Source: an optimization exercise on an open RTL-to-GDS flow (aim: small area, a short achievable clock period and few clock cycles per item). Production flows keep margins and buffers that such runs may drop.
Function was checked by simulation only, so behaviour that the tests miss may differ from the original.
Not every run is shown, and edits may drop behaviour that the tests do not exercise.

==> flow/run.sh <==
#!/bin/bash
# synth_recipe.tcl (not shown) runs the flow's synth.tcl, then flattens the netlist and writes it again
# the make line also repeats each setting of config.mk as NAME=value (left out here)
make -C /OpenROAD-flow-scripts/flow DESIGN_CONFIG=/design/flow/config.mk WORK_HOME=/design/flow/orfs CLKGATE_MAP_FILE= SYNTH_SCRIPT=/design/flow/synth_recipe.tcl finish
==> flow/config.mk <==
export PLATFORM = sky130hd
export DESIGN_NAME = Crossbar_switching_fabric
export DESIGN_NICKNAME = Crossbar_switching_fabric
export VERILOG_FILES = /design/flow/design.v
export SDC_FILE = /design/flow/constraint.sdc
export NUM_CORES = 4
export LEC_CHECK = 0
export CAP_MARGIN = 20
export CORE_MARGIN = 2
export CORE_UTILIZATION = 40
export SLEW_MARGIN = 20
==> flow/constraint.sdc <==
create_clock -name core_clock -period 5.0 [get_ports {i_clk}]
set_input_delay 1.0000 -clock core_clock [delete_from_list [all_inputs] [get_ports {i_clk}]]
set_output_delay 1.0000 -clock core_clock [all_outputs]
set_load 0.01 [all_outputs]
==> flow/design.v <==
`timescale 1ns / 1ps
module cross_node_buffer (
    input             clk,
    input             rst_n,
    input      [31:0] din,
    input             wr_en,
    input             rd_en,       
    output     [31:0] head_dout,
    output            head_valid
);
reg  [31:0] d [0:15];
reg  [15:0] v;
wire [15:0] a;
assign a[0] = v[0];
genvar k;
generate
    for (k = 1; k < 16; k = k + 1) begin : g_all
        assign a[k] = a[k-1] & v[k];
    end
endgenerate
wire [14:0] mv;
generate
    for (k = 0; k < 15; k = k + 1) begin : g_mv
        assign mv[k] = v[k+1] & (rd_en | ~a[k]);
    end
endgenerate
wire [15:0] v_nx;
assign v_nx[0]  = (v[0] & ~rd_en) | mv[0];
assign v_nx[15] = (v[15] & ~mv[14]) | wr_en;
generate
    for (k = 1; k < 15; k = k + 1) begin : g_v
        assign v_nx[k] = (v[k] & ~mv[k-1]) | mv[k];
    end
endgenerate
always @(posedge clk or negedge rst_n) begin
    if (!rst_n) v <= 16'd0;
    else        v <= v_nx;
end
generate
    for (k = 0; k < 15; k = k + 1) begin : g_d
        always @(posedge clk) begin
            if (mv[k]) d[k] <= d[k+1];
        end
    end
endgenerate
always @(posedge clk) begin
    if (wr_en) d[15] <= din;
end
assign head_dout  = d[0];
assign head_valid = v[0];
endmodule
`timescale 1ns / 1ps
 `timescale 1ns / 1ps
module Crossbar_switching_fabric(
    input                                      i_clk,
    input                                      i_rst_n,
    input           [32-1:0]      i_cb_l1_din,
    input           [1:0]                      i_cb_l1_sel,
    input                                      i_cb_l1_wr_en,
    input           [32-1:0]      i_cb_l2_din,
    input           [1:0]                      i_cb_l2_sel,
    input                                      i_cb_l2_wr_en,
    input           [32-1:0]      i_cb_l3_din,
    input           [1:0]                      i_cb_l3_sel,
    input                                      i_cb_l3_wr_en,
    input           [32-1:0]      i_cb_l4_din,
    input           [1:0]                      i_cb_l4_sel,
    input                                      i_cb_l4_wr_en,
    output          [4:0]                      o_cb_c1_queue_sel,
    output          [32-1:0]      o_cb_c1_dout,
    output                                     o_cb_c1_dat_valid,
    output          [4:0]                      o_cb_c2_queue_sel,
    output          [32-1:0]      o_cb_c2_dout,
    output                                     o_cb_c2_dat_valid,
    output          [4:0]                      o_cb_c3_queue_sel,
    output          [32-1:0]      o_cb_c3_dout,
    output                                     o_cb_c3_dat_valid,
    output          [4:0]                      o_cb_c4_queue_sel,
    output          [32-1:0]      o_cb_c4_dout,
    output                                     o_cb_c4_dat_valid
    );
wire [32-1:0] lane_din [0:3];
wire [1:0]                 lane_sel [0:3];
wire [3:0]                 lane_wr;
assign lane_din[0] = i_cb_l1_din; assign lane_sel[0] = i_cb_l1_sel; assign lane_wr[0] = i_cb_l1_wr_en;
assign lane_din[1] = i_cb_l2_din; assign lane_sel[1] = i_cb_l2_sel; assign lane_wr[1] = i_cb_l2_wr_en;
assign lane_din[2] = i_cb_l3_din; assign lane_sel[2] = i_cb_l3_sel; assign lane_wr[2] = i_cb_l3_wr_en;
assign lane_din[3] = i_cb_l4_din; assign lane_sel[3] = i_cb_l4_sel; assign lane_wr[3] = i_cb_l4_wr_en;
wire [32-1:0] head_dout [0:15];
wire [15:0]                head_valid;
wire [15:0]                node_rd;
genvar l, c;
generate
    for (l = 0; l < 4; l = l + 1) begin : g_lane
        for (c = 0; c < 4; c = c + 1) begin : g_col
            cross_node_buffer u_node (
                .clk        (i_clk),
                .rst_n      (i_rst_n),
                .din        (lane_din[l]),
                .wr_en      (lane_wr[l] & (lane_sel[l] == c)),
                .rd_en      (node_rd[4*l+c]),
                .head_dout  (head_dout[4*l+c]),
                .head_valid (head_valid[4*l+c])
            );
        end
    end
endgenerate
reg [32-1:0] col_dout  [0:3];
reg [3:0]                 col_valid;
generate
    for (c = 0; c < 4; c = c + 1) begin : g_arb
        wire [3:0] req = {head_valid[12+c], head_valid[8+c], head_valid[4+c], head_valid[c]};
        reg  [3:0] last;    
        reg  [3:0] gnt;
        always @(*) begin
            case (last)
                4'b0001: gnt = req[1] ? 4'b0010 : req[2] ? 4'b0100 : req[3] ? 4'b1000 : req[0] ? 4'b0001 : 4'b0000;
                4'b0010: gnt = req[2] ? 4'b0100 : req[3] ? 4'b1000 : req[0] ? 4'b0001 : req[1] ? 4'b0010 : 4'b0000;
                4'b0100: gnt = req[3] ? 4'b1000 : req[0] ? 4'b0001 : req[1] ? 4'b0010 : req[2] ? 4'b0100 : 4'b0000;
                default: gnt = req[0] ? 4'b0001 : req[1] ? 4'b0010 : req[2] ? 4'b0100 : req[3] ? 4'b1000 : 4'b0000;
            endcase
        end
        assign node_rd[c]    = gnt[0];
        assign node_rd[4+c]  = gnt[1];
        assign node_rd[8+c]  = gnt[2];
        assign node_rd[12+c] = gnt[3];
        always @(posedge i_clk or negedge i_rst_n) begin
            if (!i_rst_n) begin
                last         <= 4'b1000;
                col_valid[c] <= 1'b0;
            end
            else begin
                if (|req) last <= gnt;
                col_valid[c] <= |req;
            end
        end
        always @(posedge i_clk) begin
            col_dout[c] <= ({32{gnt[0]}} & head_dout[c])
                         | ({32{gnt[1]}} & head_dout[4+c])
                         | ({32{gnt[2]}} & head_dout[8+c])
                         | ({32{gnt[3]}} & head_dout[12+c]);
        end
    end
endgenerate
assign o_cb_c1_dout = col_dout[0];
assign o_cb_c2_dout = col_dout[1];
assign o_cb_c3_dout = col_dout[2];
assign o_cb_c4_dout = col_dout[3];
assign o_cb_c1_queue_sel = {col_dout[0][6:4], col_dout[0][1:0]};
assign o_cb_c2_queue_sel = {col_dout[1][6:4], col_dout[1][1:0]};
assign o_cb_c3_queue_sel = {col_dout[2][6:4], col_dout[2][1:0]};
assign o_cb_c4_queue_sel = {col_dout[3][6:4], col_dout[3][1:0]};
assign o_cb_c1_dat_valid = col_valid[0];
assign o_cb_c2_dat_valid = col_valid[1];
assign o_cb_c3_dat_valid = col_valid[2];
assign o_cb_c4_dat_valid = col_valid[3];
endmodule
==> run_1/metal_stack.png <==
(1 px per um) Only two layers are drawn.
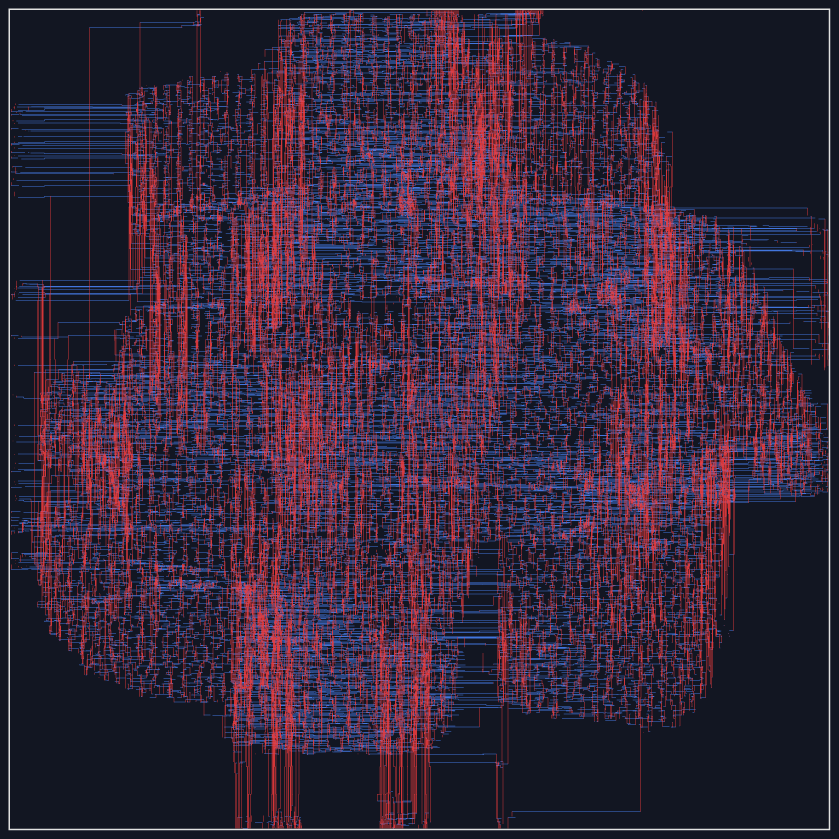
[met2] red | wire length: 233 mm
[met1] blue | wire length: 211 mm
drt total wl: 497 mm
GRT Total Usage: 14.5%
routed vias: 97.2k
Wirelength per Cell: 23.8 um

==> run_1/met2.png <==
(1 px per um)
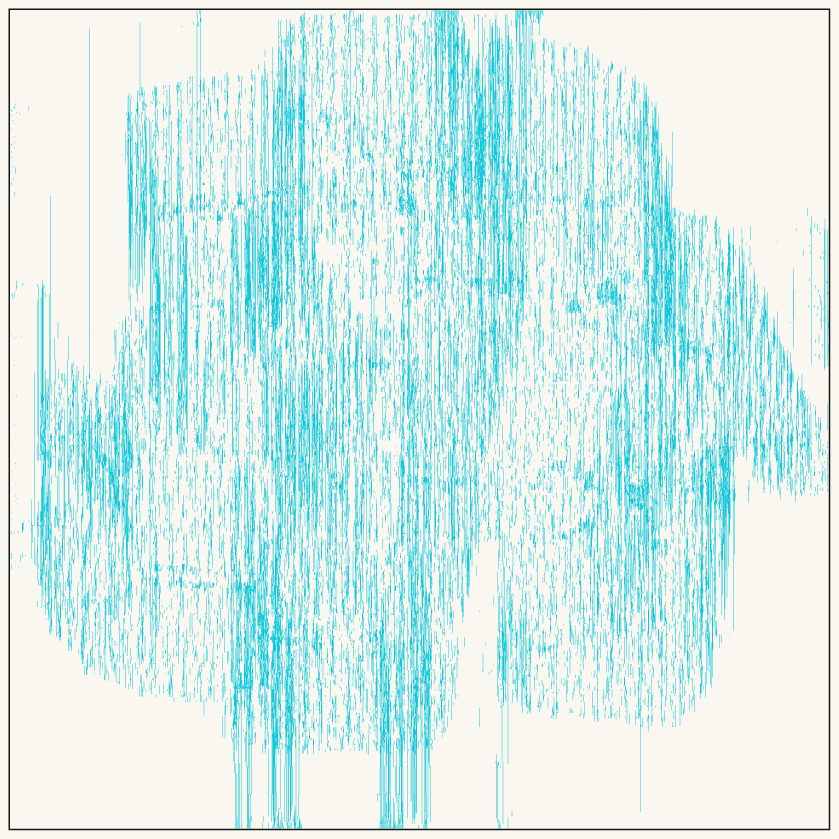
nets with wire on the layer: 9831
wire length on this layer: 233 mm

==> run_1/final_worst_path.png <==
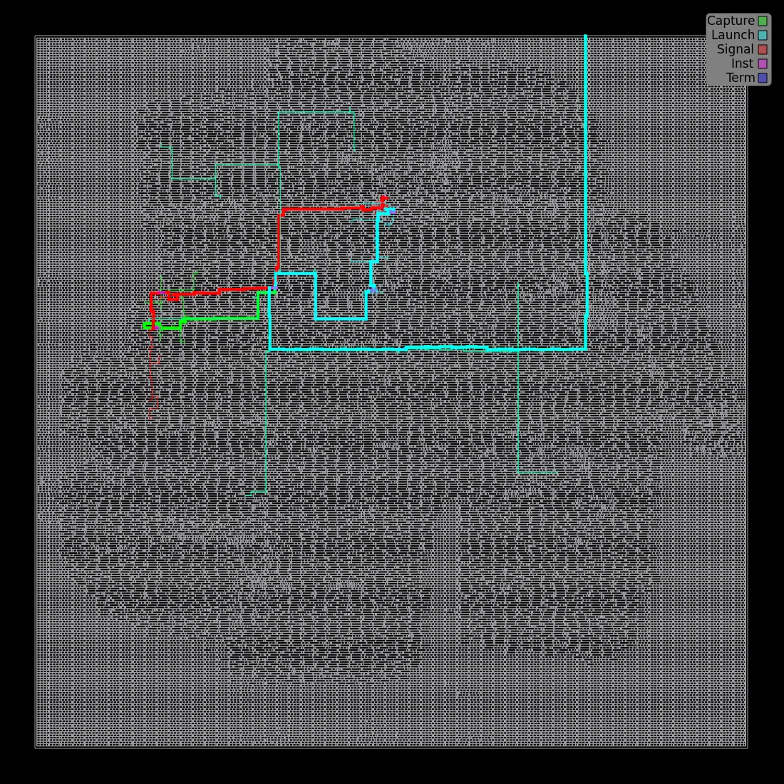
Period minus WS final: 3670 ps
Non-Filler Instances: 20.9k
TNS Setup: 0 ps

==> results.cfg, run 1 <==
[die]
die-width_um = 819
io_pins = 294
fp.dieH_um = 819

[sta]
rsz0062_at_grt = no
fmax_mhz = 272
final_hold_viol_count = 0
holdWs_ps = 363
finalSetupViolCount = 0

[critical_path]
cp_num_buf_inv = 1
cp_slowest_cell = a221oi_1
rr_startpoint = g_arb[2].last[0]
cp-end-kind = flip-flop
ff2ff_path_depth = 6
crit_start = g_arb[2].last[0]
crit_family = compound AO/OA/AOI/OAI gates
crit_arrival_ps = 4290
crit_required_ps = 5620
path_class = reg -> reg
critPathMaxFanout = 32

[global_routing]
grt_max_degree = 67
grt-ovfl-total = 0
grt_pass1_vias = 94310

[routing]
drt_iter0_drc = 11878
drc_errors = 0
ant_nets = 0
dr.pass1.iters = 19

[min_path]
min-delay-start = g_lane[1].g_col[3].u_node.d[4][26]
hp-class = reg -> reg

[logic_synthesis]
avgSynthCellArea_sq_um = 26.1
yosys_warnings = 5
synth_edf_count = 8192
synth.distinct_cells = 87
synthArstFlopShare_pct = 3.21
seq_area_frac_synth_pct = 96.2

[layout]
final_core_util_pct = 46.6
num-fill-cells = 53011
drive_gt1_share_pct = 13.8
design_area_sq_mm = 0.309

[placement]
dpl.hpwl_mm = 336
port_buffers = 293
post-place-cells = 19299

[run_status]
status = finished clean

[clocking]
htreeDepth = 6
cts_tree = yes
cts_buffers = 786
root_buffer = clkbuf_16
Testbench counts for the RTL of run 1, summed over its fixed seeds: cycles 4,458, items 16,384.
==> run 1: registers in the layout, summed over array words and instances, names as in the netlist <==
signal,cells
g_lane.g_col.u_node.d,8192
g_lane.g_col.u_node.v,256
col_dout,128
g_arb.last,16
col_valid,4
==> run 1: cell type report <==
cell class	count	area, sq um	share of cell area (%)
Clock buffer	1066	21300	6.89
Timing Repair Buffer	558	5400	1.75
Sequential cell	8596	255000	82.8
Antenna cell	75	188	0.0608
Clock inverter	395	4540	1.47
Inverter	132	495	0.161
Multi-Input combinational cell	1307	10300	3.34
Tap cell	8729	10900	3.54
==> run 1: per-layer routing <==
layer / vias to the layer above / share of wire [%] / track usage [%]
met5: - / 0.010 / 0
met4: 8 / 3.7 / 4.70
met3: 848 / 6.9 / 2.20
met2: 3520 / 47 / 22.9
met1: 49311 / 42 / 20.9
li1: 43550 / - / -
==> run 1: synthesized netlist by cell type (all sizes together), types with 33 or more instances <==
master | number | share of area (%)
a211o | 33 | 0.11
nor2 | 59 | 0.084
dfxtp | 128 | 0.97
and3 | 70 | 0.16
nand2 | 142 | 0.20
a21o | 80 | 0.23
buf | 66 | 0.16
o21ai | 67 | 0.13
or2 | 44 | 0.10
a31oi | 45 | 0.12
dfrtp | 272 | 2.6
a221o | 33 | 0.12
o211ai | 38 | 0.11
clkbuf | 69 | 0.098
edfxtp | 8192 | 93
o21a | 48 | 0.14
nor2b | 48 | 0.11
and2 | 66 | 0.16
nand3 | 54 | 0.10
inv | 132 | 0.19
a22o | 34 | 0.11
o21bai | 47 | 0.13
a21boi | 60 | 0.17
==> run 1: kinds of logic (layout without fill, tap and decap cells) <==
| kind of cell | Yosys count | in the layout | share of synthesized area, % |
|---|---|---|---|
| flip-flops | 8596 | 8596 | 96.2 |
| AO/OA/AOI/OAI | 680 | 680 | 2.02 |
| AND/OR/NAND/NOR | 621 | 621 | 1.31 |
| buffers and inverters | 267 | 2151 | 0.441 |
| XOR/XNOR | 4 | 4 | 0.0132 |
| multiplexers | 2 | 2 | 0.00754 |
| other | 0 | 75 | 0 |
==> run 1: cell usage in the layout, fill, tap and decap left out, types with 124 or more instances in the layout <==
master and instances:
nand2_1 141, clkbuf_16 792, dfxtp_1 128, dfrtp_1 271
clkbuf_1 232, edfxtp_1 8192, clkinv_1 124, inv_1 130
buf_4 239, clkdlybuf4s50_1 292
## Run 2: what changed since run 1
--- a/flow/config.mk
+++ b/flow/config.mk
@@ -7,5 +7,7 @@
 export LEC_CHECK = 0
+export ABC_CLOCK_PERIOD_IN_PS = 2500
 export CAP_MARGIN = 20
 export CORE_MARGIN = 2
-export CORE_UTILIZATION = 40
+export CORE_UTILIZATION = 60
+export SETUP_SLACK_MARGIN = 2.5
 export SLEW_MARGIN = 20
==> run_2/metal_stack.png <==
(1 px per um) Only two layers are drawn.
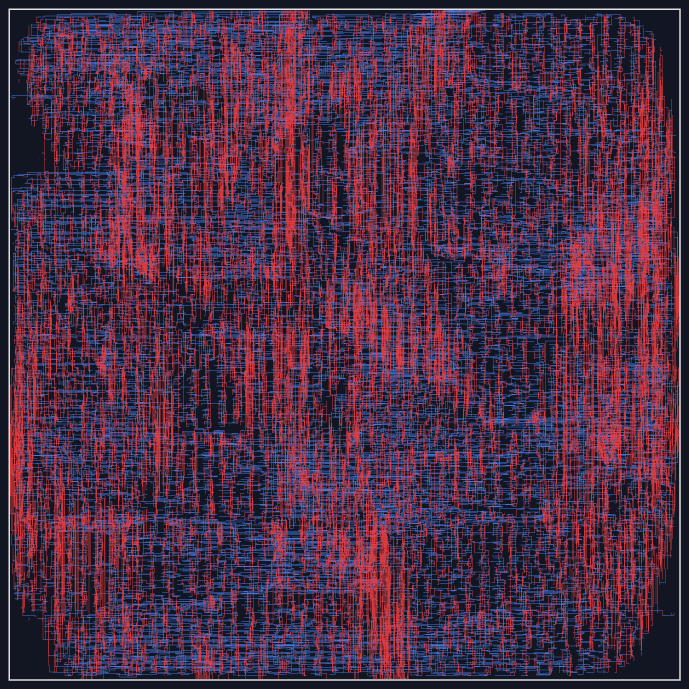
routed vias: 104k
Wirelength per Cell: 28.8 um

==> run 2 against run 1 <==
Effect of this change:
- critical path depth grew 3
- via count increased by 7.0%
- synthesized cell count did not move
- cell count down 10%
- die area fell by 33%
- wire length up 8.2%
- sequential cell count unchanged
- synthesized area unchanged
- global-route usage grew 9.2 points
- still clean on timing, DRC and antenna
- count of clock-buffer cells in the layout is 6 higher
==> results.cfg, run 2 <==
[run_status]
status = finished clean

[routing]
drt_iter0_drc = 12826
drt_wl_total_mm = 538

[die]
die-width_um = 669
io_pins = 294
fp.dieH_um = 669

[logic_synthesis]
synthSimpleGateAreaFrac_pct = 1.31
synth_mux_area_share_pct = 0.00754
synth_top_area_share_pct = 92.6
synth_compound_area_share_pct = 2.02
synth.distinct_cells = 87
synthAdderAreaFrac_pct = 0
yosys_warnings = 5
synth-xor-area-share_pct = 0.0132
synth.most_common_cell = edfxtp_1
synth_edf_count = 8192

[critical_path]
cp-end-kind = flip-flop
crit_arrival_ps = 3510
cp_num_buf_inv = 4
critPathMaxFanout = 8
crit_family = compound AO/OA/AOI/OAI gates
path_class = reg -> reg
cp_slowest_cell = or4b_4

[layout]
regMostFlops = g_lane.g_col.u_node.d
design_area_sq_mm = 0.318
layout_commonest_cell = edfxtp_1
final_core_util_pct = 72.0
drive_gt1_share_pct = 22.5
largest_reg_flops = 8192

[sta]
final_hold_viol_count = 0
setup_tns_ps = 0
fmax_mhz = 364
rsz0062_at_grt = yes
fin_crit_ps = 2750

[clocking]
cts_tree = yes
cts_buffers = 795

[min_path]
hp-class = reg -> reg

[placement]
port_buffers = 293
dpl.hpwl_mm = 324
==> run_2/pins.png <==
Pins as bars across the die edge, other pins in gray.
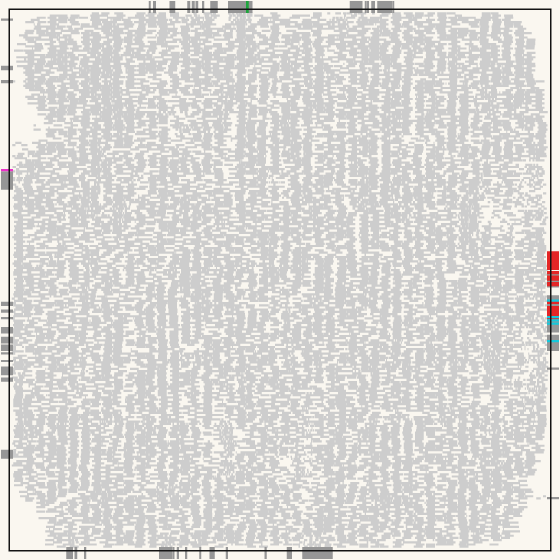
[`o_cb_c1_dat_valid`] magenta | pins: 1 | direction: output | edge: left
[`o_cb_c4_dout`] red | pins: 32 | direction: output | edge: right
[`o_cb_c3_queue_sel`] cyan | pins: 5 | direction: output | edge: right
[`i_cb_l4_sel`] green | pins: 2 | direction: input | edge: top

==> run 2: cell counts after synthesis <==
Identical to the previous run, type by type.
==> run 2: worst register-to-register path, delay by kind of cell, from the launching register on <==
kind                   cells  cell delay [ps]
AO/OA/AOI/OAI              3              690
buffers and inverters      4              650
flip-flops                 1              440
AND/OR/NAND/NOR            2              670
==> run 2: logic make-up after synthesis <==
logic type,Yosys count
multiplexers,2
buffers and inverters,267
AO/OA/AOI/OAI,680
XOR/XNOR,4
AND/OR/NAND/NOR,621
flip-flops,8596
==> run 2: routing by layer <==
layer / vias to the layer above / global-route usage (%) / part of all wire, %
met4: 18 / 8.82 / 4.0
li1: 45420 / - / -
met5: - / 0 / 0.019
met2: 4187 / 37.4 / 48
met1: 53465 / 33.8 / 40
met3: 986 / 4.37 / 7.4
==> run 2: repair_timing <==
item / in CTS / in global routing
endpoints found under the hold margin: 31 / 0
pin swaps: 261 / 105
gates resized for setup: 1368 / 304
setup buffers: 425 / 165
hold buffers: 1 / 0
gates cloned: 200 / 65
setup endpoints to repair: 7296 / 5726
==> run 2: layout make-up <==
type | instances | area [sq um]
Antenna cell | 26 | 65.1
Sequential cell | 8596 | 256000
Fill cell | 24657 | 123000
Tap cell | 5904 | 7390
Clock buffer | 1072 | 22000
Timing Repair Buffer | 1031 | 12900
Inverter | 132 | 499
Clock inverter | 400 | 3550
Multi-Input combinational cell | 1522 | 15500
==> run 2: path summary, 6_finish.rpt <==
path	cells past startpoint	from	end	slack, ps
max in group asynchronous	3	i_rst_n	g_lane[1].g_col[0].u_node.v[6]	3170
setup / recovery	9	g_arb[0].last[2]	g_lane[3].g_col[0].u_node.d[6][16]	2250
setup reg to reg	9	g_arb[0].last[2]	g_lane[3].g_col[0].u_node.d[6][16]	2250
hold / removal	0	g_lane[1].g_col[1].u_node.d[15][28]	g_lane[1].g_col[1].u_node.d[14][28]	400
hold reg to reg	0	g_lane[1].g_col[1].u_node.d[15][28]	g_lane[1].g_col[1].u_node.d[14][28]	400
min in group asynchronous	2	i_rst_n	g_lane[0].g_col[2].u_node.v[11]	530
## Run 3: what changed since run 2
--- a/flow/design.v
+++ b/flow/design.v
@@ -23,3 +23,3 @@
     for (k = 0; k < 15; k = k + 1) begin : g_mv
-        assign mv[k] = v[k+1] & (rd_en | ~a[k]);
+        assign mv[k] = rd_en ? v[k+1] : (v[k+1] & ~a[k]);
     end
@@ -34,5 +34,4 @@
 endgenerate
-always @(posedge clk or negedge rst_n) begin
-    if (!rst_n) v <= 16'd0;
-    else        v <= v_nx;
+always @(posedge clk) begin
+    v <= v_nx & {16{rst_n}};
 end
@@ -126,11 +125,9 @@
         assign node_rd[12+c] = gnt[3];
+        always @(posedge i_clk) begin
+            if (!i_rst_n)  last <= 4'b1000;
+            else if (|req) last <= gnt;
+        end
         always @(posedge i_clk or negedge i_rst_n) begin
-            if (!i_rst_n) begin
-                last         <= 4'b1000;
-                col_valid[c] <= 1'b0;
-            end
-            else begin
-                if (|req) last <= gnt;
-                col_valid[c] <= |req;
-            end
+            if (!i_rst_n) col_valid[c] <= 1'b0;
+            else          col_valid[c] <= |req;
         end
--- a/flow/config.mk
+++ b/flow/config.mk
@@ -7,3 +7,2 @@
 export LEC_CHECK = 0
-export ABC_CLOCK_PERIOD_IN_PS = 2500
 export CAP_MARGIN = 20
@@ -11,2 +10,4 @@
 export CORE_UTILIZATION = 60
+export CTS_CLUSTER_DIAMETER = 100
+export CTS_CLUSTER_SIZE = 30
 export SETUP_SLACK_MARGIN = 2.5
==> run_3/pins.png <==
Pins as bars across the die edge, other pins in gray.
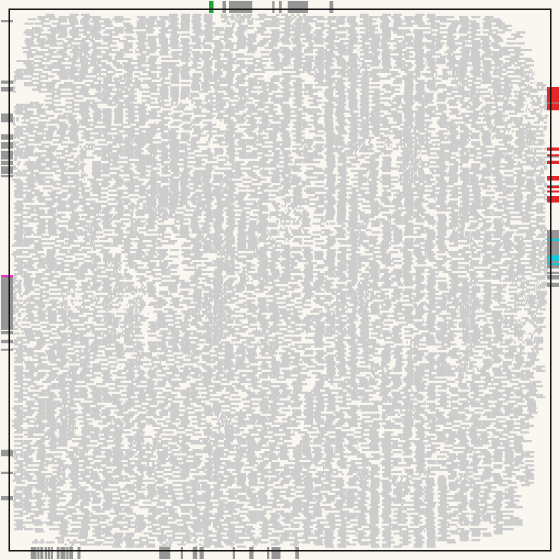
[`o_cb_c1_dat_valid`] magenta | pins: 1 | direction: output | edge: left
[`o_cb_c3_queue_sel`] cyan | pins: 5 | direction: output | edge: right
[`i_cb_l4_sel`] green | pins: 2 | direction: input | edge: top
[`o_cb_c4_dout`] red | pins: 32 | direction: output | edge: right
die height: 668 um
I/O Buffers: 293

==> run 3 against run 2 <==
Effect of this change:
- largest cell class unchanged
- cell count down 4.5%
- highest routed layer is now met4
- register-to-register slack about the same
- core utilization down 3.8 points
- critical endpoint is now g_lane[3].g_col[1].u_node.d[9][28]
==> results.cfg, run 3 <==
[run_status]
status = finished clean

[routing]
drt_iter0_drc = 12220
drt_wl_total_mm = 521
ant_nets = 0

[sta]
fmax_mhz = 365
setup_tns_ps = 0
final_hold_viol_count = 0

[die]
die-width_um = 668
io_pins = 294

[clocking]
postCtsResizedCells = 1344
cts_hold_buf = 1
htreeDepth = 5
cts_tree = yes

[global_routing]
grt_use_total_pct = 23.3
grt_max_degree = 76
grt_pass1_vias = 97167
grt-ovfl-total = 0

[layout]
num-fill-cells = 26327
layout_commonest_cell = edfxtp_1
top_regs = g_lane.g_col.u_node.d (8192), g_lane.g_col.u_node.v (256), col_dout (128)
largest_reg_flops = 8192

[logic_synthesis]
synth.distinct_cells = 82
synth_area_leaders = edfxtp_1 (93%), dfxtp_1 (3.0%), nand2_1 (0.42%)
synth.most_common_cell = edfxtp_1
synth_top_cell_by_area = edfxtp_1
seq_area_frac_synth_pct = 96.0
synthArstFlopShare_pct = 0.0465

[critical_path]
crit_arrival_ps = 3440
cp-end-kind = flip-flop
rr_startpoint = g_arb[1].last[1]
reg2reg_slack_ps = 2260

[min_path]
min-delay-start = g_lane[2].g_col[0].u_node.d[15][7]

[placement]
dpl.hpwl_mm = 336
Testbench counts for the RTL of run 3, summed over its fixed seeds: cycles 4,458, items 16,384.
==> run_3/layout.png <==
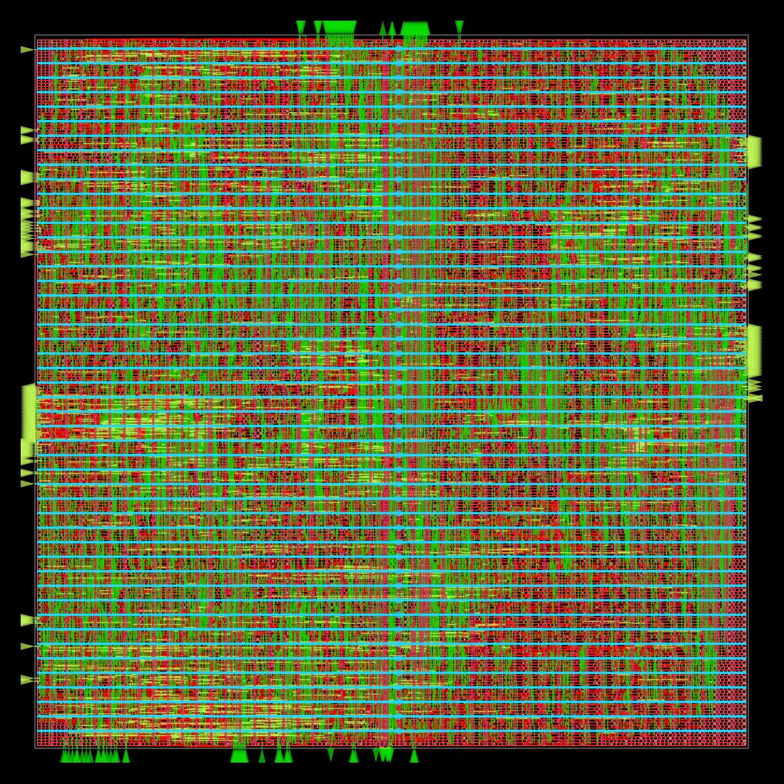
# rows: 243
Final Core Density: 68.2%

## run 3: critical path: stages (launching register included)
cell and delay [ps]:
dfxtp_4 380, or4b_4 570, o211a_4 180, o31ai_4 210, buf_12 160, buf_6 100, a21oi_4 50, buf_12 140
buf_12 120, buf_6 110, a31oi_4 220, clkbuf_16 220
## run 3: cell type report
class | count | area (sq um) | share of cell area (%)
Antenna cell | 37 | 92.6 | 0.0309
Clock buffer | 560 | 9370 | 3.13
Tap cell | 5880 | 7360 | 2.46
Timing Repair Buffer | 875 | 11400 | 3.80
Sequential cell | 8596 | 255000 | 85.0
Multi-Input combinational cell | 1754 | 15900 | 5.31
Clock inverter | 11 | 129 | 0.0431
Inverter | 136 | 518 | 0.173
## run 3: cell families after synthesis
kind of cell / after synthesis / share of synthesized area (%)
AOI/OAI and AO/OA: 680 / 1.88
xor gates and xnor gates: 4 / 0.0132
buffers and inverters: 286 / 0.462
DFF: 8596 / 96.0
muxes: 2 / 0.00803
and+or+nand+nor: 874 / 1.67
## run 3: worst paths after layout
| path | end | depth (start not counted) |
|---|---|---|
| max in group asynchronous | col_valid[1] | 3 |
| min in group asynchronous | col_valid[2] | 2 |
| min | g_lane[2].g_col[0].u_node.d[14][7] | 0 |
| min reg2reg | g_lane[2].g_col[0].u_node.d[14][7] | 0 |
| max | g_lane[3].g_col[1].u_node.d[9][28] | 11 |
| max reg2reg | g_lane[3].g_col[1].u_node.d[9][28] | 11 |
## run 3: per-layer routing
metal	global-route usage (%)	wire length [um]	part of all wire (%)
met1	32.5	204000	39
met2	38.6	260000	50
met3	2.91	33900	6.5
met4	8.88	23000	4.4
met5	0	0	0
## run 3: through the flow
| stage | hold slack, ps | instances | worst slack, ps | utilization [%] |
|---|---|---|---|---|
| after floorplan | 400 | 10442 | 2070 | - |
| after global placement | 400 | 16540 | 1350 | 63.2 |
| after detailed placement | 405 | 16546 | 1220 | 63.2 |
| after CTS | 406 | 17627 | 2220 | 67.4 |
| after global routing | 416 | 17825 | 2230 | 68.2 |
| final | 407 | 17849 | 2260 | 68.2 |
## Run 4: what changed since run 3
--- a/flow/design.v
+++ b/flow/design.v
@@ -8,3 +8,4 @@
     output     [31:0] head_dout,
-    output            head_valid
+    output            head_valid,
+    output            head_valid_nx    
 );
@@ -48,3 +49,4 @@
 assign head_dout  = d[0];
-assign head_valid = v[0];
+assign head_valid    = v[0];
+assign head_valid_nx = v_nx[0] & rst_n;
 endmodule
@@ -89,2 +91,3 @@
 wire [15:0]                head_valid;
+wire [15:0]                head_valid_nx;
 wire [15:0]                node_rd;
@@ -95,9 +98,10 @@
             cross_node_buffer u_node (
-                .clk        (i_clk),
-                .rst_n      (i_rst_n),
-                .din        (lane_din[l]),
-                .wr_en      (lane_wr[l] & (lane_sel[l] == c)),
-                .rd_en      (node_rd[4*l+c]),
-                .head_dout  (head_dout[4*l+c]),
-                .head_valid (head_valid[4*l+c])
+                .clk           (i_clk),
+                .rst_n         (i_rst_n),
+                .din           (lane_din[l]),
+                .wr_en         (lane_wr[l] & (lane_sel[l] == c)),
+                .rd_en         (node_rd[4*l+c]),
+                .head_dout     (head_dout[4*l+c]),
+                .head_valid    (head_valid[4*l+c]),
+                .head_valid_nx (head_valid_nx[4*l+c])
             );
@@ -110,5 +114,6 @@
     for (c = 0; c < 4; c = c + 1) begin : g_arb
-        wire [3:0] req = {head_valid[12+c], head_valid[8+c], head_valid[4+c], head_valid[c]};
+        wire [3:0] req = {head_valid_nx[12+c], head_valid_nx[8+c], head_valid_nx[4+c], head_valid_nx[c]};
         reg  [3:0] last;    
         reg  [3:0] gnt;
+        reg  [3:0] gnt_q;   
         always @(*) begin
@@ -121,9 +126,15 @@
         end
-        assign node_rd[c]    = gnt[0];
-        assign node_rd[4+c]  = gnt[1];
-        assign node_rd[8+c]  = gnt[2];
-        assign node_rd[12+c] = gnt[3];
+        assign node_rd[c]    = gnt_q[0];
+        assign node_rd[4+c]  = gnt_q[1];
+        assign node_rd[8+c]  = gnt_q[2];
+        assign node_rd[12+c] = gnt_q[3];
         always @(posedge i_clk) begin
-            if (!i_rst_n)  last <= 4'b1000;
-            else if (|req) last <= gnt;
+            if (!i_rst_n) begin
+                last  <= 4'b1000;
+                gnt_q <= 4'b0000;
+            end
+            else begin
+                if (|req) last <= gnt;
+                gnt_q <= gnt;
+            end
         end
@@ -131,9 +142,9 @@
             if (!i_rst_n) col_valid[c] <= 1'b0;
-            else          col_valid[c] <= |req;
+            else          col_valid[c] <= |gnt_q;
         end
         always @(posedge i_clk) begin
-            col_dout[c] <= ({32{gnt[0]}} & head_dout[c])
-                         | ({32{gnt[1]}} & head_dout[4+c])
-                         | ({32{gnt[2]}} & head_dout[8+c])
-                         | ({32{gnt[3]}} & head_dout[12+c]);
+            col_dout[c] <= ({32{gnt_q[0]}} & head_dout[c])
+                         | ({32{gnt_q[1]}} & head_dout[4+c])
+                         | ({32{gnt_q[2]}} & head_dout[8+c])
+                         | ({32{gnt_q[3]}} & head_dout[12+c]);
         end
==> run_4/pins.png <==
Pins as bars across the die edge, other pins in gray.
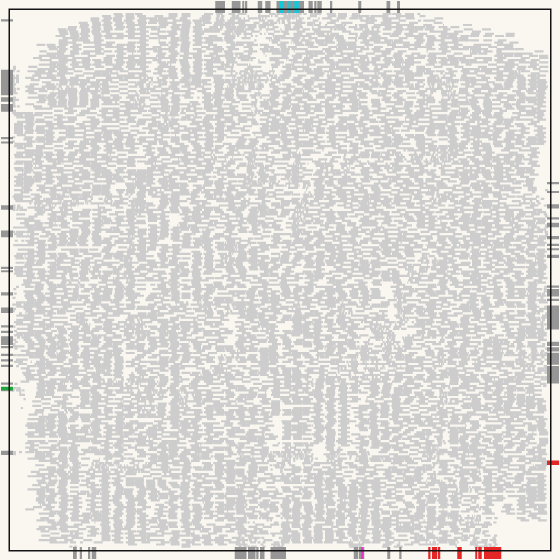
[`o_cb_c1_dat_valid`] magenta | pins: 1 | direction: output | edge: bottom
[`i_cb_l4_sel`] green | pins: 2 | direction: input | edge: left
[`o_cb_c3_queue_sel`] cyan | pins: 5 | direction: output | edge: top
[`o_cb_c4_dout`] red | pins: 32 | direction: output | edge: 30 bottom, 2 right

==> run 4 against run 3 <==
Effect of this change:
- still clean on timing, DRC and antenna
- sequential share of layout area up 3.5 points
- count of clock-buffer cells in the layout up 21
- setup slack better by 96 ps
- critical endpoint is now o_cb_c1_dat_valid
==> results.cfg, run 4 <==
[run_status]
status = finished clean

[logic_synthesis]
seq_area_frac_synth_pct = 96.4
synth_edf_count = 8192
synth_area_leaders = edfxtp_1 (93%), dfxtp_1 (3.2%), a22oi_1 (0.73%)
synth.distinct_cells = 74
ys_top_cells_by_count = edfxtp_1 (8192), dfxtp_1 (416), nor2_1 (278)
synthArstFlopShare_pct = 0.0464
synth_top_cell_by_area = edfxtp_1
avgSynthCellArea_sq_um = 25.7

[layout]
layout_commonest_cell = edfxtp_1
largest_reg_flops = 8192
drive_gt1_share_pct = 10.7
regMostFlops = g_lane.g_col.u_node.d
final_core_util_pct = 65.6

[min_path]
min_to = g_lane[1].g_col[3].u_node.d[14][28]
min_path_cells = 0
hp-class = reg -> reg

[sta]
rsz0062_at_grt = yes
fin_crit_ps = 2640
fmax_mhz = 379

[clocking]
htreeDepth = 5
cts_hold_buf = 1
cts_buffers = 325
root_buffer = clkbuf_16
postCtsResizedCells = 883

[routing]
route.met3.wl_mm = 25.4
ant_nets = 0
routed.top_layer = met4
wl_met1_mm = 201
drc_errors = 0

[critical_path]
crit_chain = buf_6
cp_slowest_cell = dfrtp_2
crit_required_ps = 4000
crit_family = flip-flops
cp_num_buf_inv = 1
ff2ff_path_depth = 9
regToRegEndpoint = g_lane[2].g_col[3].u_node.d[11][15]
path_class = reg -> out

[die]
io_pins = 294
fp.dieH_um = 667
row_count = 243

[placement]
port_buffers = 293

[global_routing]
grt_use_total_pct = 20.7
grt-ovfl-total = 0
met1_usage_pct = 31.4
busiest_layer = met2

[power_and_ir_drop]
Testbench counts for the RTL of run 4, summed over its fixed seeds: cycles 4,458, items 16,384.
==> run_4/met2.png <==
(1 px per um)
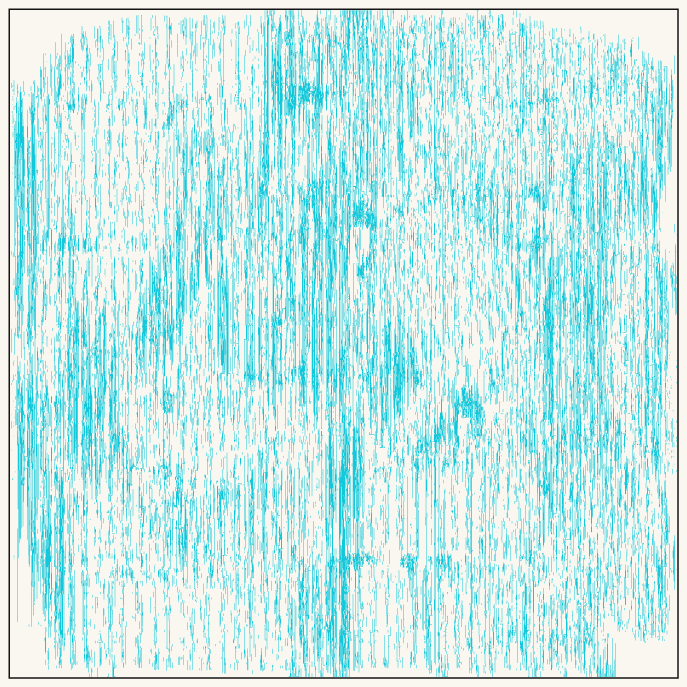
wire length on this layer: 219 mm
main direction: vertical
longest straight run: 224 um
routed vias: 93.8k
met2 GRT Util: 32.5%
drt total wl: 460 mm

==> run 4: changes by cell type after synthesis, sizes merged, moves of 20 or more <==
| cell | before | now |
|---|---|---|
| inv | 136 | 42 |
| a22oi | 98 | 256 |
| nand2 | 299 | 210 |
| and2 | 39 | 64 |
| clkbuf | 97 | 77 |
| o21a | 140 | 64 |
| a31oi | 33 | 11 |
| a21oi | 43 | 87 |
| nand3 | 134 | 39 |
| nor2 | 83 | 278 |
| a222oi | 31 | 0 |
| o21ai | 89 | 33 |
| o211ai | 68 | 1 |
==> run 4: kinds of logic (layout without fill, tap and decap cells) <==
group                  Yosys count  after routing  synth area share, %
DFF                           8612           8612                 96.4
other                            0             10                    0
and+or+nand+nor                881            888                 1.68
buffers and inverters          176           1229                0.307
AOI/OAI and AO/OA              599            617                 1.62
==> run 4: layout make-up <==
class / count / area (sq um)
Antenna cell: 10 / 25.0
Clock buffer: 581 / 9430
Clock inverter: 12 / 130
Fill cell: 27338 / 150000
Inverter: 42 / 165
Multi-Input combinational cell: 1505 / 10300
Sequential cell: 8612 / 255000
Tap cell: 5880 / 7360
Timing Repair Buffer: 594 / 5590
==> run 4: through the flow <==
stage	cell area [sq um]	std cells	setup WS, ps	hold slack [ps]
after global placement	276000	16547	1760	400
after global routing	288000	17228	2280	420
final	288000	17236	2360	399
after floorplan	265000	10268	1680	400
after CTS	287000	17200	2220	407
after detailed placement	276000	16547	1710	405
==> run 4: how the worst max path moves through the flow <==
stage | from | to | slack, ps | depth (start not counted)
floorplan | g_arb[1].gnt_q[0] | g_lane[0].g_col[1].u_node.d[12][0] | 1680 | 6
global placement | g_arb[2].gnt_q[3] | g_lane[3].g_col[2].u_node.d[10][30] | 1760 | 6
detailed placement | g_arb[2].gnt_q[3] | g_lane[3].g_col[2].u_node.d[10][24] | 1710 | 6
CTS | col_valid[0] | o_cb_c1_dat_valid | 2220 | 1
global route | col_valid[0] | o_cb_c1_dat_valid | 2280 | 1
finish | col_valid[0] | o_cb_c1_dat_valid | 2360 | 1
## Run 5: what changed since run 4
--- a/flow/config.mk
+++ b/flow/config.mk
@@ -12,3 +12,3 @@
 export CTS_CLUSTER_SIZE = 30
-export SETUP_SLACK_MARGIN = 2.5
+export SETUP_SLACK_MARGIN = 2.3
 export SLEW_MARGIN = 20
==> run_5/metal_stack.png <==
(1 px per um) Only two layers are drawn.
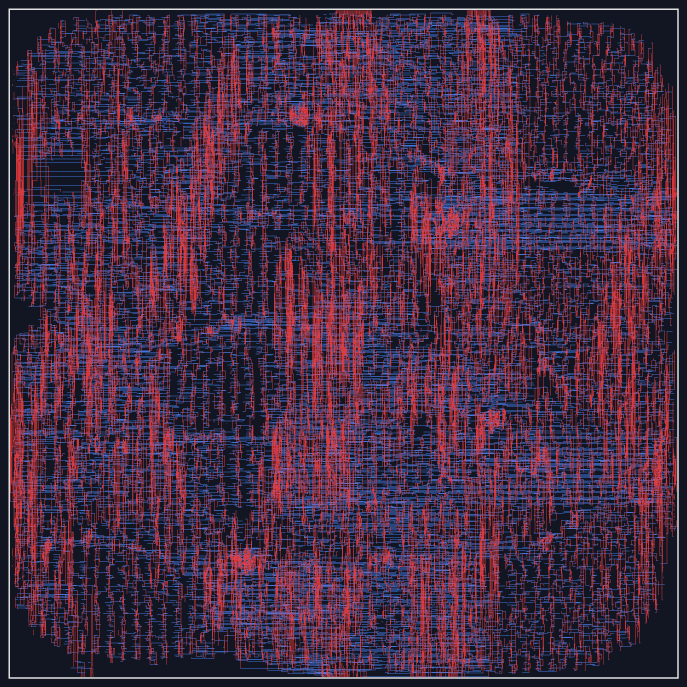
Wirelength per Cell: 26.7 um
GRT Total Usage: 20.6%
drt total wl: 459 mm

==> run 5 against run 4 <==
Effect of this change:
- still clean
- global-route usage shrank 0.10 points
- register-to-register slack lost 160 ps
- worst hold slack lost 180 ps
- sequential cell count is the same
- wire length shrank 0.25%
- cell count shrank 0.14%
- first-iteration DRC count grew 1.0%
- count of clock-buffer cells in the layout grew 2
- cell area shrank 0.34%
- critical path type unchanged
==> results.cfg, run 5 <==
[run_status]
status = finished clean

[logic_synthesis]
synth_top_family_by_area = simple AND/OR/NAND/NOR gates
synth_compound_area_share_pct = 1.62
yosys_warnings = 5
ys_top_cells_by_count = edfxtp_1 (8192), dfxtp_1 (416), nor2_1 (278)
synthArstFlopShare_pct = 0.0464
synthSimpleGateAreaFrac_pct = 1.68
synth.distinct_cells = 74
synth-xor-area-share_pct = 0
avgSynthCellArea_sq_um = 25.7
synthAdderAreaFrac_pct = 0
synth_edf_count = 8192
synth_area_leaders = edfxtp_1 (93%), dfxtp_1 (3.2%), a22oi_1 (0.73%)
seq_area_frac_synth_pct = 96.4
synth_mux_area_share_pct = 0
synth_top_cell_by_area = edfxtp_1
synth_top_area_share_pct = 93.2

[layout]
layout_commonest_cell = edfxtp_1
regMostFlops = g_lane.g_col.u_node.d
drive_gt1_share_pct = 8.25
final_cell_mix = edfxtp_1 (8192), dfxtp_1 (408), clkbuf_16 (346)

[placement]
post-place-cells = 16565
port_buffers = 293
dpl.hpwl_mm = 312

[critical_path]
worst_path_largest_cell_delay_ps = 470
cp_slowest_cell = dfrtp_2
crit_required_ps = 4000
path_class = reg -> out
crit_arrival_ps = 1600
cp-end-kind = primary output
cp_num_buf_inv = 1
critPathMaxFanout = 1

[clocking]
htreeDepth = 5
root_buffer = clkbuf_16
cts_tree = yes

[sta]
finalSetupViolCount = 0
final_hold_viol_count = 0
setup_tns_ps = 0
fmax_mhz = 384
rsz0062_at_grt = yes

[routing]
drt_iter0_drc = 11501
ant_nets = 0
num_vias = 94241

[die]
row_count = 243
io_pins = 294
fp.dieH_um = 667

[global_routing]
grt_pass1_vias = 91171
grt_max_degree = 66
grt-ovfl-total = 0

[min_path]
hp-class = in -> async
==> run_5/final_worst_path.png <==
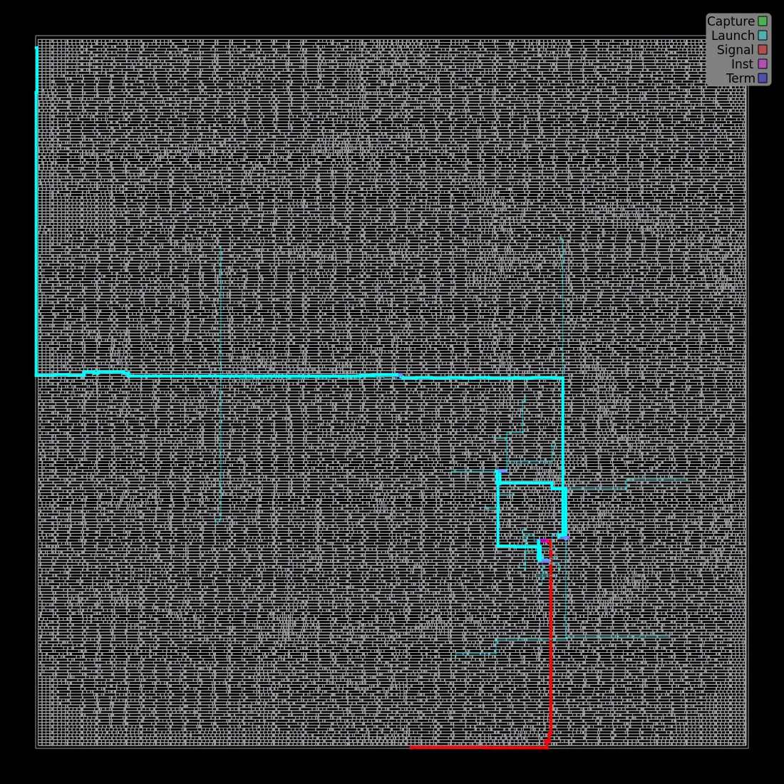
Period minus WS final: 2600 ps
Final Core Density: 65.4%
Non-Filler Instances: 17.2k
Worst Slack Setup Final: 2400 ps

## run 5: changes by cell type in the layout (fill, tap and decap cells not counted), sizes merged
cell,delta
nor2b,-5
clkbuf,-1
inv,-3
dlygate4sd2,+122
clkdlybuf4s15,+26
buf,-159
bufinv,-1
clkinv,+5
nor2,-2
a21boi,-5
clkinvlp,-1
a31oi,-2
diode,+2
## run 5: timing repair
item,4_1_cts,5_1_grt
setup endpoints to repair,2375,1226
hold buffers,0,1
buffers inserted,14,11
pin swaps,17,7
cloned,10,1
endpoints found under the hold margin,0,1
resized for setup,235,25
## run 5: logic make-up after synthesis
group | after synthesis
AO/OA/AOI/OAI | 599
buffers and inverters | 176
flip-flops | 8612
AND/OR/NAND/NOR | 881
## run 5: stage by stage
step                      cell area (sq um)  hold WS, ps  utilization, %
after global placement               276000          400            63.1
final                                287000          219            65.4
after floorplan                      264000          400               -
after CTS                            286000         11.4            65.4
after global routing                 287000          138            65.4
after detailed placement             276000          405            63.1
## run 5: final timing paths
check                      slack [ps]  cells past startpoint                            endpoint                         startpoint
max                              2400                      1                   o_cb_c4_dat_valid                       col_valid[3]
min                               220                      1                        col_valid[3]                            i_rst_n
max reg2reg                      2400                      6  g_lane[3].g_col[2].u_node.d[14][5]                  g_arb[2].gnt_q[3]
min reg2reg                       410                      0   g_lane[3].g_col[0].u_node.d[8][2]  g_lane[3].g_col[0].u_node.d[9][2]
max in group asynchronous        3990                      2                        col_valid[2]                            i_rst_n
min in group core_clock           410                      0   g_lane[3].g_col[0].u_node.d[8][2]  g_lane[3].g_col[0].u_node.d[9][2]
## run 5: final cells by class
class,count,area (sq um)
Timing Repair Buffer,580,5110
Antenna cell,12,30.0
Tap cell,5880,7360
Inverter,42,165
Sequential cell,8612,254000
Clock buffer,583,9550
Multi-Input combinational cell,1491,9870
Clock inverter,12,134
Fill cell,27573,151000
## run 5: metal layers
metal	routed length (um)	part of all wire, %	global-route usage [%]	vias to the layer above
met3	28900	6.3	2.75	569
met5	217	0.047	0	-
li1	-	-	-	42206
met4	12500	2.7	5.27	2
met1	193000	42	30.4	48565
met2	225000	49	33.4	2899
## Run 6: what changed since run 5
--- a/flow/config.mk
+++ b/flow/config.mk
@@ -7,2 +7,3 @@
 export LEC_CHECK = 0
+export ABC_AREA = 1
 export CAP_MARGIN = 20
@@ -12,3 +13,3 @@
 export CTS_CLUSTER_SIZE = 30
-export SETUP_SLACK_MARGIN = 2.3
+export SETUP_SLACK_MARGIN = 2.4
 export SLEW_MARGIN = 20
==> run_6/metal_stack.png <==
(1 px per um) Only two layers are drawn.
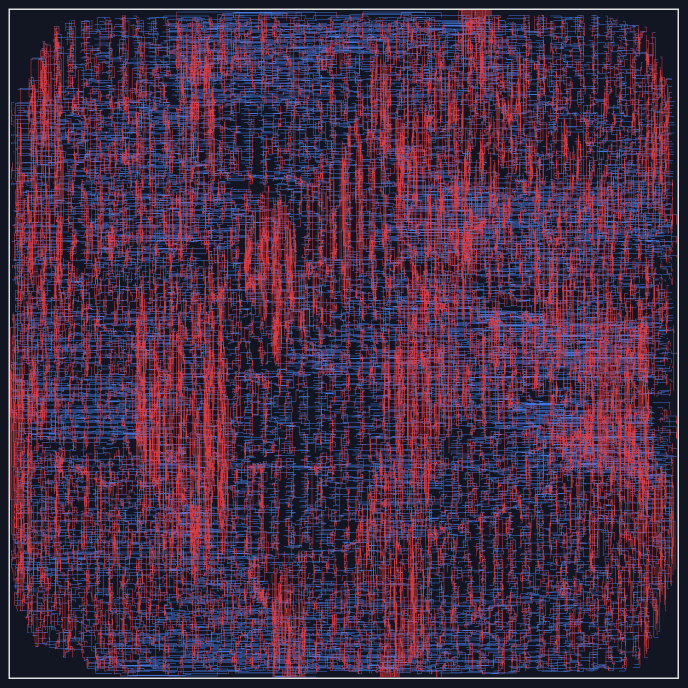
[met2] red | wire length: 235 mm
[met1] blue | wire length: 208 mm

==> run 6 against run 5 <==
Effect of this change:
- synthesized area barely moved
- non-clock buffer count rose by 117
- synthesized cell count rose by 4.9%
- register-to-register slack improved by 30 ps
- count of clock-buffer cells in the layout fell by 14
- cell count rose by 3.9%
- worst hold slack improved by 160 ps
- sequential share of layout area fell by 0.60 points
- global-route usage rose by 1.3 points
- critical path depth did not move
- first-iteration DRC count rose by 5.5%
- die area barely moved
==> results.cfg, run 6 <==
[run_status]
status = finished clean

[routing]
ant_nets = 0
drc_errors = 0
routed.top_layer = met5
wl_met1_mm = 208

[critical_path]
worst_path_largest_cell_delay_ps = 450
path_class = reg -> out
crit_family = flip-flops

[logic_synthesis]
synth_top_area_share_pct = 93.1
synth_edf_count = 8192
synth_top_cell_by_area = edfxtp_1
ys_top_cells_by_count = edfxtp_1 (8192), nand2_1 (752), inv_1 (436)

[die]
die-width_um = 668

[clocking]
htreeDepth = 5

[layout]
regMostFlops = g_lane.g_col.u_node.d
final_cell_mix = edfxtp_1 (8192), nand2_1 (711), clkbuf_16 (341)
regArea_sq_mm = 0.255
largest_reg_flops = 8192
multiInputGateArea_sq_mm = 0.00858
drive_gt1_share_pct = 12.1
top_regs = g_lane.g_col.u_node.d (8192), g_lane.g_col.u_node.v (256), col_dout (128)

[sta]
fin_crit_ps = 2580
fmax_mhz = 388

[placement]
dpl.hpwl_mm = 338
post-place-ws_ps = 1350
port_buffers = 293

[global_routing]
busiest_layer = met2
met3_usage_pct = 2.90
grt_use_total_pct = 21.9
grt-ovfl-total = 0

[min_path]
hp-class = in -> async
==> run_6/met2.png <==
(1 px per um)
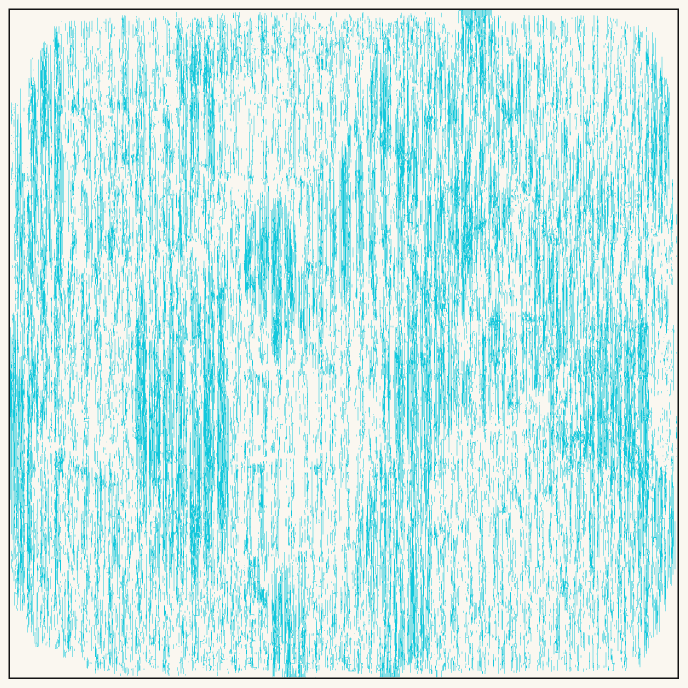
longest straight run: 189 um
share of all routed wire: 48%
drt total wl: 489 mm
routed vias: 96.9k
met2 GRT Util: 34.8%

-- run 6: cells by family (layout without fill, tap and decap cells) --
kind of cell / Yosys count / count (layout) / share of synthesized area [%]
DFF: 8612 / 8612 / 96.3
and+or+nand+nor: 1263 / 1263 / 2.20
buffers and inverters: 572 / 1788 / 0.856
AOI/OAI and AO/OA: 320 / 322 / 0.642
other: 0 / 15 / 0
-- run 6: final timing paths --
path | startpoint | endpoint | slack (ps) | cells after the start
setup / recovery | col_valid[2] | o_cb_c3_dat_valid | 2420 | 1
hold / removal | i_rst_n | col_valid[2] | 380 | 2
setup reg to reg | g_arb[3].gnt_q[1] | g_lane[1].g_col[3].u_node.d[12][13] | 2430 | 13
hold reg to reg | g_lane[0].g_col[0].u_node.d[11][9] | g_lane[0].g_col[0].u_node.d[10][9] | 400 | 0
max in group asynchronous | i_rst_n | col_valid[0] | 3950 | 2
min in group core_clock | g_lane[0].g_col[0].u_node.d[11][9] | g_lane[0].g_col[0].u_node.d[10][9] | 400 | 0
-- run 6: area by class of cell --
| cell class | count | share of cell area [%] |
|---|---|---|
| Tap cell | 5880 | 2.55 |
| Antenna cell | 15 | 0.0130 |
| Timing Repair inverter | 52 | 0.135 |
| Sequential cell | 8612 | 88.2 |
| Clock buffer | 569 | 3.24 |
| Clock inverter | 12 | 0.0537 |
| Inverter | 458 | 0.686 |
| Multi-Input combinational cell | 1585 | 2.97 |
| Timing Repair Buffer | 697 | 2.19 |
-- run 6: metrics by stage --
| step | instances | hold slack, ps | utilization [%] |
|---|---|---|---|
| after detailed placement | 16991 | 405 | 63.0 |
| final | 17880 | 384 | 65.9 |
| after global placement | 16984 | 400 | 62.9 |
| after global routing | 17870 | 314 | 65.9 |
| after floorplan | 10767 | 400 | - |
| after CTS | 17809 | 286 | 65.7 |
-- run 6: timing repair --
action	in CTS	in global routing
hold buffers	1	0
setup endpoints to repair	4185	2278
gates resized for setup	899	71
gates cloned	50	7
pin swaps	39	51
buffers inserted	186	44
endpoints found under the hold margin	2	0
## Run 7: what changed since run 6
--- a/flow/config.mk
+++ b/flow/config.mk
@@ -7,9 +7,8 @@
 export LEC_CHECK = 0
-export ABC_AREA = 1
 export CAP_MARGIN = 20
 export CORE_MARGIN = 2
-export CORE_UTILIZATION = 60
+export CORE_UTILIZATION = 50
 export CTS_CLUSTER_DIAMETER = 100
 export CTS_CLUSTER_SIZE = 30
-export SETUP_SLACK_MARGIN = 2.4
+export SETUP_SLACK_MARGIN = 2.5
 export SLEW_MARGIN = 20
==> run_7/pins.png <==
(0.5 px per um) Pins as bars across the die edge, other pins in gray.
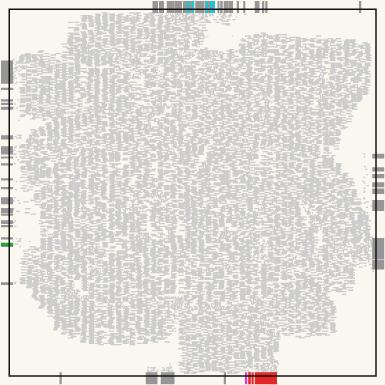
[`i_cb_l4_sel`] green | pins: 2 | direction: input | edge: left
[`o_cb_c4_dout`] red | pins: 32 | direction: output | edge: bottom
[`o_cb_c1_dat_valid`] magenta | pins: 1 | direction: output | edge: bottom
[`o_cb_c3_queue_sel`] cyan | pins: 5 | direction: output | edge: top
die width: 731 um
die height: 731 um

==> run 7 against run 6 <==
Effect of this change:
- sequential cell count is the same
- die area rose by 20%
- sequential share of layout area is essentially flat
- highest routed layer unchanged
==> results.cfg, run 7 <==
[logic_synthesis]
synth-xor-area-share_pct = 0
synth_top_cell_by_area = edfxtp_1
synth_edf_count = 8192
yosys_warnings = 5
synthSimpleGateAreaFrac_pct = 1.68
ys_top_cells_by_count = edfxtp_1 (8192), dfxtp_1 (416), nor2_1 (278)
synth.distinct_cells = 74
synth_top_family_by_area = simple AND/OR/NAND/NOR gates
avgSynthCellArea_sq_um = 25.7
synth.most_common_cell = edfxtp_1
synth_mux_area_share_pct = 0
synth_compound_area_share_pct = 1.62
synthArstFlopShare_pct = 0.0464
synth_area_leaders = edfxtp_1 (93%), dfxtp_1 (3.2%), a22oi_1 (0.73%)

[sta]
final_hold_viol_count = 0
rsz0062_at_grt = yes
setup_tns_ps = 0
fin_crit_ps = 2580
finalSetupViolCount = 0

[layout]
layout_commonest_cell = edfxtp_1
final_cell_mix = edfxtp_1 (8192), clkbuf_16 (337), dfxtp_1 (316)
largest_reg_flops = 8192
drive_gt1_share_pct = 10.8
regMostFlops = g_lane.g_col.u_node.d
final_core_util_pct = 55.0
top_regs = g_lane.g_col.u_node.d (8192), g_lane.g_col.u_node.v (256), col_dout (128)
stdcell_count = 18306

[critical_path]
cp_slowest_cell = dfrtp_2
crit_chain = buf_6
cp-end-kind = primary output
rr_startpoint = g_arb[0].gnt_q[3]
crit_arrival_ps = 1580
worst_path_largest_cell_delay_ps = 460
path_class = reg -> out
crit_required_ps = 4000
crit_start = col_valid[3]

[placement]
dpl.hpwl_mm = 316
post-place-cells = 17630

[routing]
num_vias = 93624
wire_per_inst_um = 25.3
drt_wl_total_mm = 463
drt_iter0_drc = 11263

[global_routing]
grt_use_total_pct = 17.2
grt_pass1_vias = 91579
grt_max_degree = 56
grt-ovfl-total = 0

[clocking]
cts_buffers = 330
root_buffer = clkbuf_16
htreeDepth = 5

[run_status]
status = finished clean

[min_path]
min-delay-start = g_lane[1].g_col[0].u_node.d[2][31]
hp-class = reg -> reg
==> run_7/layout.png <==
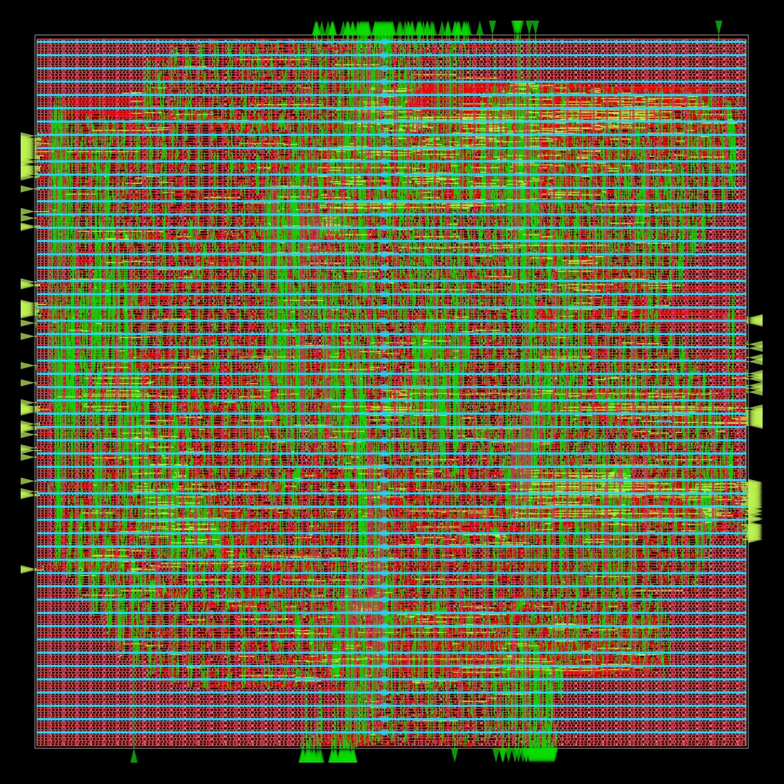
# rows: 266
die area: 0.534 sq mm
I/O pin cnt: 294

==> run 7: through the flow <==
stage	cell area (sq um)	hold slack [ps]	worst slack [ps]
5_1_grt	289000	402	2310
6_report	289000	398	2420
4_1_cts	288000	383	2260
2_1_floorplan	265000	400	1680
3_3_place_gp	278000	400	1230
3_5_place_dp	278000	405	1370
==> run 7: final cells by class <==
type / count / area [sq um]
multi-input cells: 1502 / 10200
well taps: 6968 / 8720
repair buffers: 569 / 5260
fillers: 37997 / 236000
clock buffers: 561 / 9290
flip-flops and latches: 8612 / 255000
inverters: 42 / 165
diodes: 17 / 42.5
clock inverters: 35 / 584
==> run 7: kinds of logic (layout without fill, tap and decap cells) <==
group,count (synthesis),in the layout
flip-flops,8612,8612
AND/OR/NAND/NOR,881,888
AO/OA/AOI/OAI,599,614
buffers and inverters,176,1207
other,0,17
==> run 7: metal layers <==
metal  global-route usage (%)  part of all wire, %
met5                        0               0.0026
met4                     4.87                  3.1
met3                     2.36                  5.8
met2                     27.8                   48
met1                     24.9                   43
==> run 7: path summary, 6_finish.rpt <==
path / slack, ps / depth (start not counted) / to
max: 2420 / 1 / o_cb_c4_dat_valid
min: 400 / 0 / g_lane[1].g_col[0].u_node.d[1][31]
max reg2reg: 2560 / 7 / g_lane[3].g_col[0].u_node.d[12][26]
min reg2reg: 400 / 0 / g_lane[1].g_col[0].u_node.d[1][31]
max in group asynchronous: 3940 / 2 / col_valid[1]
min in group asynchronous: 660 / 2 / col_valid[0]
==> run 7: what timing repair did <==
item | in CTS | in global routing
endpoints found under the hold margin | 2 | 0
setup endpoints to repair | 3424 | 2112
gates cloned | 21 | 1
pin swaps | 23 | 12
buffers inserted | 16 | 22
hold buffers | 1 | 0
gates resized for setup | 850 | 100
## Run 8: what changed since run 7
--- a/flow/config.mk
+++ b/flow/config.mk
@@ -9,3 +9,3 @@
 export CORE_MARGIN = 2
-export CORE_UTILIZATION = 50
+export CORE_UTILIZATION = 45
 export CTS_CLUSTER_DIAMETER = 100
==> run_8/layout.png <==
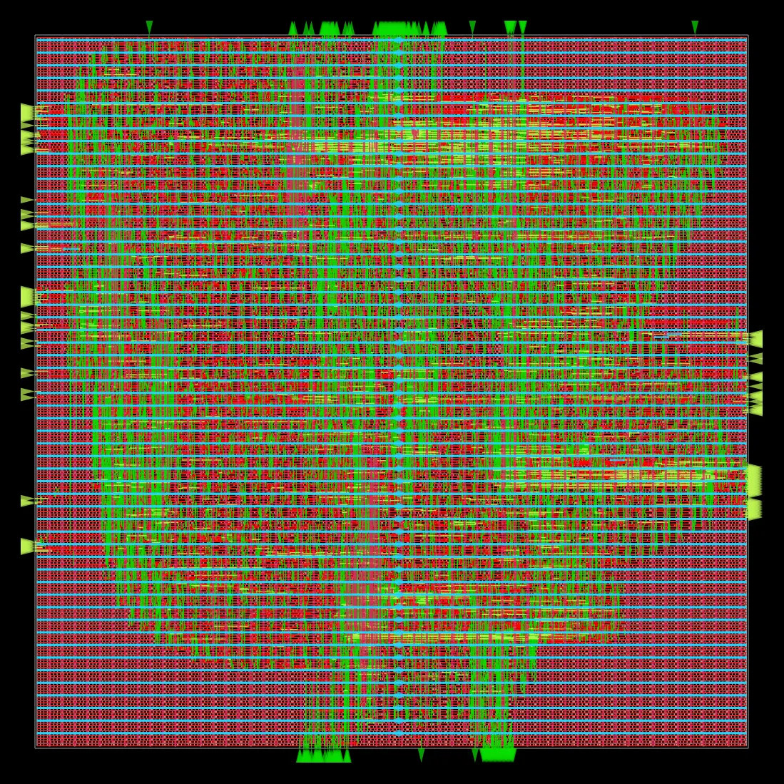
die area: 0.593 sq mm
# rows: 281
die height: 770 um

==> run 8 against run 7 <==
Effect of this change:
- still clean on timing, DRC and antenna
- sequential share of layout area shrank 0.33 points
- register-to-register slack worse by 20 ps
- synthesized area unchanged
- critical path depth did not move
- core utilization decreased by 5.4 points
- first-iteration DRC count shrank 2.8%
- wire length shrank 0.34%
- clock skew rose by 21 ps
- highest routed layer unchanged
==> results.cfg, run 8 <==
[critical_path]
cp_slowest_cell = dfrtp_2
path_class = reg -> out
worstSetupPathDepth = 1
cp_num_buf_inv = 1
crit_required_ps = 4000
crit_arrival_ps = 1690
critPathMaxFanout = 1
crit_chain = buf_6
cp-end-kind = primary output
worst_path_largest_cell_delay_ps = 510

[logic_synthesis]
seq_area_frac_synth_pct = 96.4
synth_top_area_share_pct = 93.2
synth_top_cell_by_area = edfxtp_1
synth_area_leaders = edfxtp_1 (93%), dfxtp_1 (3.2%), a22oi_1 (0.73%)
synth.most_common_cell = edfxtp_1
ys_top_cells_by_count = edfxtp_1 (8192), dfxtp_1 (416), nor2_1 (278)
synth_edf_count = 8192
synthArstFlopShare_pct = 0.0464

[routing]
wire_per_inst_um = 24.1
dr.pass1.iters = 12
drc_errors = 0
drt_iter0_drc = 10946
ant_nets = 0

[placement]
post-place-cells = 18431
placed_area_sq_mm = 0.279

[layout]
top_regs = g_lane.g_col.u_node.d (8192), g_lane.g_col.u_node.v (256), col_dout (128)
num-fill-cells = 45162
final_cell_mix = edfxtp_1 (8192), clkbuf_16 (335), dfxtp_1 (312)
largest_reg_flops = 8192
regMostFlops = g_lane.g_col.u_node.d
stdcell_count = 19124
drive_gt1_share_pct = 10.7

[sta]
holdWs_ps = 382
fin_crit_ps = 2690
rsz0062_at_grt = yes
finalSetupViolCount = 0

[run_status]
status = finished clean

[die]
io_pins = 294

[min_path]
min_path_cells = 0

[clocking]
htreeDepth = 5
root_buffer = clkbuf_16
cts_buffers = 330

[global_routing]
grt_pass1_vias = 91537
grt_use_total_pct = 15.3
grt_max_degree = 79
==> run_8/met2.png <==
(1 px per um)
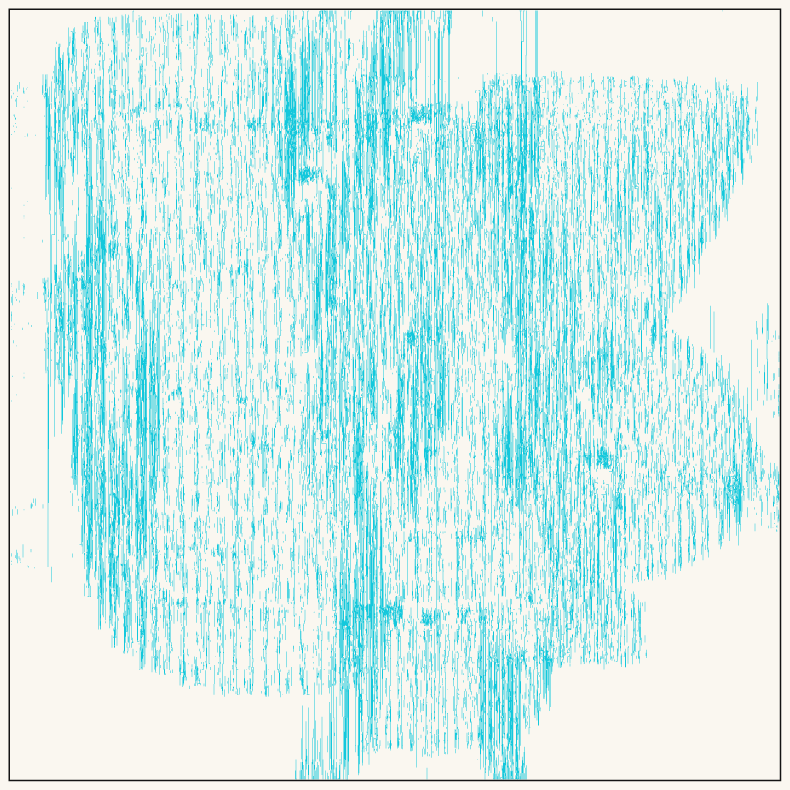
longest straight run: 197 um
main direction: vertical
wire length on this layer: 223 mm
drt total wl: 461 mm
routed vias: 93.1k
met2 GRT Util: 24.9%

run 8: worst register-to-register path: stages (launching register included):
cell and delay [ps]:
dfxtp_1 330, buf_4 310, and4b_1 290, buf_4 190
and4_1 270, nand3_1 250, and2_4 450
run 8: worst paths after layout:
kind	from	to	slack, ps
worst max register to register	g_arb[1].gnt_q[2]	g_lane[2].g_col[1].u_node.d[8][10]	2540
worst min-delay path	g_lane[3].g_col[3].u_node.d[7][7]	g_lane[3].g_col[3].u_node.d[6][7]	380
max in group asynchronous	i_rst_n	col_valid[3]	4250
worst max-delay path	col_valid[0]	o_cb_c1_dat_valid	2310
worst min register to register	g_lane[3].g_col[3].u_node.d[7][7]	g_lane[3].g_col[3].u_node.d[6][7]	380
min in group asynchronous	i_rst_n	col_valid[2]	400
run 8: final cells by class:
class	instances	area, sq um	area share (%)
inverter	42	165	0.0570
clock inverter	34	583	0.201
timing repair buffer	559	5250	1.81
multi-input combinational	1505	10300	3.57
clock buffer	571	9270	3.20
antenna	19	47.5	0.0164
sequential	8612	255000	87.8
tap	7782	9740	3.36
run 8: per-layer routing:
layer  global-route usage (%)  share of wire (%)  routed length, um  vias up
li1                         -                  -                  -    42241
met3                     2.33                6.2              28600      628
met1                     21.5                 42             194000    47518
met5                        0              0.012                 55        -
met2                     24.9                 48             223000     2692
met4                     4.94                3.6              16400        8
run 8: what timing repair did:
item                                     CTS  global route
buffers inserted                          21            21
cloned                                    24             1
gates resized for setup                  898            63
hold buffers                               0             0
pin swaps                                 28            15
endpoints found under the setup margin  4063          1599
run 8: logic make-up after synthesis:
logic type             Yosys count  share of synthesized area, %
AO/OA/AOI/OAI                  599                          1.62
buffers and inverters          176                         0.307
flip-flops                    8612                          96.4
AND/OR/NAND/NOR                881                          1.68
## Run 9: what changed since run 8
--- a/flow/config.mk
+++ b/flow/config.mk
@@ -9,3 +9,3 @@
 export CORE_MARGIN = 2
-export CORE_UTILIZATION = 45
+export CORE_UTILIZATION = 55
 export CTS_CLUSTER_DIAMETER = 100
==> run_9/layout.png <==
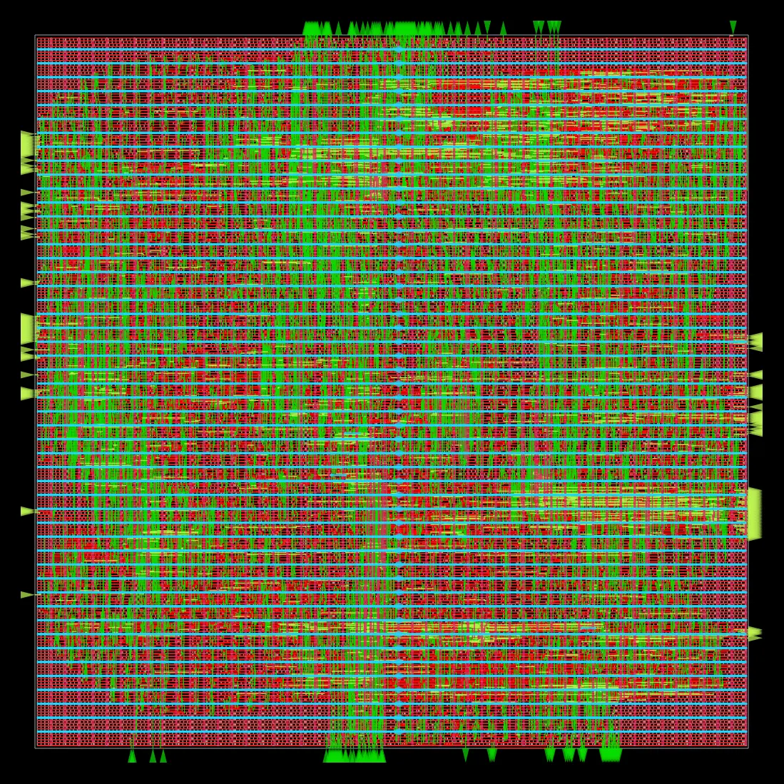
# rows: 254
die area: 0.485 sq mm
Final Core Density: 60.2%
final instance area: 0.288 sq mm
die height: 697 um

==> run 9 against run 8 <==
Effect of this change:
- still clean
- first-iteration DRC count up 4.5%
- core utilization up 11 points
- count of clock-buffer cells in the layout up 10
- sequential cell count unchanged
- register-to-register slack about the same
- clock skew down 35 ps
- cell count down 7.1%
- cell area down 0.63%
- critical endpoint unchanged
- highest routed layer unchanged
==> results.cfg, run 9 <==
[sta]
final_hold_viol_count = 0
fin_crit_ps = 2560
rsz0062_at_grt = yes
setup_slack_ps = 2440

[clocking]
htreeDepth = 5
cts_tree = yes
root_buffer = clkbuf_16

[critical_path]
worst_path_largest_cell_delay_ps = 450
cp-end-kind = primary output
critPathMaxFanout = 1
path_class = reg -> out

[logic_synthesis]
synth_area_leaders = edfxtp_1 (93%), dfxtp_1 (3.2%), a22oi_1 (0.73%)
synthArstFlopShare_pct = 0.0464
synth_edf_count = 8192
ys_top_cells_by_count = edfxtp_1 (8192), dfxtp_1 (416), nor2_1 (278)

[routing]
dr.pass1.iters = 7
drc_errors = 0
wire_per_inst_um = 26.1

[die]
io_pins = 294
die-width_um = 697

[layout]
num-fill-cells = 32158
top_regs = g_lane.g_col.u_node.d (8192), g_lane.g_col.u_node.v (256), col_dout (128)

[placement]
port_buffers = 293

[run_status]
status = finished clean
==> run_9/met2.png <==
(1 px per um)
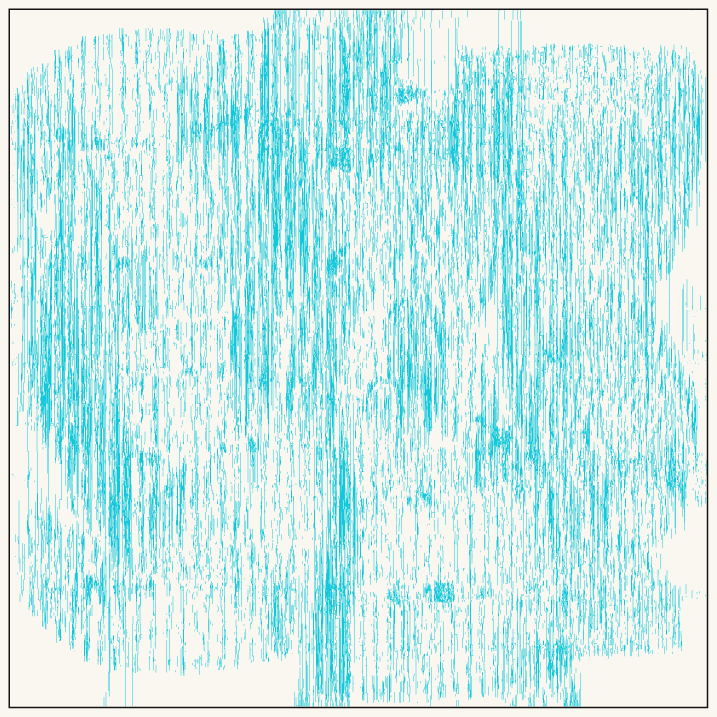
wire length on this layer: 225 mm
nets with wire on the layer: 9830
longest straight run: 224 um
share of all routed wire: 49%
main direction: vertical

==> run 9: cell counts after synthesis <==
Identical to the previous run, type by type.
==> run 9: per-stage QoR <==
stage	instances	area, sq um	hold slack [ps]	utilization [%]
final	17761	288000	197	60.2
after global routing	17744	288000	93.9	60.2
after CTS	17731	288000	63.3	60.1
after detailed placement	17055	277000	405	57.9
after global placement	17054	277000	401	57.9
after floorplan	10268	265000	400	-
==> run 9: final timing paths <==
kind                                               startpoint                             endpoint  slack [ps]  depth (start not counted)
max in group asynchronous                             i_rst_n                         col_valid[1]        3870                          2
min                                                   i_rst_n                         col_valid[0]         200                          1
min in group core_clock    g_lane[2].g_col[3].u_node.d[1][19]   g_lane[2].g_col[3].u_node.d[0][19]         400                          0
max                                              col_valid[0]                    o_cb_c1_dat_valid        2440                          1
max reg2reg                                 g_arb[2].gnt_q[3]  g_lane[3].g_col[2].u_node.d[14][12]        2530                         10
min reg2reg                g_lane[2].g_col[3].u_node.d[1][19]   g_lane[2].g_col[3].u_node.d[0][19]         400                          0
==> run 9: area by class of cell <==
cell class | count | share of cell area [%]
inverter | 42 | 0.0573
antenna | 18 | 0.0156
sequential | 8612 | 88.3
timing repair buffer | 584 | 1.89
multi-input combinational | 1504 | 3.58
tap | 6400 | 2.78
clock inverter | 20 | 0.0838
clock buffer | 581 | 3.26
==> run 9: per-layer routing <==
layer | wire length [um] | vias up | GRT usage [%] | share of wire [%]
met3 | 30200 | 547 | 2.90 | 6.5
li1 | - | 42285 | - | -
met5 | 40 | - | 0 | 0.0086
met2 | 225000 | 2942 | 30.8 | 49
met1 | 196000 | 48058 | 27.8 | 42
met4 | 11600 | 6 | 4.55 | 2.5
==> run 9: what timing repair did <==
item                        CTS  global route
hold endpoints to repair      2             0
gates cloned                 24             0
setup endpoints to repair  3990          1494
pin swaps                    34             7
hold buffers                  1             0
buffers inserted             50            11
resized for setup           870            69
==> run 9: cells by family (layout without fill, tap and decap cells) <==
group / after synthesis / in the layout / share of synthesized area, %
and+or+nand+nor: 881 / 888 / 1.68
AOI/OAI and AO/OA: 599 / 616 / 1.62
other: 0 / 18 / 0
DFF: 8612 / 8612 / 96.4
buffers and inverters: 176 / 1227 / 0.307
==> run 9: worst reg2reg max path: cells and delay by family, from the launching register on <==
kind,cells,cell delay (ps)
flip-flops,1,340
AND/OR/NAND/NOR,5,900
buffers and inverters,5,920
## Run 10: what changed since run 9
--- a/flow/design.v
+++ b/flow/design.v
@@ -1,3 +1,5 @@
 `timescale 1ns / 1ps
-module cross_node_buffer (
+module cross_node_buffer #(
+    parameter ENTRY = 3
+) (
     input             clk,
@@ -6,3 +8,3 @@
     input             wr_en,
-    input             rd_en,       
+    input             rd_en,           
     output     [31:0] head_dout,
@@ -27,8 +29,15 @@
 endgenerate
+wire wr_lo = wr_en & ~(|v[15:ENTRY+1]) & (~v[ENTRY] | mv[ENTRY-1]);
+wire wr_hi = wr_en & ~wr_lo;
 wire [15:0] v_nx;
 assign v_nx[0]  = (v[0] & ~rd_en) | mv[0];
-assign v_nx[15] = (v[15] & ~mv[14]) | wr_en;
+assign v_nx[15] = (v[15] & ~mv[14]) | wr_hi;
 generate
     for (k = 1; k < 15; k = k + 1) begin : g_v
-        assign v_nx[k] = (v[k] & ~mv[k-1]) | mv[k];
+        if (k == ENTRY) begin : g_e
+            assign v_nx[k] = (v[k] & ~mv[k-1]) | mv[k] | wr_lo;
+        end
+        else begin : g_n
+            assign v_nx[k] = (v[k] & ~mv[k-1]) | mv[k];
+        end
     end
@@ -40,4 +49,12 @@
     for (k = 0; k < 15; k = k + 1) begin : g_d
-        always @(posedge clk) begin
-            if (mv[k]) d[k] <= d[k+1];
+        if (k == ENTRY) begin : g_e
+            always @(posedge clk) begin
+                if (wr_lo)      d[k] <= din;
+                else if (mv[k]) d[k] <= d[k+1];
+            end
+        end
+        else begin : g_n
+            always @(posedge clk) begin
+                if (mv[k]) d[k] <= d[k+1];
+            end
         end
@@ -46,5 +63,5 @@
 always @(posedge clk) begin
-    if (wr_en) d[15] <= din;
+    if (wr_hi) d[15] <= din;
 end
-assign head_dout  = d[0];
+assign head_dout     = d[0];
 assign head_valid    = v[0];
--- a/flow/config.mk
+++ b/flow/config.mk
@@ -9,3 +9,3 @@
 export CORE_MARGIN = 2
-export CORE_UTILIZATION = 55
+export CORE_UTILIZATION = 60
 export CTS_CLUSTER_DIAMETER = 100
==> run_10/pins.png <==
Pins as bars across the die edge, other pins in gray.
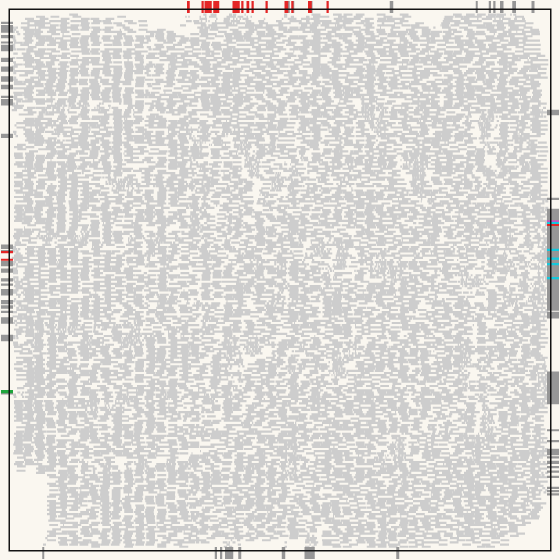
[`i_cb_l4_sel`] green | pins: 2 | direction: input | edge: left
[`o_cb_c3_queue_sel`] cyan | pins: 5 | direction: output | edge: right
[`o_cb_c1_dat_valid`] magenta | pins: 1 | direction: output | edge: right
[`o_cb_c4_dout`] red | pins: 32 | direction: output | edge: 29 top, 2 left, 1 right
all pins by edge: 146 right, 72 left, 47 top, 29 bottom

==> run 10 against run 9 <==
Effect of this change:
- still clean on timing, DRC and antenna
- wire length rose by 22%
- synthesized area rose by 2.7%
- critical endpoint is now o_cb_c2_dat_valid
- worst hold slack improved by 200 ps
- via count rose by 10%
- register-to-register slack got worse by 30 ps
- largest cell class unchanged
- sequential cell count did not move
- core utilization rose by 5.8 points
==> results.cfg, run 10 <==
[layout]
final_core_util_pct = 66.0
largest_reg_flops = 8192
final_cell_mix = edfxtp_1 (8192), mux2_2 (384), buf_4 (366)
num-fill-cells = 28435
regMostFlops = g_lane.g_col.u_node.d
top_regs = g_lane.g_col.u_node.d (8192), g_lane.g_col.u_node.v (256), col_dout (128)
inverters = 58
multiInputGateArea_sq_mm = 0.0178
seq_area_share_pct = 85.8
final-nonclk-buf-share_pct = 2.29
multi_input_gates = 2136
num-nonclk-buffers = 739
clkCellAreaFrac_pct = 3.24
layout_commonest_cell = edfxtp_1

[clocking]
root_buffer = clkbuf_16
htreeDepth = 5

[global_routing]
busiest_layer = met2
gr-usage-met2_pct = 40.1
grt_max_degree = 60
grt-ovfl-total = 0
grt_pass1_vias = 97981
met1_usage_pct = 33.6

[critical_path]
critPathMaxFanout = 1
cp_num_buf_inv = 1
crit_chain = buf_6
crit_family = flip-flops
crit_start = col_valid[1]

[die]
nWellTaps = 5952

[logic_synthesis]
synth.distinct_cells = 80
ys_top_cells_by_count = edfxtp_1 (8192), mux2_2 (448), dfxtp_1 (416)
synthArstFlopShare_pct = 0.0464
synth_top_cell_by_area = edfxtp_1
yosys_warnings = 5
synth.most_common_cell = edfxtp_1
avgSynthCellArea_sq_um = 24.7

[min_path]
hp-class = reg -> reg

[placement]
post-place-cells = 17360
port_buffers = 293

[sta]
holdWs_ps = 399
final_hold_viol_count = 0

[routing]
drc_errors = 0
dr.pass1.iters = 6

[run_status]
status = finished clean
Testbench counts for the RTL of run 10, summed over its fixed seeds: cycles 4,369, items 16,384.
==> run_10/metal_stack.png <==
(1 px per um) Only two layers are drawn.
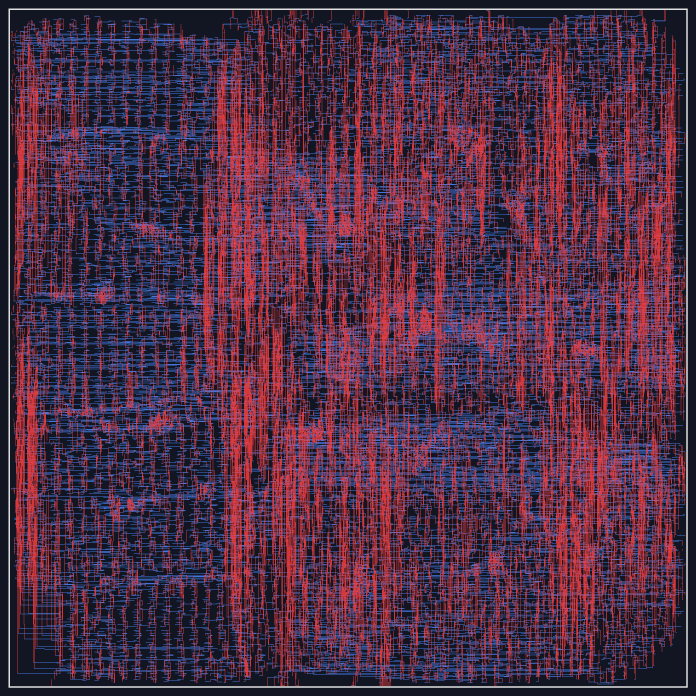
GRT Total Usage: 24.6%
routed vias: 103k
drt total wl: 563 mm
Wirelength per Cell: 30.9 um

-- run 10: cell count changes in the layout (fill, tap and decap cells not counted), moves of 34 or more --
cell	before	now
mux2_4	0	124
dfxtp_2	92	58
nor4_1	6	40
mux2_2	0	384
buf_4	249	366
diode_2	18	115
buf_2	41	86
clkdlybuf4s50_1	140	96
-- run 10: layer usage --
metal | wire (um) | vias to the layer above
met1 | 216000 | 53004
li1 | - | 45352
met2 | 276000 | 4173
met5 | 73 | -
met4 | 25300 | 12
met3 | 45500 | 886
-- run 10: cell families after synthesis --
family,after synthesis,share of synthesized area [%]
compound gates,596,1.53
xor+xnor,4,0.0129
buf+inv,245,0.483
flops,8612,93.9
mux,512,2.21
simple gates,988,1.91
-- run 10: worst reg2reg max path, delay by kind of cell, from the launching register on --
kind                   cells  cell delay [ps]
flip-flops                 1              340
AND/OR/NAND/NOR            1              750
buffers and inverters      1              170
AO/OA/AOI/OAI              4             1140
-- run 10: worst paths after layout --
check | to | slack (ps) | cells after the start
worst min-delay path | g_lane[3].g_col[2].u_node.d[5][23] | 400 | 0
min in group asynchronous | col_valid[1] | 590 | 2
max in group asynchronous | col_valid[0] | 3810 | 3
worst max register to register | g_arb[3].last[2] | 2500 | 6
worst max-delay path | o_cb_c2_dat_valid | 2320 | 1
worst min register to register | g_lane[3].g_col[2].u_node.d[5][23] | 400 | 0
-- run 10: through the flow --
| stage | setup slack (ps) |
|---|---|
| 2_1_floorplan | 2230 |
| 3_3_place_gp | 836 |
| 3_5_place_dp | 870 |
| 4_1_cts | 2240 |
| 5_1_grt | 2280 |
| 6_report | 2320 |
-- run 10: repair_timing --
| item | in CTS | in global routing |
|---|---|---|
| hold buffers | 1 | 0 |
| pin swaps | 28 | 16 |
| resized for setup | 929 | 86 |
| hold endpoints to repair | 1 | 0 |
| buffers inserted | 44 | 23 |
| endpoints found under the setup margin | 4351 | 2099 |
| cloned | 26 | 11 |
## Run 11: files that changed since run 10, shown whole
==> flow/design.v <==
`timescale 1ns / 1ps
module cross_node_buffer (
    input             clk,
    input             rst_n,
    input      [31:0] din,
    input             wr_en,
    input             rd_en,           
    output     [31:0] head0_dout,      
    output     [31:0] head1_dout,      
    output            head_valid_nx,   
    output            sel_nx           
);
reg wsel;    
reg rsel;    
wire [1:0] hv_nx;
fall_chain u_chain0 (
    .clk (clk), .rst_n (rst_n),
    .din (din), .wr_en (wr_en & ~wsel), .rd_en (rd_en & ~rsel),
    .head_dout (head0_dout), .head_valid_nx (hv_nx[0])
);
fall_chain u_chain1 (
    .clk (clk), .rst_n (rst_n),
    .din (din), .wr_en (wr_en & wsel), .rd_en (rd_en & rsel),
    .head_dout (head1_dout), .head_valid_nx (hv_nx[1])
);
assign sel_nx        = rsel ^ rd_en;
assign head_valid_nx = sel_nx ? hv_nx[1] : hv_nx[0];
always @(posedge clk) begin
    if (!rst_n) begin
        wsel <= 1'b0;
        rsel <= 1'b0;
    end
    else begin
        wsel <= wsel ^ wr_en;
        rsel <= rsel ^ rd_en;
    end
end
endmodule
module fall_chain (
    input             clk,
    input             rst_n,
    input      [31:0] din,
    input             wr_en,
    input             rd_en,           
    output     [31:0] head_dout,
    output            head_valid_nx
);
reg  [31:0] d [0:7];
reg  [7:0]  v;
wire [7:0] a;
assign a[0] = v[0];
genvar k;
generate
    for (k = 1; k < 8; k = k + 1) begin : g_all
        assign a[k] = a[k-1] & v[k];
    end
endgenerate
wire [6:0] mv;
generate
    for (k = 0; k < 7; k = k + 1) begin : g_mv
        assign mv[k] = rd_en ? v[k+1] : (v[k+1] & ~a[k]);
    end
endgenerate
wire [7:0] v_nx;
assign v_nx[0] = (v[0] & ~rd_en) | mv[0];
assign v_nx[7] = (v[7] & ~mv[6]) | wr_en;
generate
    for (k = 1; k < 7; k = k + 1) begin : g_v
        assign v_nx[k] = (v[k] & ~mv[k-1]) | mv[k];
    end
endgenerate
always @(posedge clk) begin
    v <= v_nx & {8{rst_n}};
end
generate
    for (k = 0; k < 7; k = k + 1) begin : g_d
        always @(posedge clk) begin
            if (mv[k]) d[k] <= d[k+1];
        end
    end
endgenerate
always @(posedge clk) begin
    if (wr_en) d[7] <= din;
end
assign head_dout     = d[0];
assign head_valid_nx = v_nx[0] & rst_n;
endmodule
`timescale 1ns / 1ps
 `timescale 1ns / 1ps
module Crossbar_switching_fabric(
    input                                      i_clk,
    input                                      i_rst_n,
    input           [32-1:0]      i_cb_l1_din,
    input           [1:0]                      i_cb_l1_sel,
    input                                      i_cb_l1_wr_en,
    input           [32-1:0]      i_cb_l2_din,
    input           [1:0]                      i_cb_l2_sel,
    input                                      i_cb_l2_wr_en,
    input           [32-1:0]      i_cb_l3_din,
    input           [1:0]                      i_cb_l3_sel,
    input                                      i_cb_l3_wr_en,
    input           [32-1:0]      i_cb_l4_din,
    input           [1:0]                      i_cb_l4_sel,
    input                                      i_cb_l4_wr_en,
    output          [4:0]                      o_cb_c1_queue_sel,
    output          [32-1:0]      o_cb_c1_dout,
    output                                     o_cb_c1_dat_valid,
    output          [4:0]                      o_cb_c2_queue_sel,
    output          [32-1:0]      o_cb_c2_dout,
    output                                     o_cb_c2_dat_valid,
    output          [4:0]                      o_cb_c3_queue_sel,
    output          [32-1:0]      o_cb_c3_dout,
    output                                     o_cb_c3_dat_valid,
    output          [4:0]                      o_cb_c4_queue_sel,
    output          [32-1:0]      o_cb_c4_dout,
    output                                     o_cb_c4_dat_valid
    );
wire [32-1:0] lane_din [0:3];
wire [1:0]                 lane_sel [0:3];
wire [3:0]                 lane_wr;
assign lane_din[0] = i_cb_l1_din; assign lane_sel[0] = i_cb_l1_sel; assign lane_wr[0] = i_cb_l1_wr_en;
assign lane_din[1] = i_cb_l2_din; assign lane_sel[1] = i_cb_l2_sel; assign lane_wr[1] = i_cb_l2_wr_en;
assign lane_din[2] = i_cb_l3_din; assign lane_sel[2] = i_cb_l3_sel; assign lane_wr[2] = i_cb_l3_wr_en;
assign lane_din[3] = i_cb_l4_din; assign lane_sel[3] = i_cb_l4_sel; assign lane_wr[3] = i_cb_l4_wr_en;
wire [32-1:0] head0_dout [0:15];
wire [32-1:0] head1_dout [0:15];
wire [15:0]                head_valid_nx;
wire [15:0]                head_sel_nx;
wire [15:0]                node_rd;
genvar l, c;
generate
    for (l = 0; l < 4; l = l + 1) begin : g_lane
        for (c = 0; c < 4; c = c + 1) begin : g_col
            cross_node_buffer u_node (
                .clk           (i_clk),
                .rst_n         (i_rst_n),
                .din           (lane_din[l]),
                .wr_en         (lane_wr[l] & (lane_sel[l] == c)),
                .rd_en         (node_rd[4*l+c]),
                .head0_dout    (head0_dout[4*l+c]),
                .head1_dout    (head1_dout[4*l+c]),
                .head_valid_nx (head_valid_nx[4*l+c]),
                .sel_nx        (head_sel_nx[4*l+c])
            );
        end
    end
endgenerate
reg [32-1:0] col_dout  [0:3];
reg [3:0]                 col_valid;
generate
    for (c = 0; c < 4; c = c + 1) begin : g_arb
        wire [3:0] req = {head_valid_nx[12+c], head_valid_nx[8+c], head_valid_nx[4+c], head_valid_nx[c]};
        reg  [3:0] last;    
        reg  [3:0] gnt;
        reg  [3:0] gnt_q;   
        reg  [7:0] src_q;   
        wire [3:0] hsel = {head_sel_nx[12+c], head_sel_nx[8+c], head_sel_nx[4+c], head_sel_nx[c]};
        always @(*) begin
            case (last)
                4'b0001: gnt = req[1] ? 4'b0010 : req[2] ? 4'b0100 : req[3] ? 4'b1000 : req[0] ? 4'b0001 : 4'b0000;
                4'b0010: gnt = req[2] ? 4'b0100 : req[3] ? 4'b1000 : req[0] ? 4'b0001 : req[1] ? 4'b0010 : 4'b0000;
                4'b0100: gnt = req[3] ? 4'b1000 : req[0] ? 4'b0001 : req[1] ? 4'b0010 : req[2] ? 4'b0100 : 4'b0000;
                default: gnt = req[0] ? 4'b0001 : req[1] ? 4'b0010 : req[2] ? 4'b0100 : req[3] ? 4'b1000 : 4'b0000;
            endcase
        end
        assign node_rd[c]    = gnt_q[0];
        assign node_rd[4+c]  = gnt_q[1];
        assign node_rd[8+c]  = gnt_q[2];
        assign node_rd[12+c] = gnt_q[3];
        always @(posedge i_clk) begin
            if (!i_rst_n) begin
                last  <= 4'b1000;
                gnt_q <= 4'b0000;
                src_q <= 8'd0;
            end
            else begin
                if (|req) last <= gnt;
                gnt_q <= gnt;
                src_q <= {gnt & hsel, gnt & ~hsel};
            end
        end
        always @(posedge i_clk or negedge i_rst_n) begin
            if (!i_rst_n) col_valid[c] <= 1'b0;
            else          col_valid[c] <= |gnt_q;
        end
        always @(posedge i_clk) begin
            col_dout[c] <= ({32{src_q[0]}} & head0_dout[c])
                         | ({32{src_q[1]}} & head0_dout[4+c])
                         | ({32{src_q[2]}} & head0_dout[8+c])
                         | ({32{src_q[3]}} & head0_dout[12+c])
                         | ({32{src_q[4]}} & head1_dout[c])
                         | ({32{src_q[5]}} & head1_dout[4+c])
                         | ({32{src_q[6]}} & head1_dout[8+c])
                         | ({32{src_q[7]}} & head1_dout[12+c]);
        end
    end
endgenerate
assign o_cb_c1_dout = col_dout[0];
assign o_cb_c2_dout = col_dout[1];
assign o_cb_c3_dout = col_dout[2];
assign o_cb_c4_dout = col_dout[3];
assign o_cb_c1_queue_sel = {col_dout[0][6:4], col_dout[0][1:0]};
assign o_cb_c2_queue_sel = {col_dout[1][6:4], col_dout[1][1:0]};
assign o_cb_c3_queue_sel = {col_dout[2][6:4], col_dout[2][1:0]};
assign o_cb_c4_queue_sel = {col_dout[3][6:4], col_dout[3][1:0]};
assign o_cb_c1_dat_valid = col_valid[0];
assign o_cb_c2_dat_valid = col_valid[1];
assign o_cb_c3_dat_valid = col_valid[2];
assign o_cb_c4_dat_valid = col_valid[3];
endmodule
==> run_11/metal_stack.png <==
(1 px per um) Only two layers are drawn.
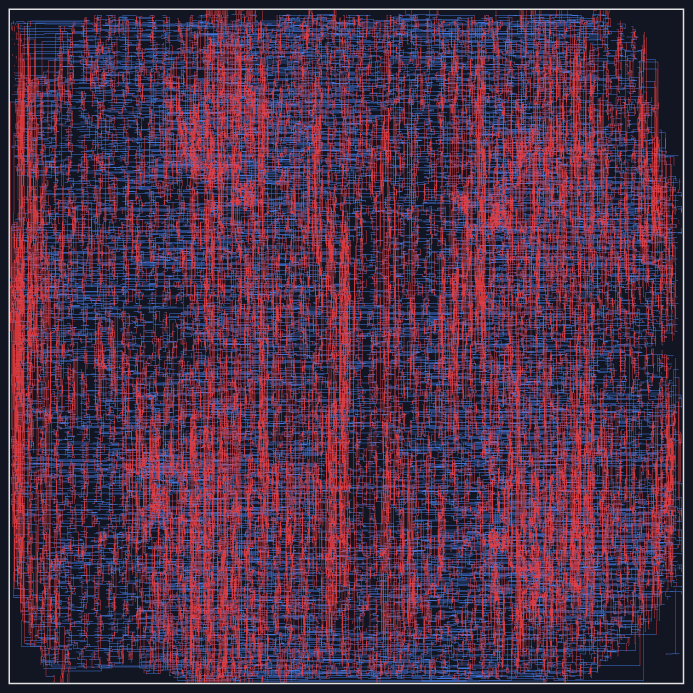
Wirelength per Cell: 34.2 um
routed vias: 106k
GRT Total Usage: 27.4%
drt total wl: 619 mm

==> run 11 against run 10 <==
Effect of this change:
- now fails the layout checks on antenna rules
- cell area is 1.6% lower
- first-iteration DRC count up 26%
- critical path depth is the same
- non-clock buffer count decreased by 132
- critical path type unchanged
- die area down 1.0%
==> results.cfg, run 11 <==
[layout]
num-fill-cells = 28506
layout_commonest_cell = edfxtp_1
inverters = 53
seq_area_share_pct = 87.6
num-nonclk-buffers = 607
design.seq.count = 8676
dominant_cells = flip-flops and latches
drive_gt1_share_pct = 10.9
num_antenna_cells = 357
final-nonclk-buf-share_pct = 1.72

[clocking]
cts_buffers = 328
htreeDepth = 5

[logic_synthesis]
synth_top_area_share_pct = 91.7
synth_compound_area_share_pct = 2.09
synth.most_common_cell = edfxtp_1
synthArstFlopShare_pct = 0.0461
synthAdderAreaFrac_pct = 0.298
synthSimpleGateAreaFrac_pct = 1.99
avgSynthCellArea_sq_um = 25.0
synth_area_leaders = edfxtp_1 (92%), dfxtp_1 (3.6%), a22oi_1 (1.4%)
synth_top_family_by_area = compound AO/OA/AOI/OAI gates
synth_edf_count = 8192
synth-xor-area-share_pct = 0.0228
yosys_warnings = 6

[critical_path]
worst_path_largest_cell_delay_ps = 480
crit_arrival_ps = 1620
crit_family = flip-flops
cp_num_buf_inv = 1
cp_slowest_cell = dfrtp_2
crit_required_ps = 4000

[die]
row_count = 245
io_pins = 294
fp.dieH_um = 673
die-width_um = 673

[sta]
finalSetupViolCount = 0
setup_tns_ps = 0

[placement]
port_buffers = 293
placed_area_sq_mm = 0.281

[run_status]
status = finished with violations
violations = antenna rules

[routing]
drt_iter0_drc = 17269
ant_nets = 6
dr.pass1.iters = 14

[min_path]
hp-class = in -> async
Testbench counts for the RTL of run 11, summed over its fixed seeds: cycles 4,382, items 16,384.
==> run_11/final_worst_path.png <==
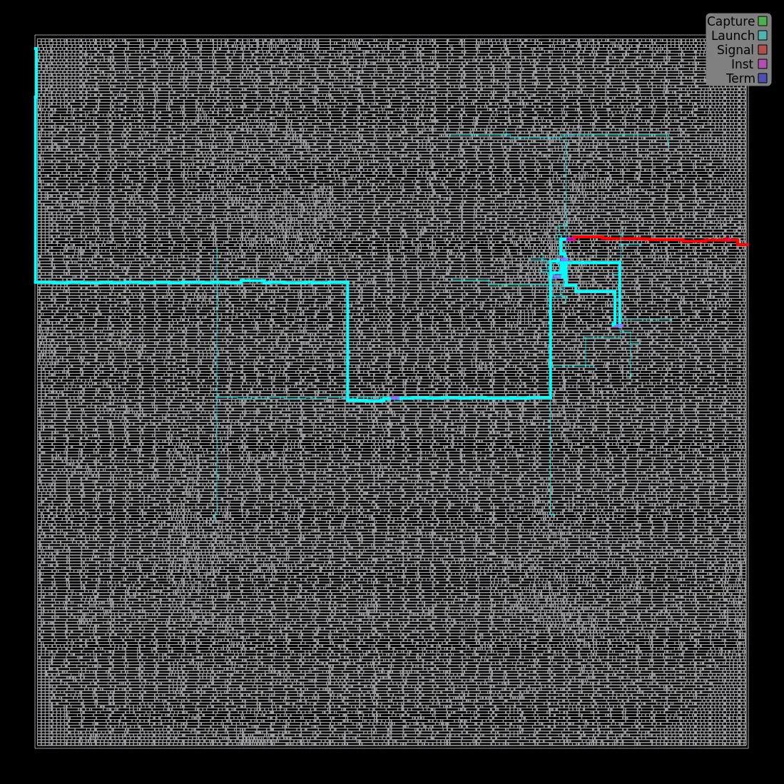
Worst Slack Setup Final: 2380 ps
Final Core Density: 65.6%
Non-Filler Instances: 18.1k
Period minus WS final: 2620 ps

==> run 11: cell types whose count changed after synthesis, moves of 37 or more <==
cell / change
a22oi_1: +253
clkbuf_1: +49
nand2_1: -173
ha_1: +64
dfxtp_1: +64
mux2_4: -60
o21a_1: -50
nor4_1: -44
nor2_1: +188
mux2_2: -448
nand3_1: -39
nand4_1: +117
buf_2: -37
==> run 11: worst paths after layout <==
path | end | start | slack, ps | cells past startpoint
worst min-delay path | col_valid[1] | i_rst_n | 140 | 1
max in group asynchronous | col_valid[0] | i_rst_n | 3940 | 2
worst min register to register | g_lane[3].g_col[1].u_node.u_chain1.d[0][5] | g_lane[3].g_col[1].u_node.u_chain1.d[1][5] | 390 | 0
min in group core_clock | g_lane[0].g_col[3].u_node.u_chain1.d[7][26] | i_cb_l1_din[26] | 370 | 1
worst max-delay path | o_cb_c4_dat_valid | col_valid[3] | 2380 | 1
worst max register to register | g_lane[0].g_col[3].u_node.u_chain1.d[6][9] | g_arb[3].gnt_q[0] | 2540 | 5
==> run 11: layer usage <==
layer	vias to the layer above	track usage, %	share of wire, %
li1	44691	-	-
met1	54640	39.4	38
met2	6095	41.6	46
met3	1061	5.15	10
met4	10	12.9	5.1
met5	-	0.223	0.029
==> run 11: timing repair <==
| item | 4_1_cts | 5_1_grt |
|---|---|---|
| pin swaps | 2 | 6 |
| gates resized for setup | 783 | 33 |
| hold buffers | 1 | 0 |
| setup buffers | 3 | 15 |
| gates cloned | 3 | 4 |
| endpoints found under the hold margin | 1 | 0 |
| setup endpoints to repair | 635 | 551 |
==> run 11: per-stage QoR <==
| stage | hold WS, ps | instances |
|---|---|---|
| after floorplan | 400 | 10747 |
| after global placement | 400 | 17092 |
| after detailed placement | 405 | 17104 |
| after CTS | 30.8 | 17704 |
| after global routing | 51.3 | 17824 |
| final | 142 | 18086 |
==> run 11: cells by family (layout without fill, tap and decap cells) <==
family,count (synthesis),in the layout
DFF,8676,8676
xor gates and xnor gates,7,7
AOI/OAI and AO/OA,774,780
other,0,357
and+or+nand+nor,1020,1021
adders and majority gates,64,64
buffers and inverters,206,1253

==> screenshots <==
The whole layout, all layers.
shot_01.png
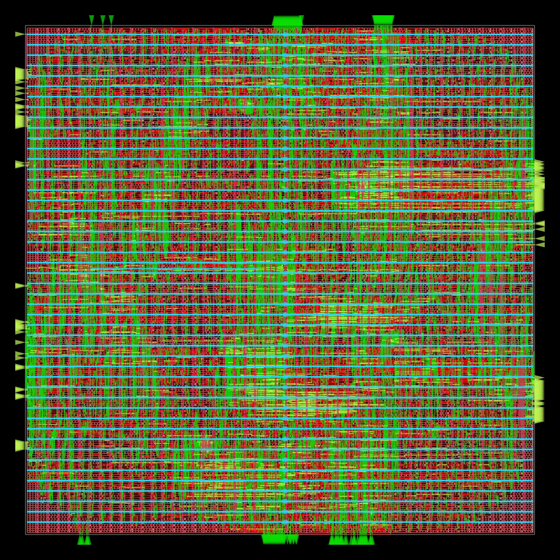
shot_02.png
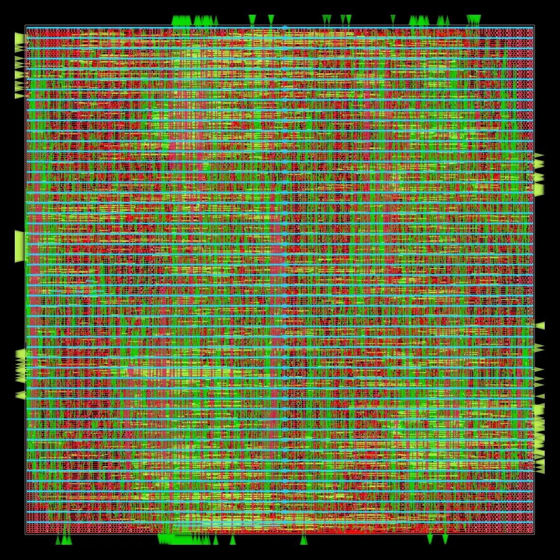
shot_03.png
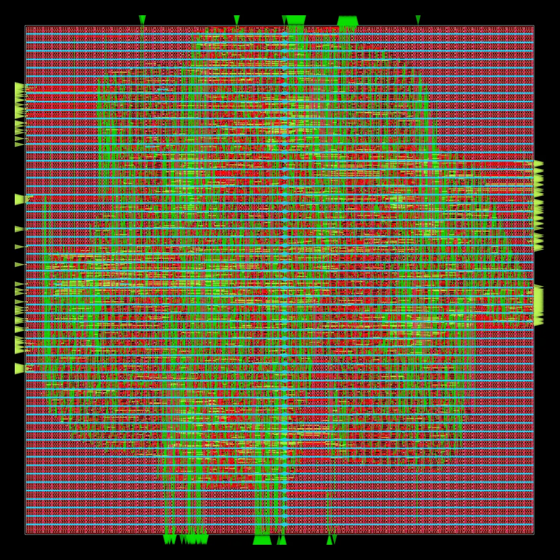
shot_04.png
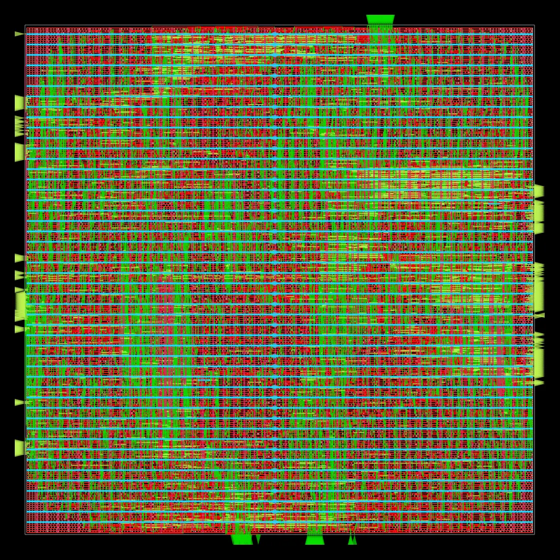
shot_05.png
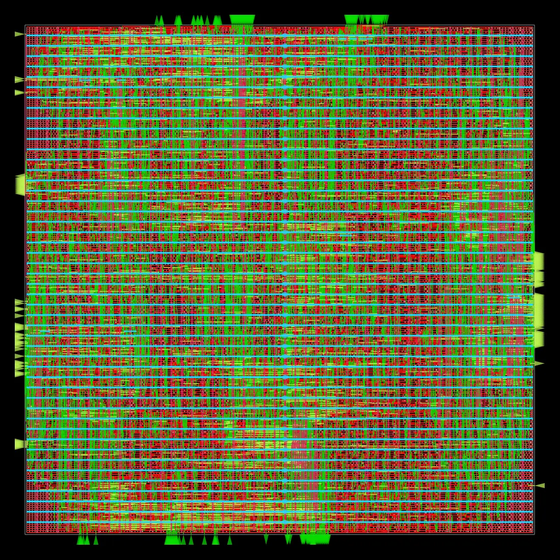
shot_06.png
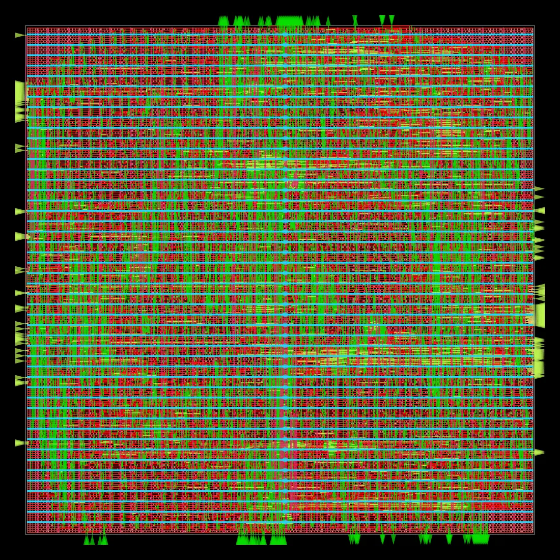
shot_02.png comes from run 11.
shot_03.png comes from run 1.
shot_06.png comes from run 4.
shot_04.png comes from run 6.
shot_01.png comes from run 5.
shot_05.png comes from run 2.


==> gallery <==
Signal wires by layer.
(1 px per um) Only two layers are drawn.
image #1
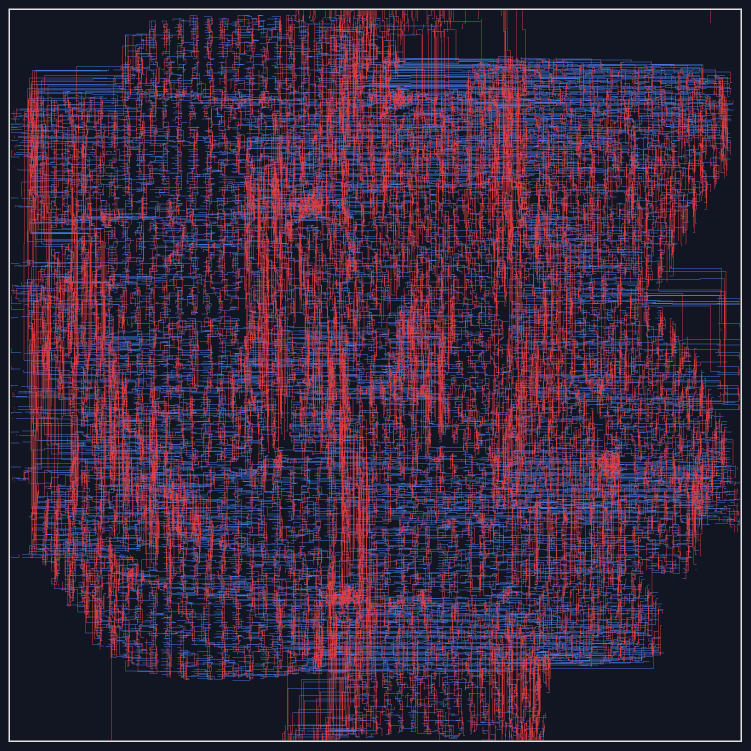
image #2
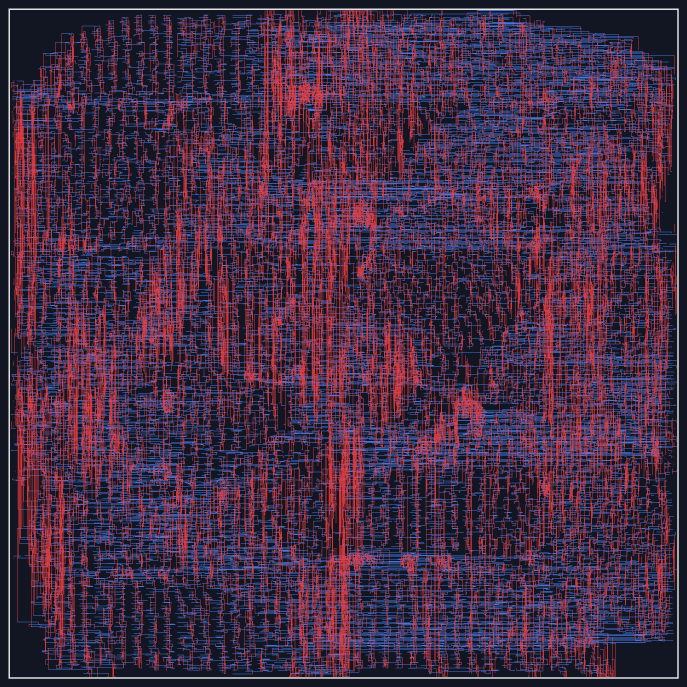
image #3
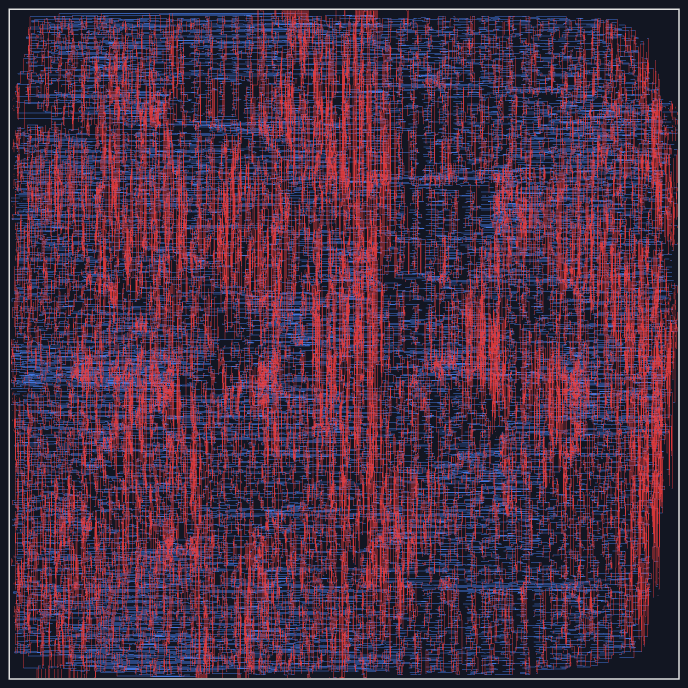
image #4
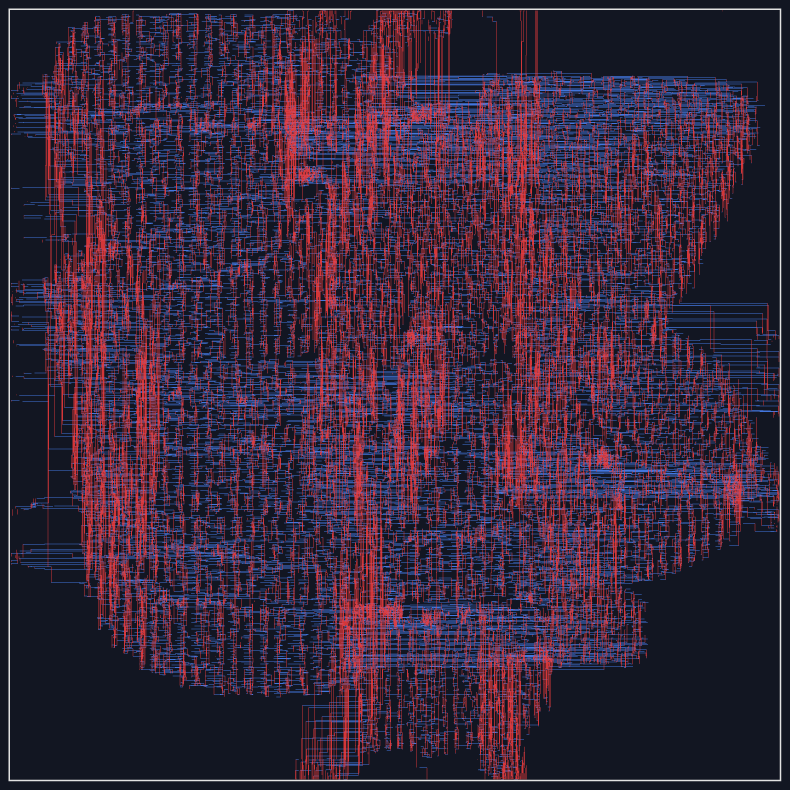
Image #1 comes from run 7.
Image #2 comes from run 4.
Image #3 comes from run 3.
Image #4 comes from run 8.

Key to image #3:
[met2] red | wire length: 260 mm
[met1] blue | wire length: 204 mm

[port drivers added, routing unchanged]
The flow's constraints put no driver on any port. The routed layouts listed below were extracted and timed again, unchanged, in two steps. Step 1 (the two cells are an assumption about what drives the block):
set clk [get_ports {i_clk}]
set_driving_cell -lib_cell sky130_fd_sc_hd__clkbuf_16 $clk
set_driving_cell -lib_cell sky130_fd_sc_hd__buf_2 [delete_from_list [all_inputs] $clk]
Step 2 moves the port delays by t, midway between the first and last clock arrival at a register: inputs arrive t later, outputs are due t later. That takes back most of the time a late clock gives input paths. a / b / c = ideal ports / drivers / drivers and shift; a / b = the first two.
run	shift t [ns]	slack for setup (ns)	worst setup path after step 2
run 1	1.182	1.328 / 1.328 / 1.328	register to register
run 2	1.164	2.255 / 2.190 / 1.926	input to register
run 3	1.075	2.263 / 2.235 / 1.519	input to register
run 4	1.087	2.359 / 2.244 / 1.755	input to register
run 5	1.074	2.396 / 2.288 / 1.632	input to register
run 6	1.077	2.423 / 2.307 / 1.736	input to register
run 7	1.105	2.421 / 2.294 / 1.669	input to register
run 8	1.129	2.313 / 2.184 / 1.776	input to register
run 9	1.099	2.436 / 2.312 / 1.661	input to register
run 10	1.094	2.315 / 2.199 / 1.447	input to register
run 11	1.105	2.382 / 2.257 / 1.579	input to register
The setup slack of run 10, which loses most, moves by -0.116 ns with the drivers and by -0.868 ns with both steps.
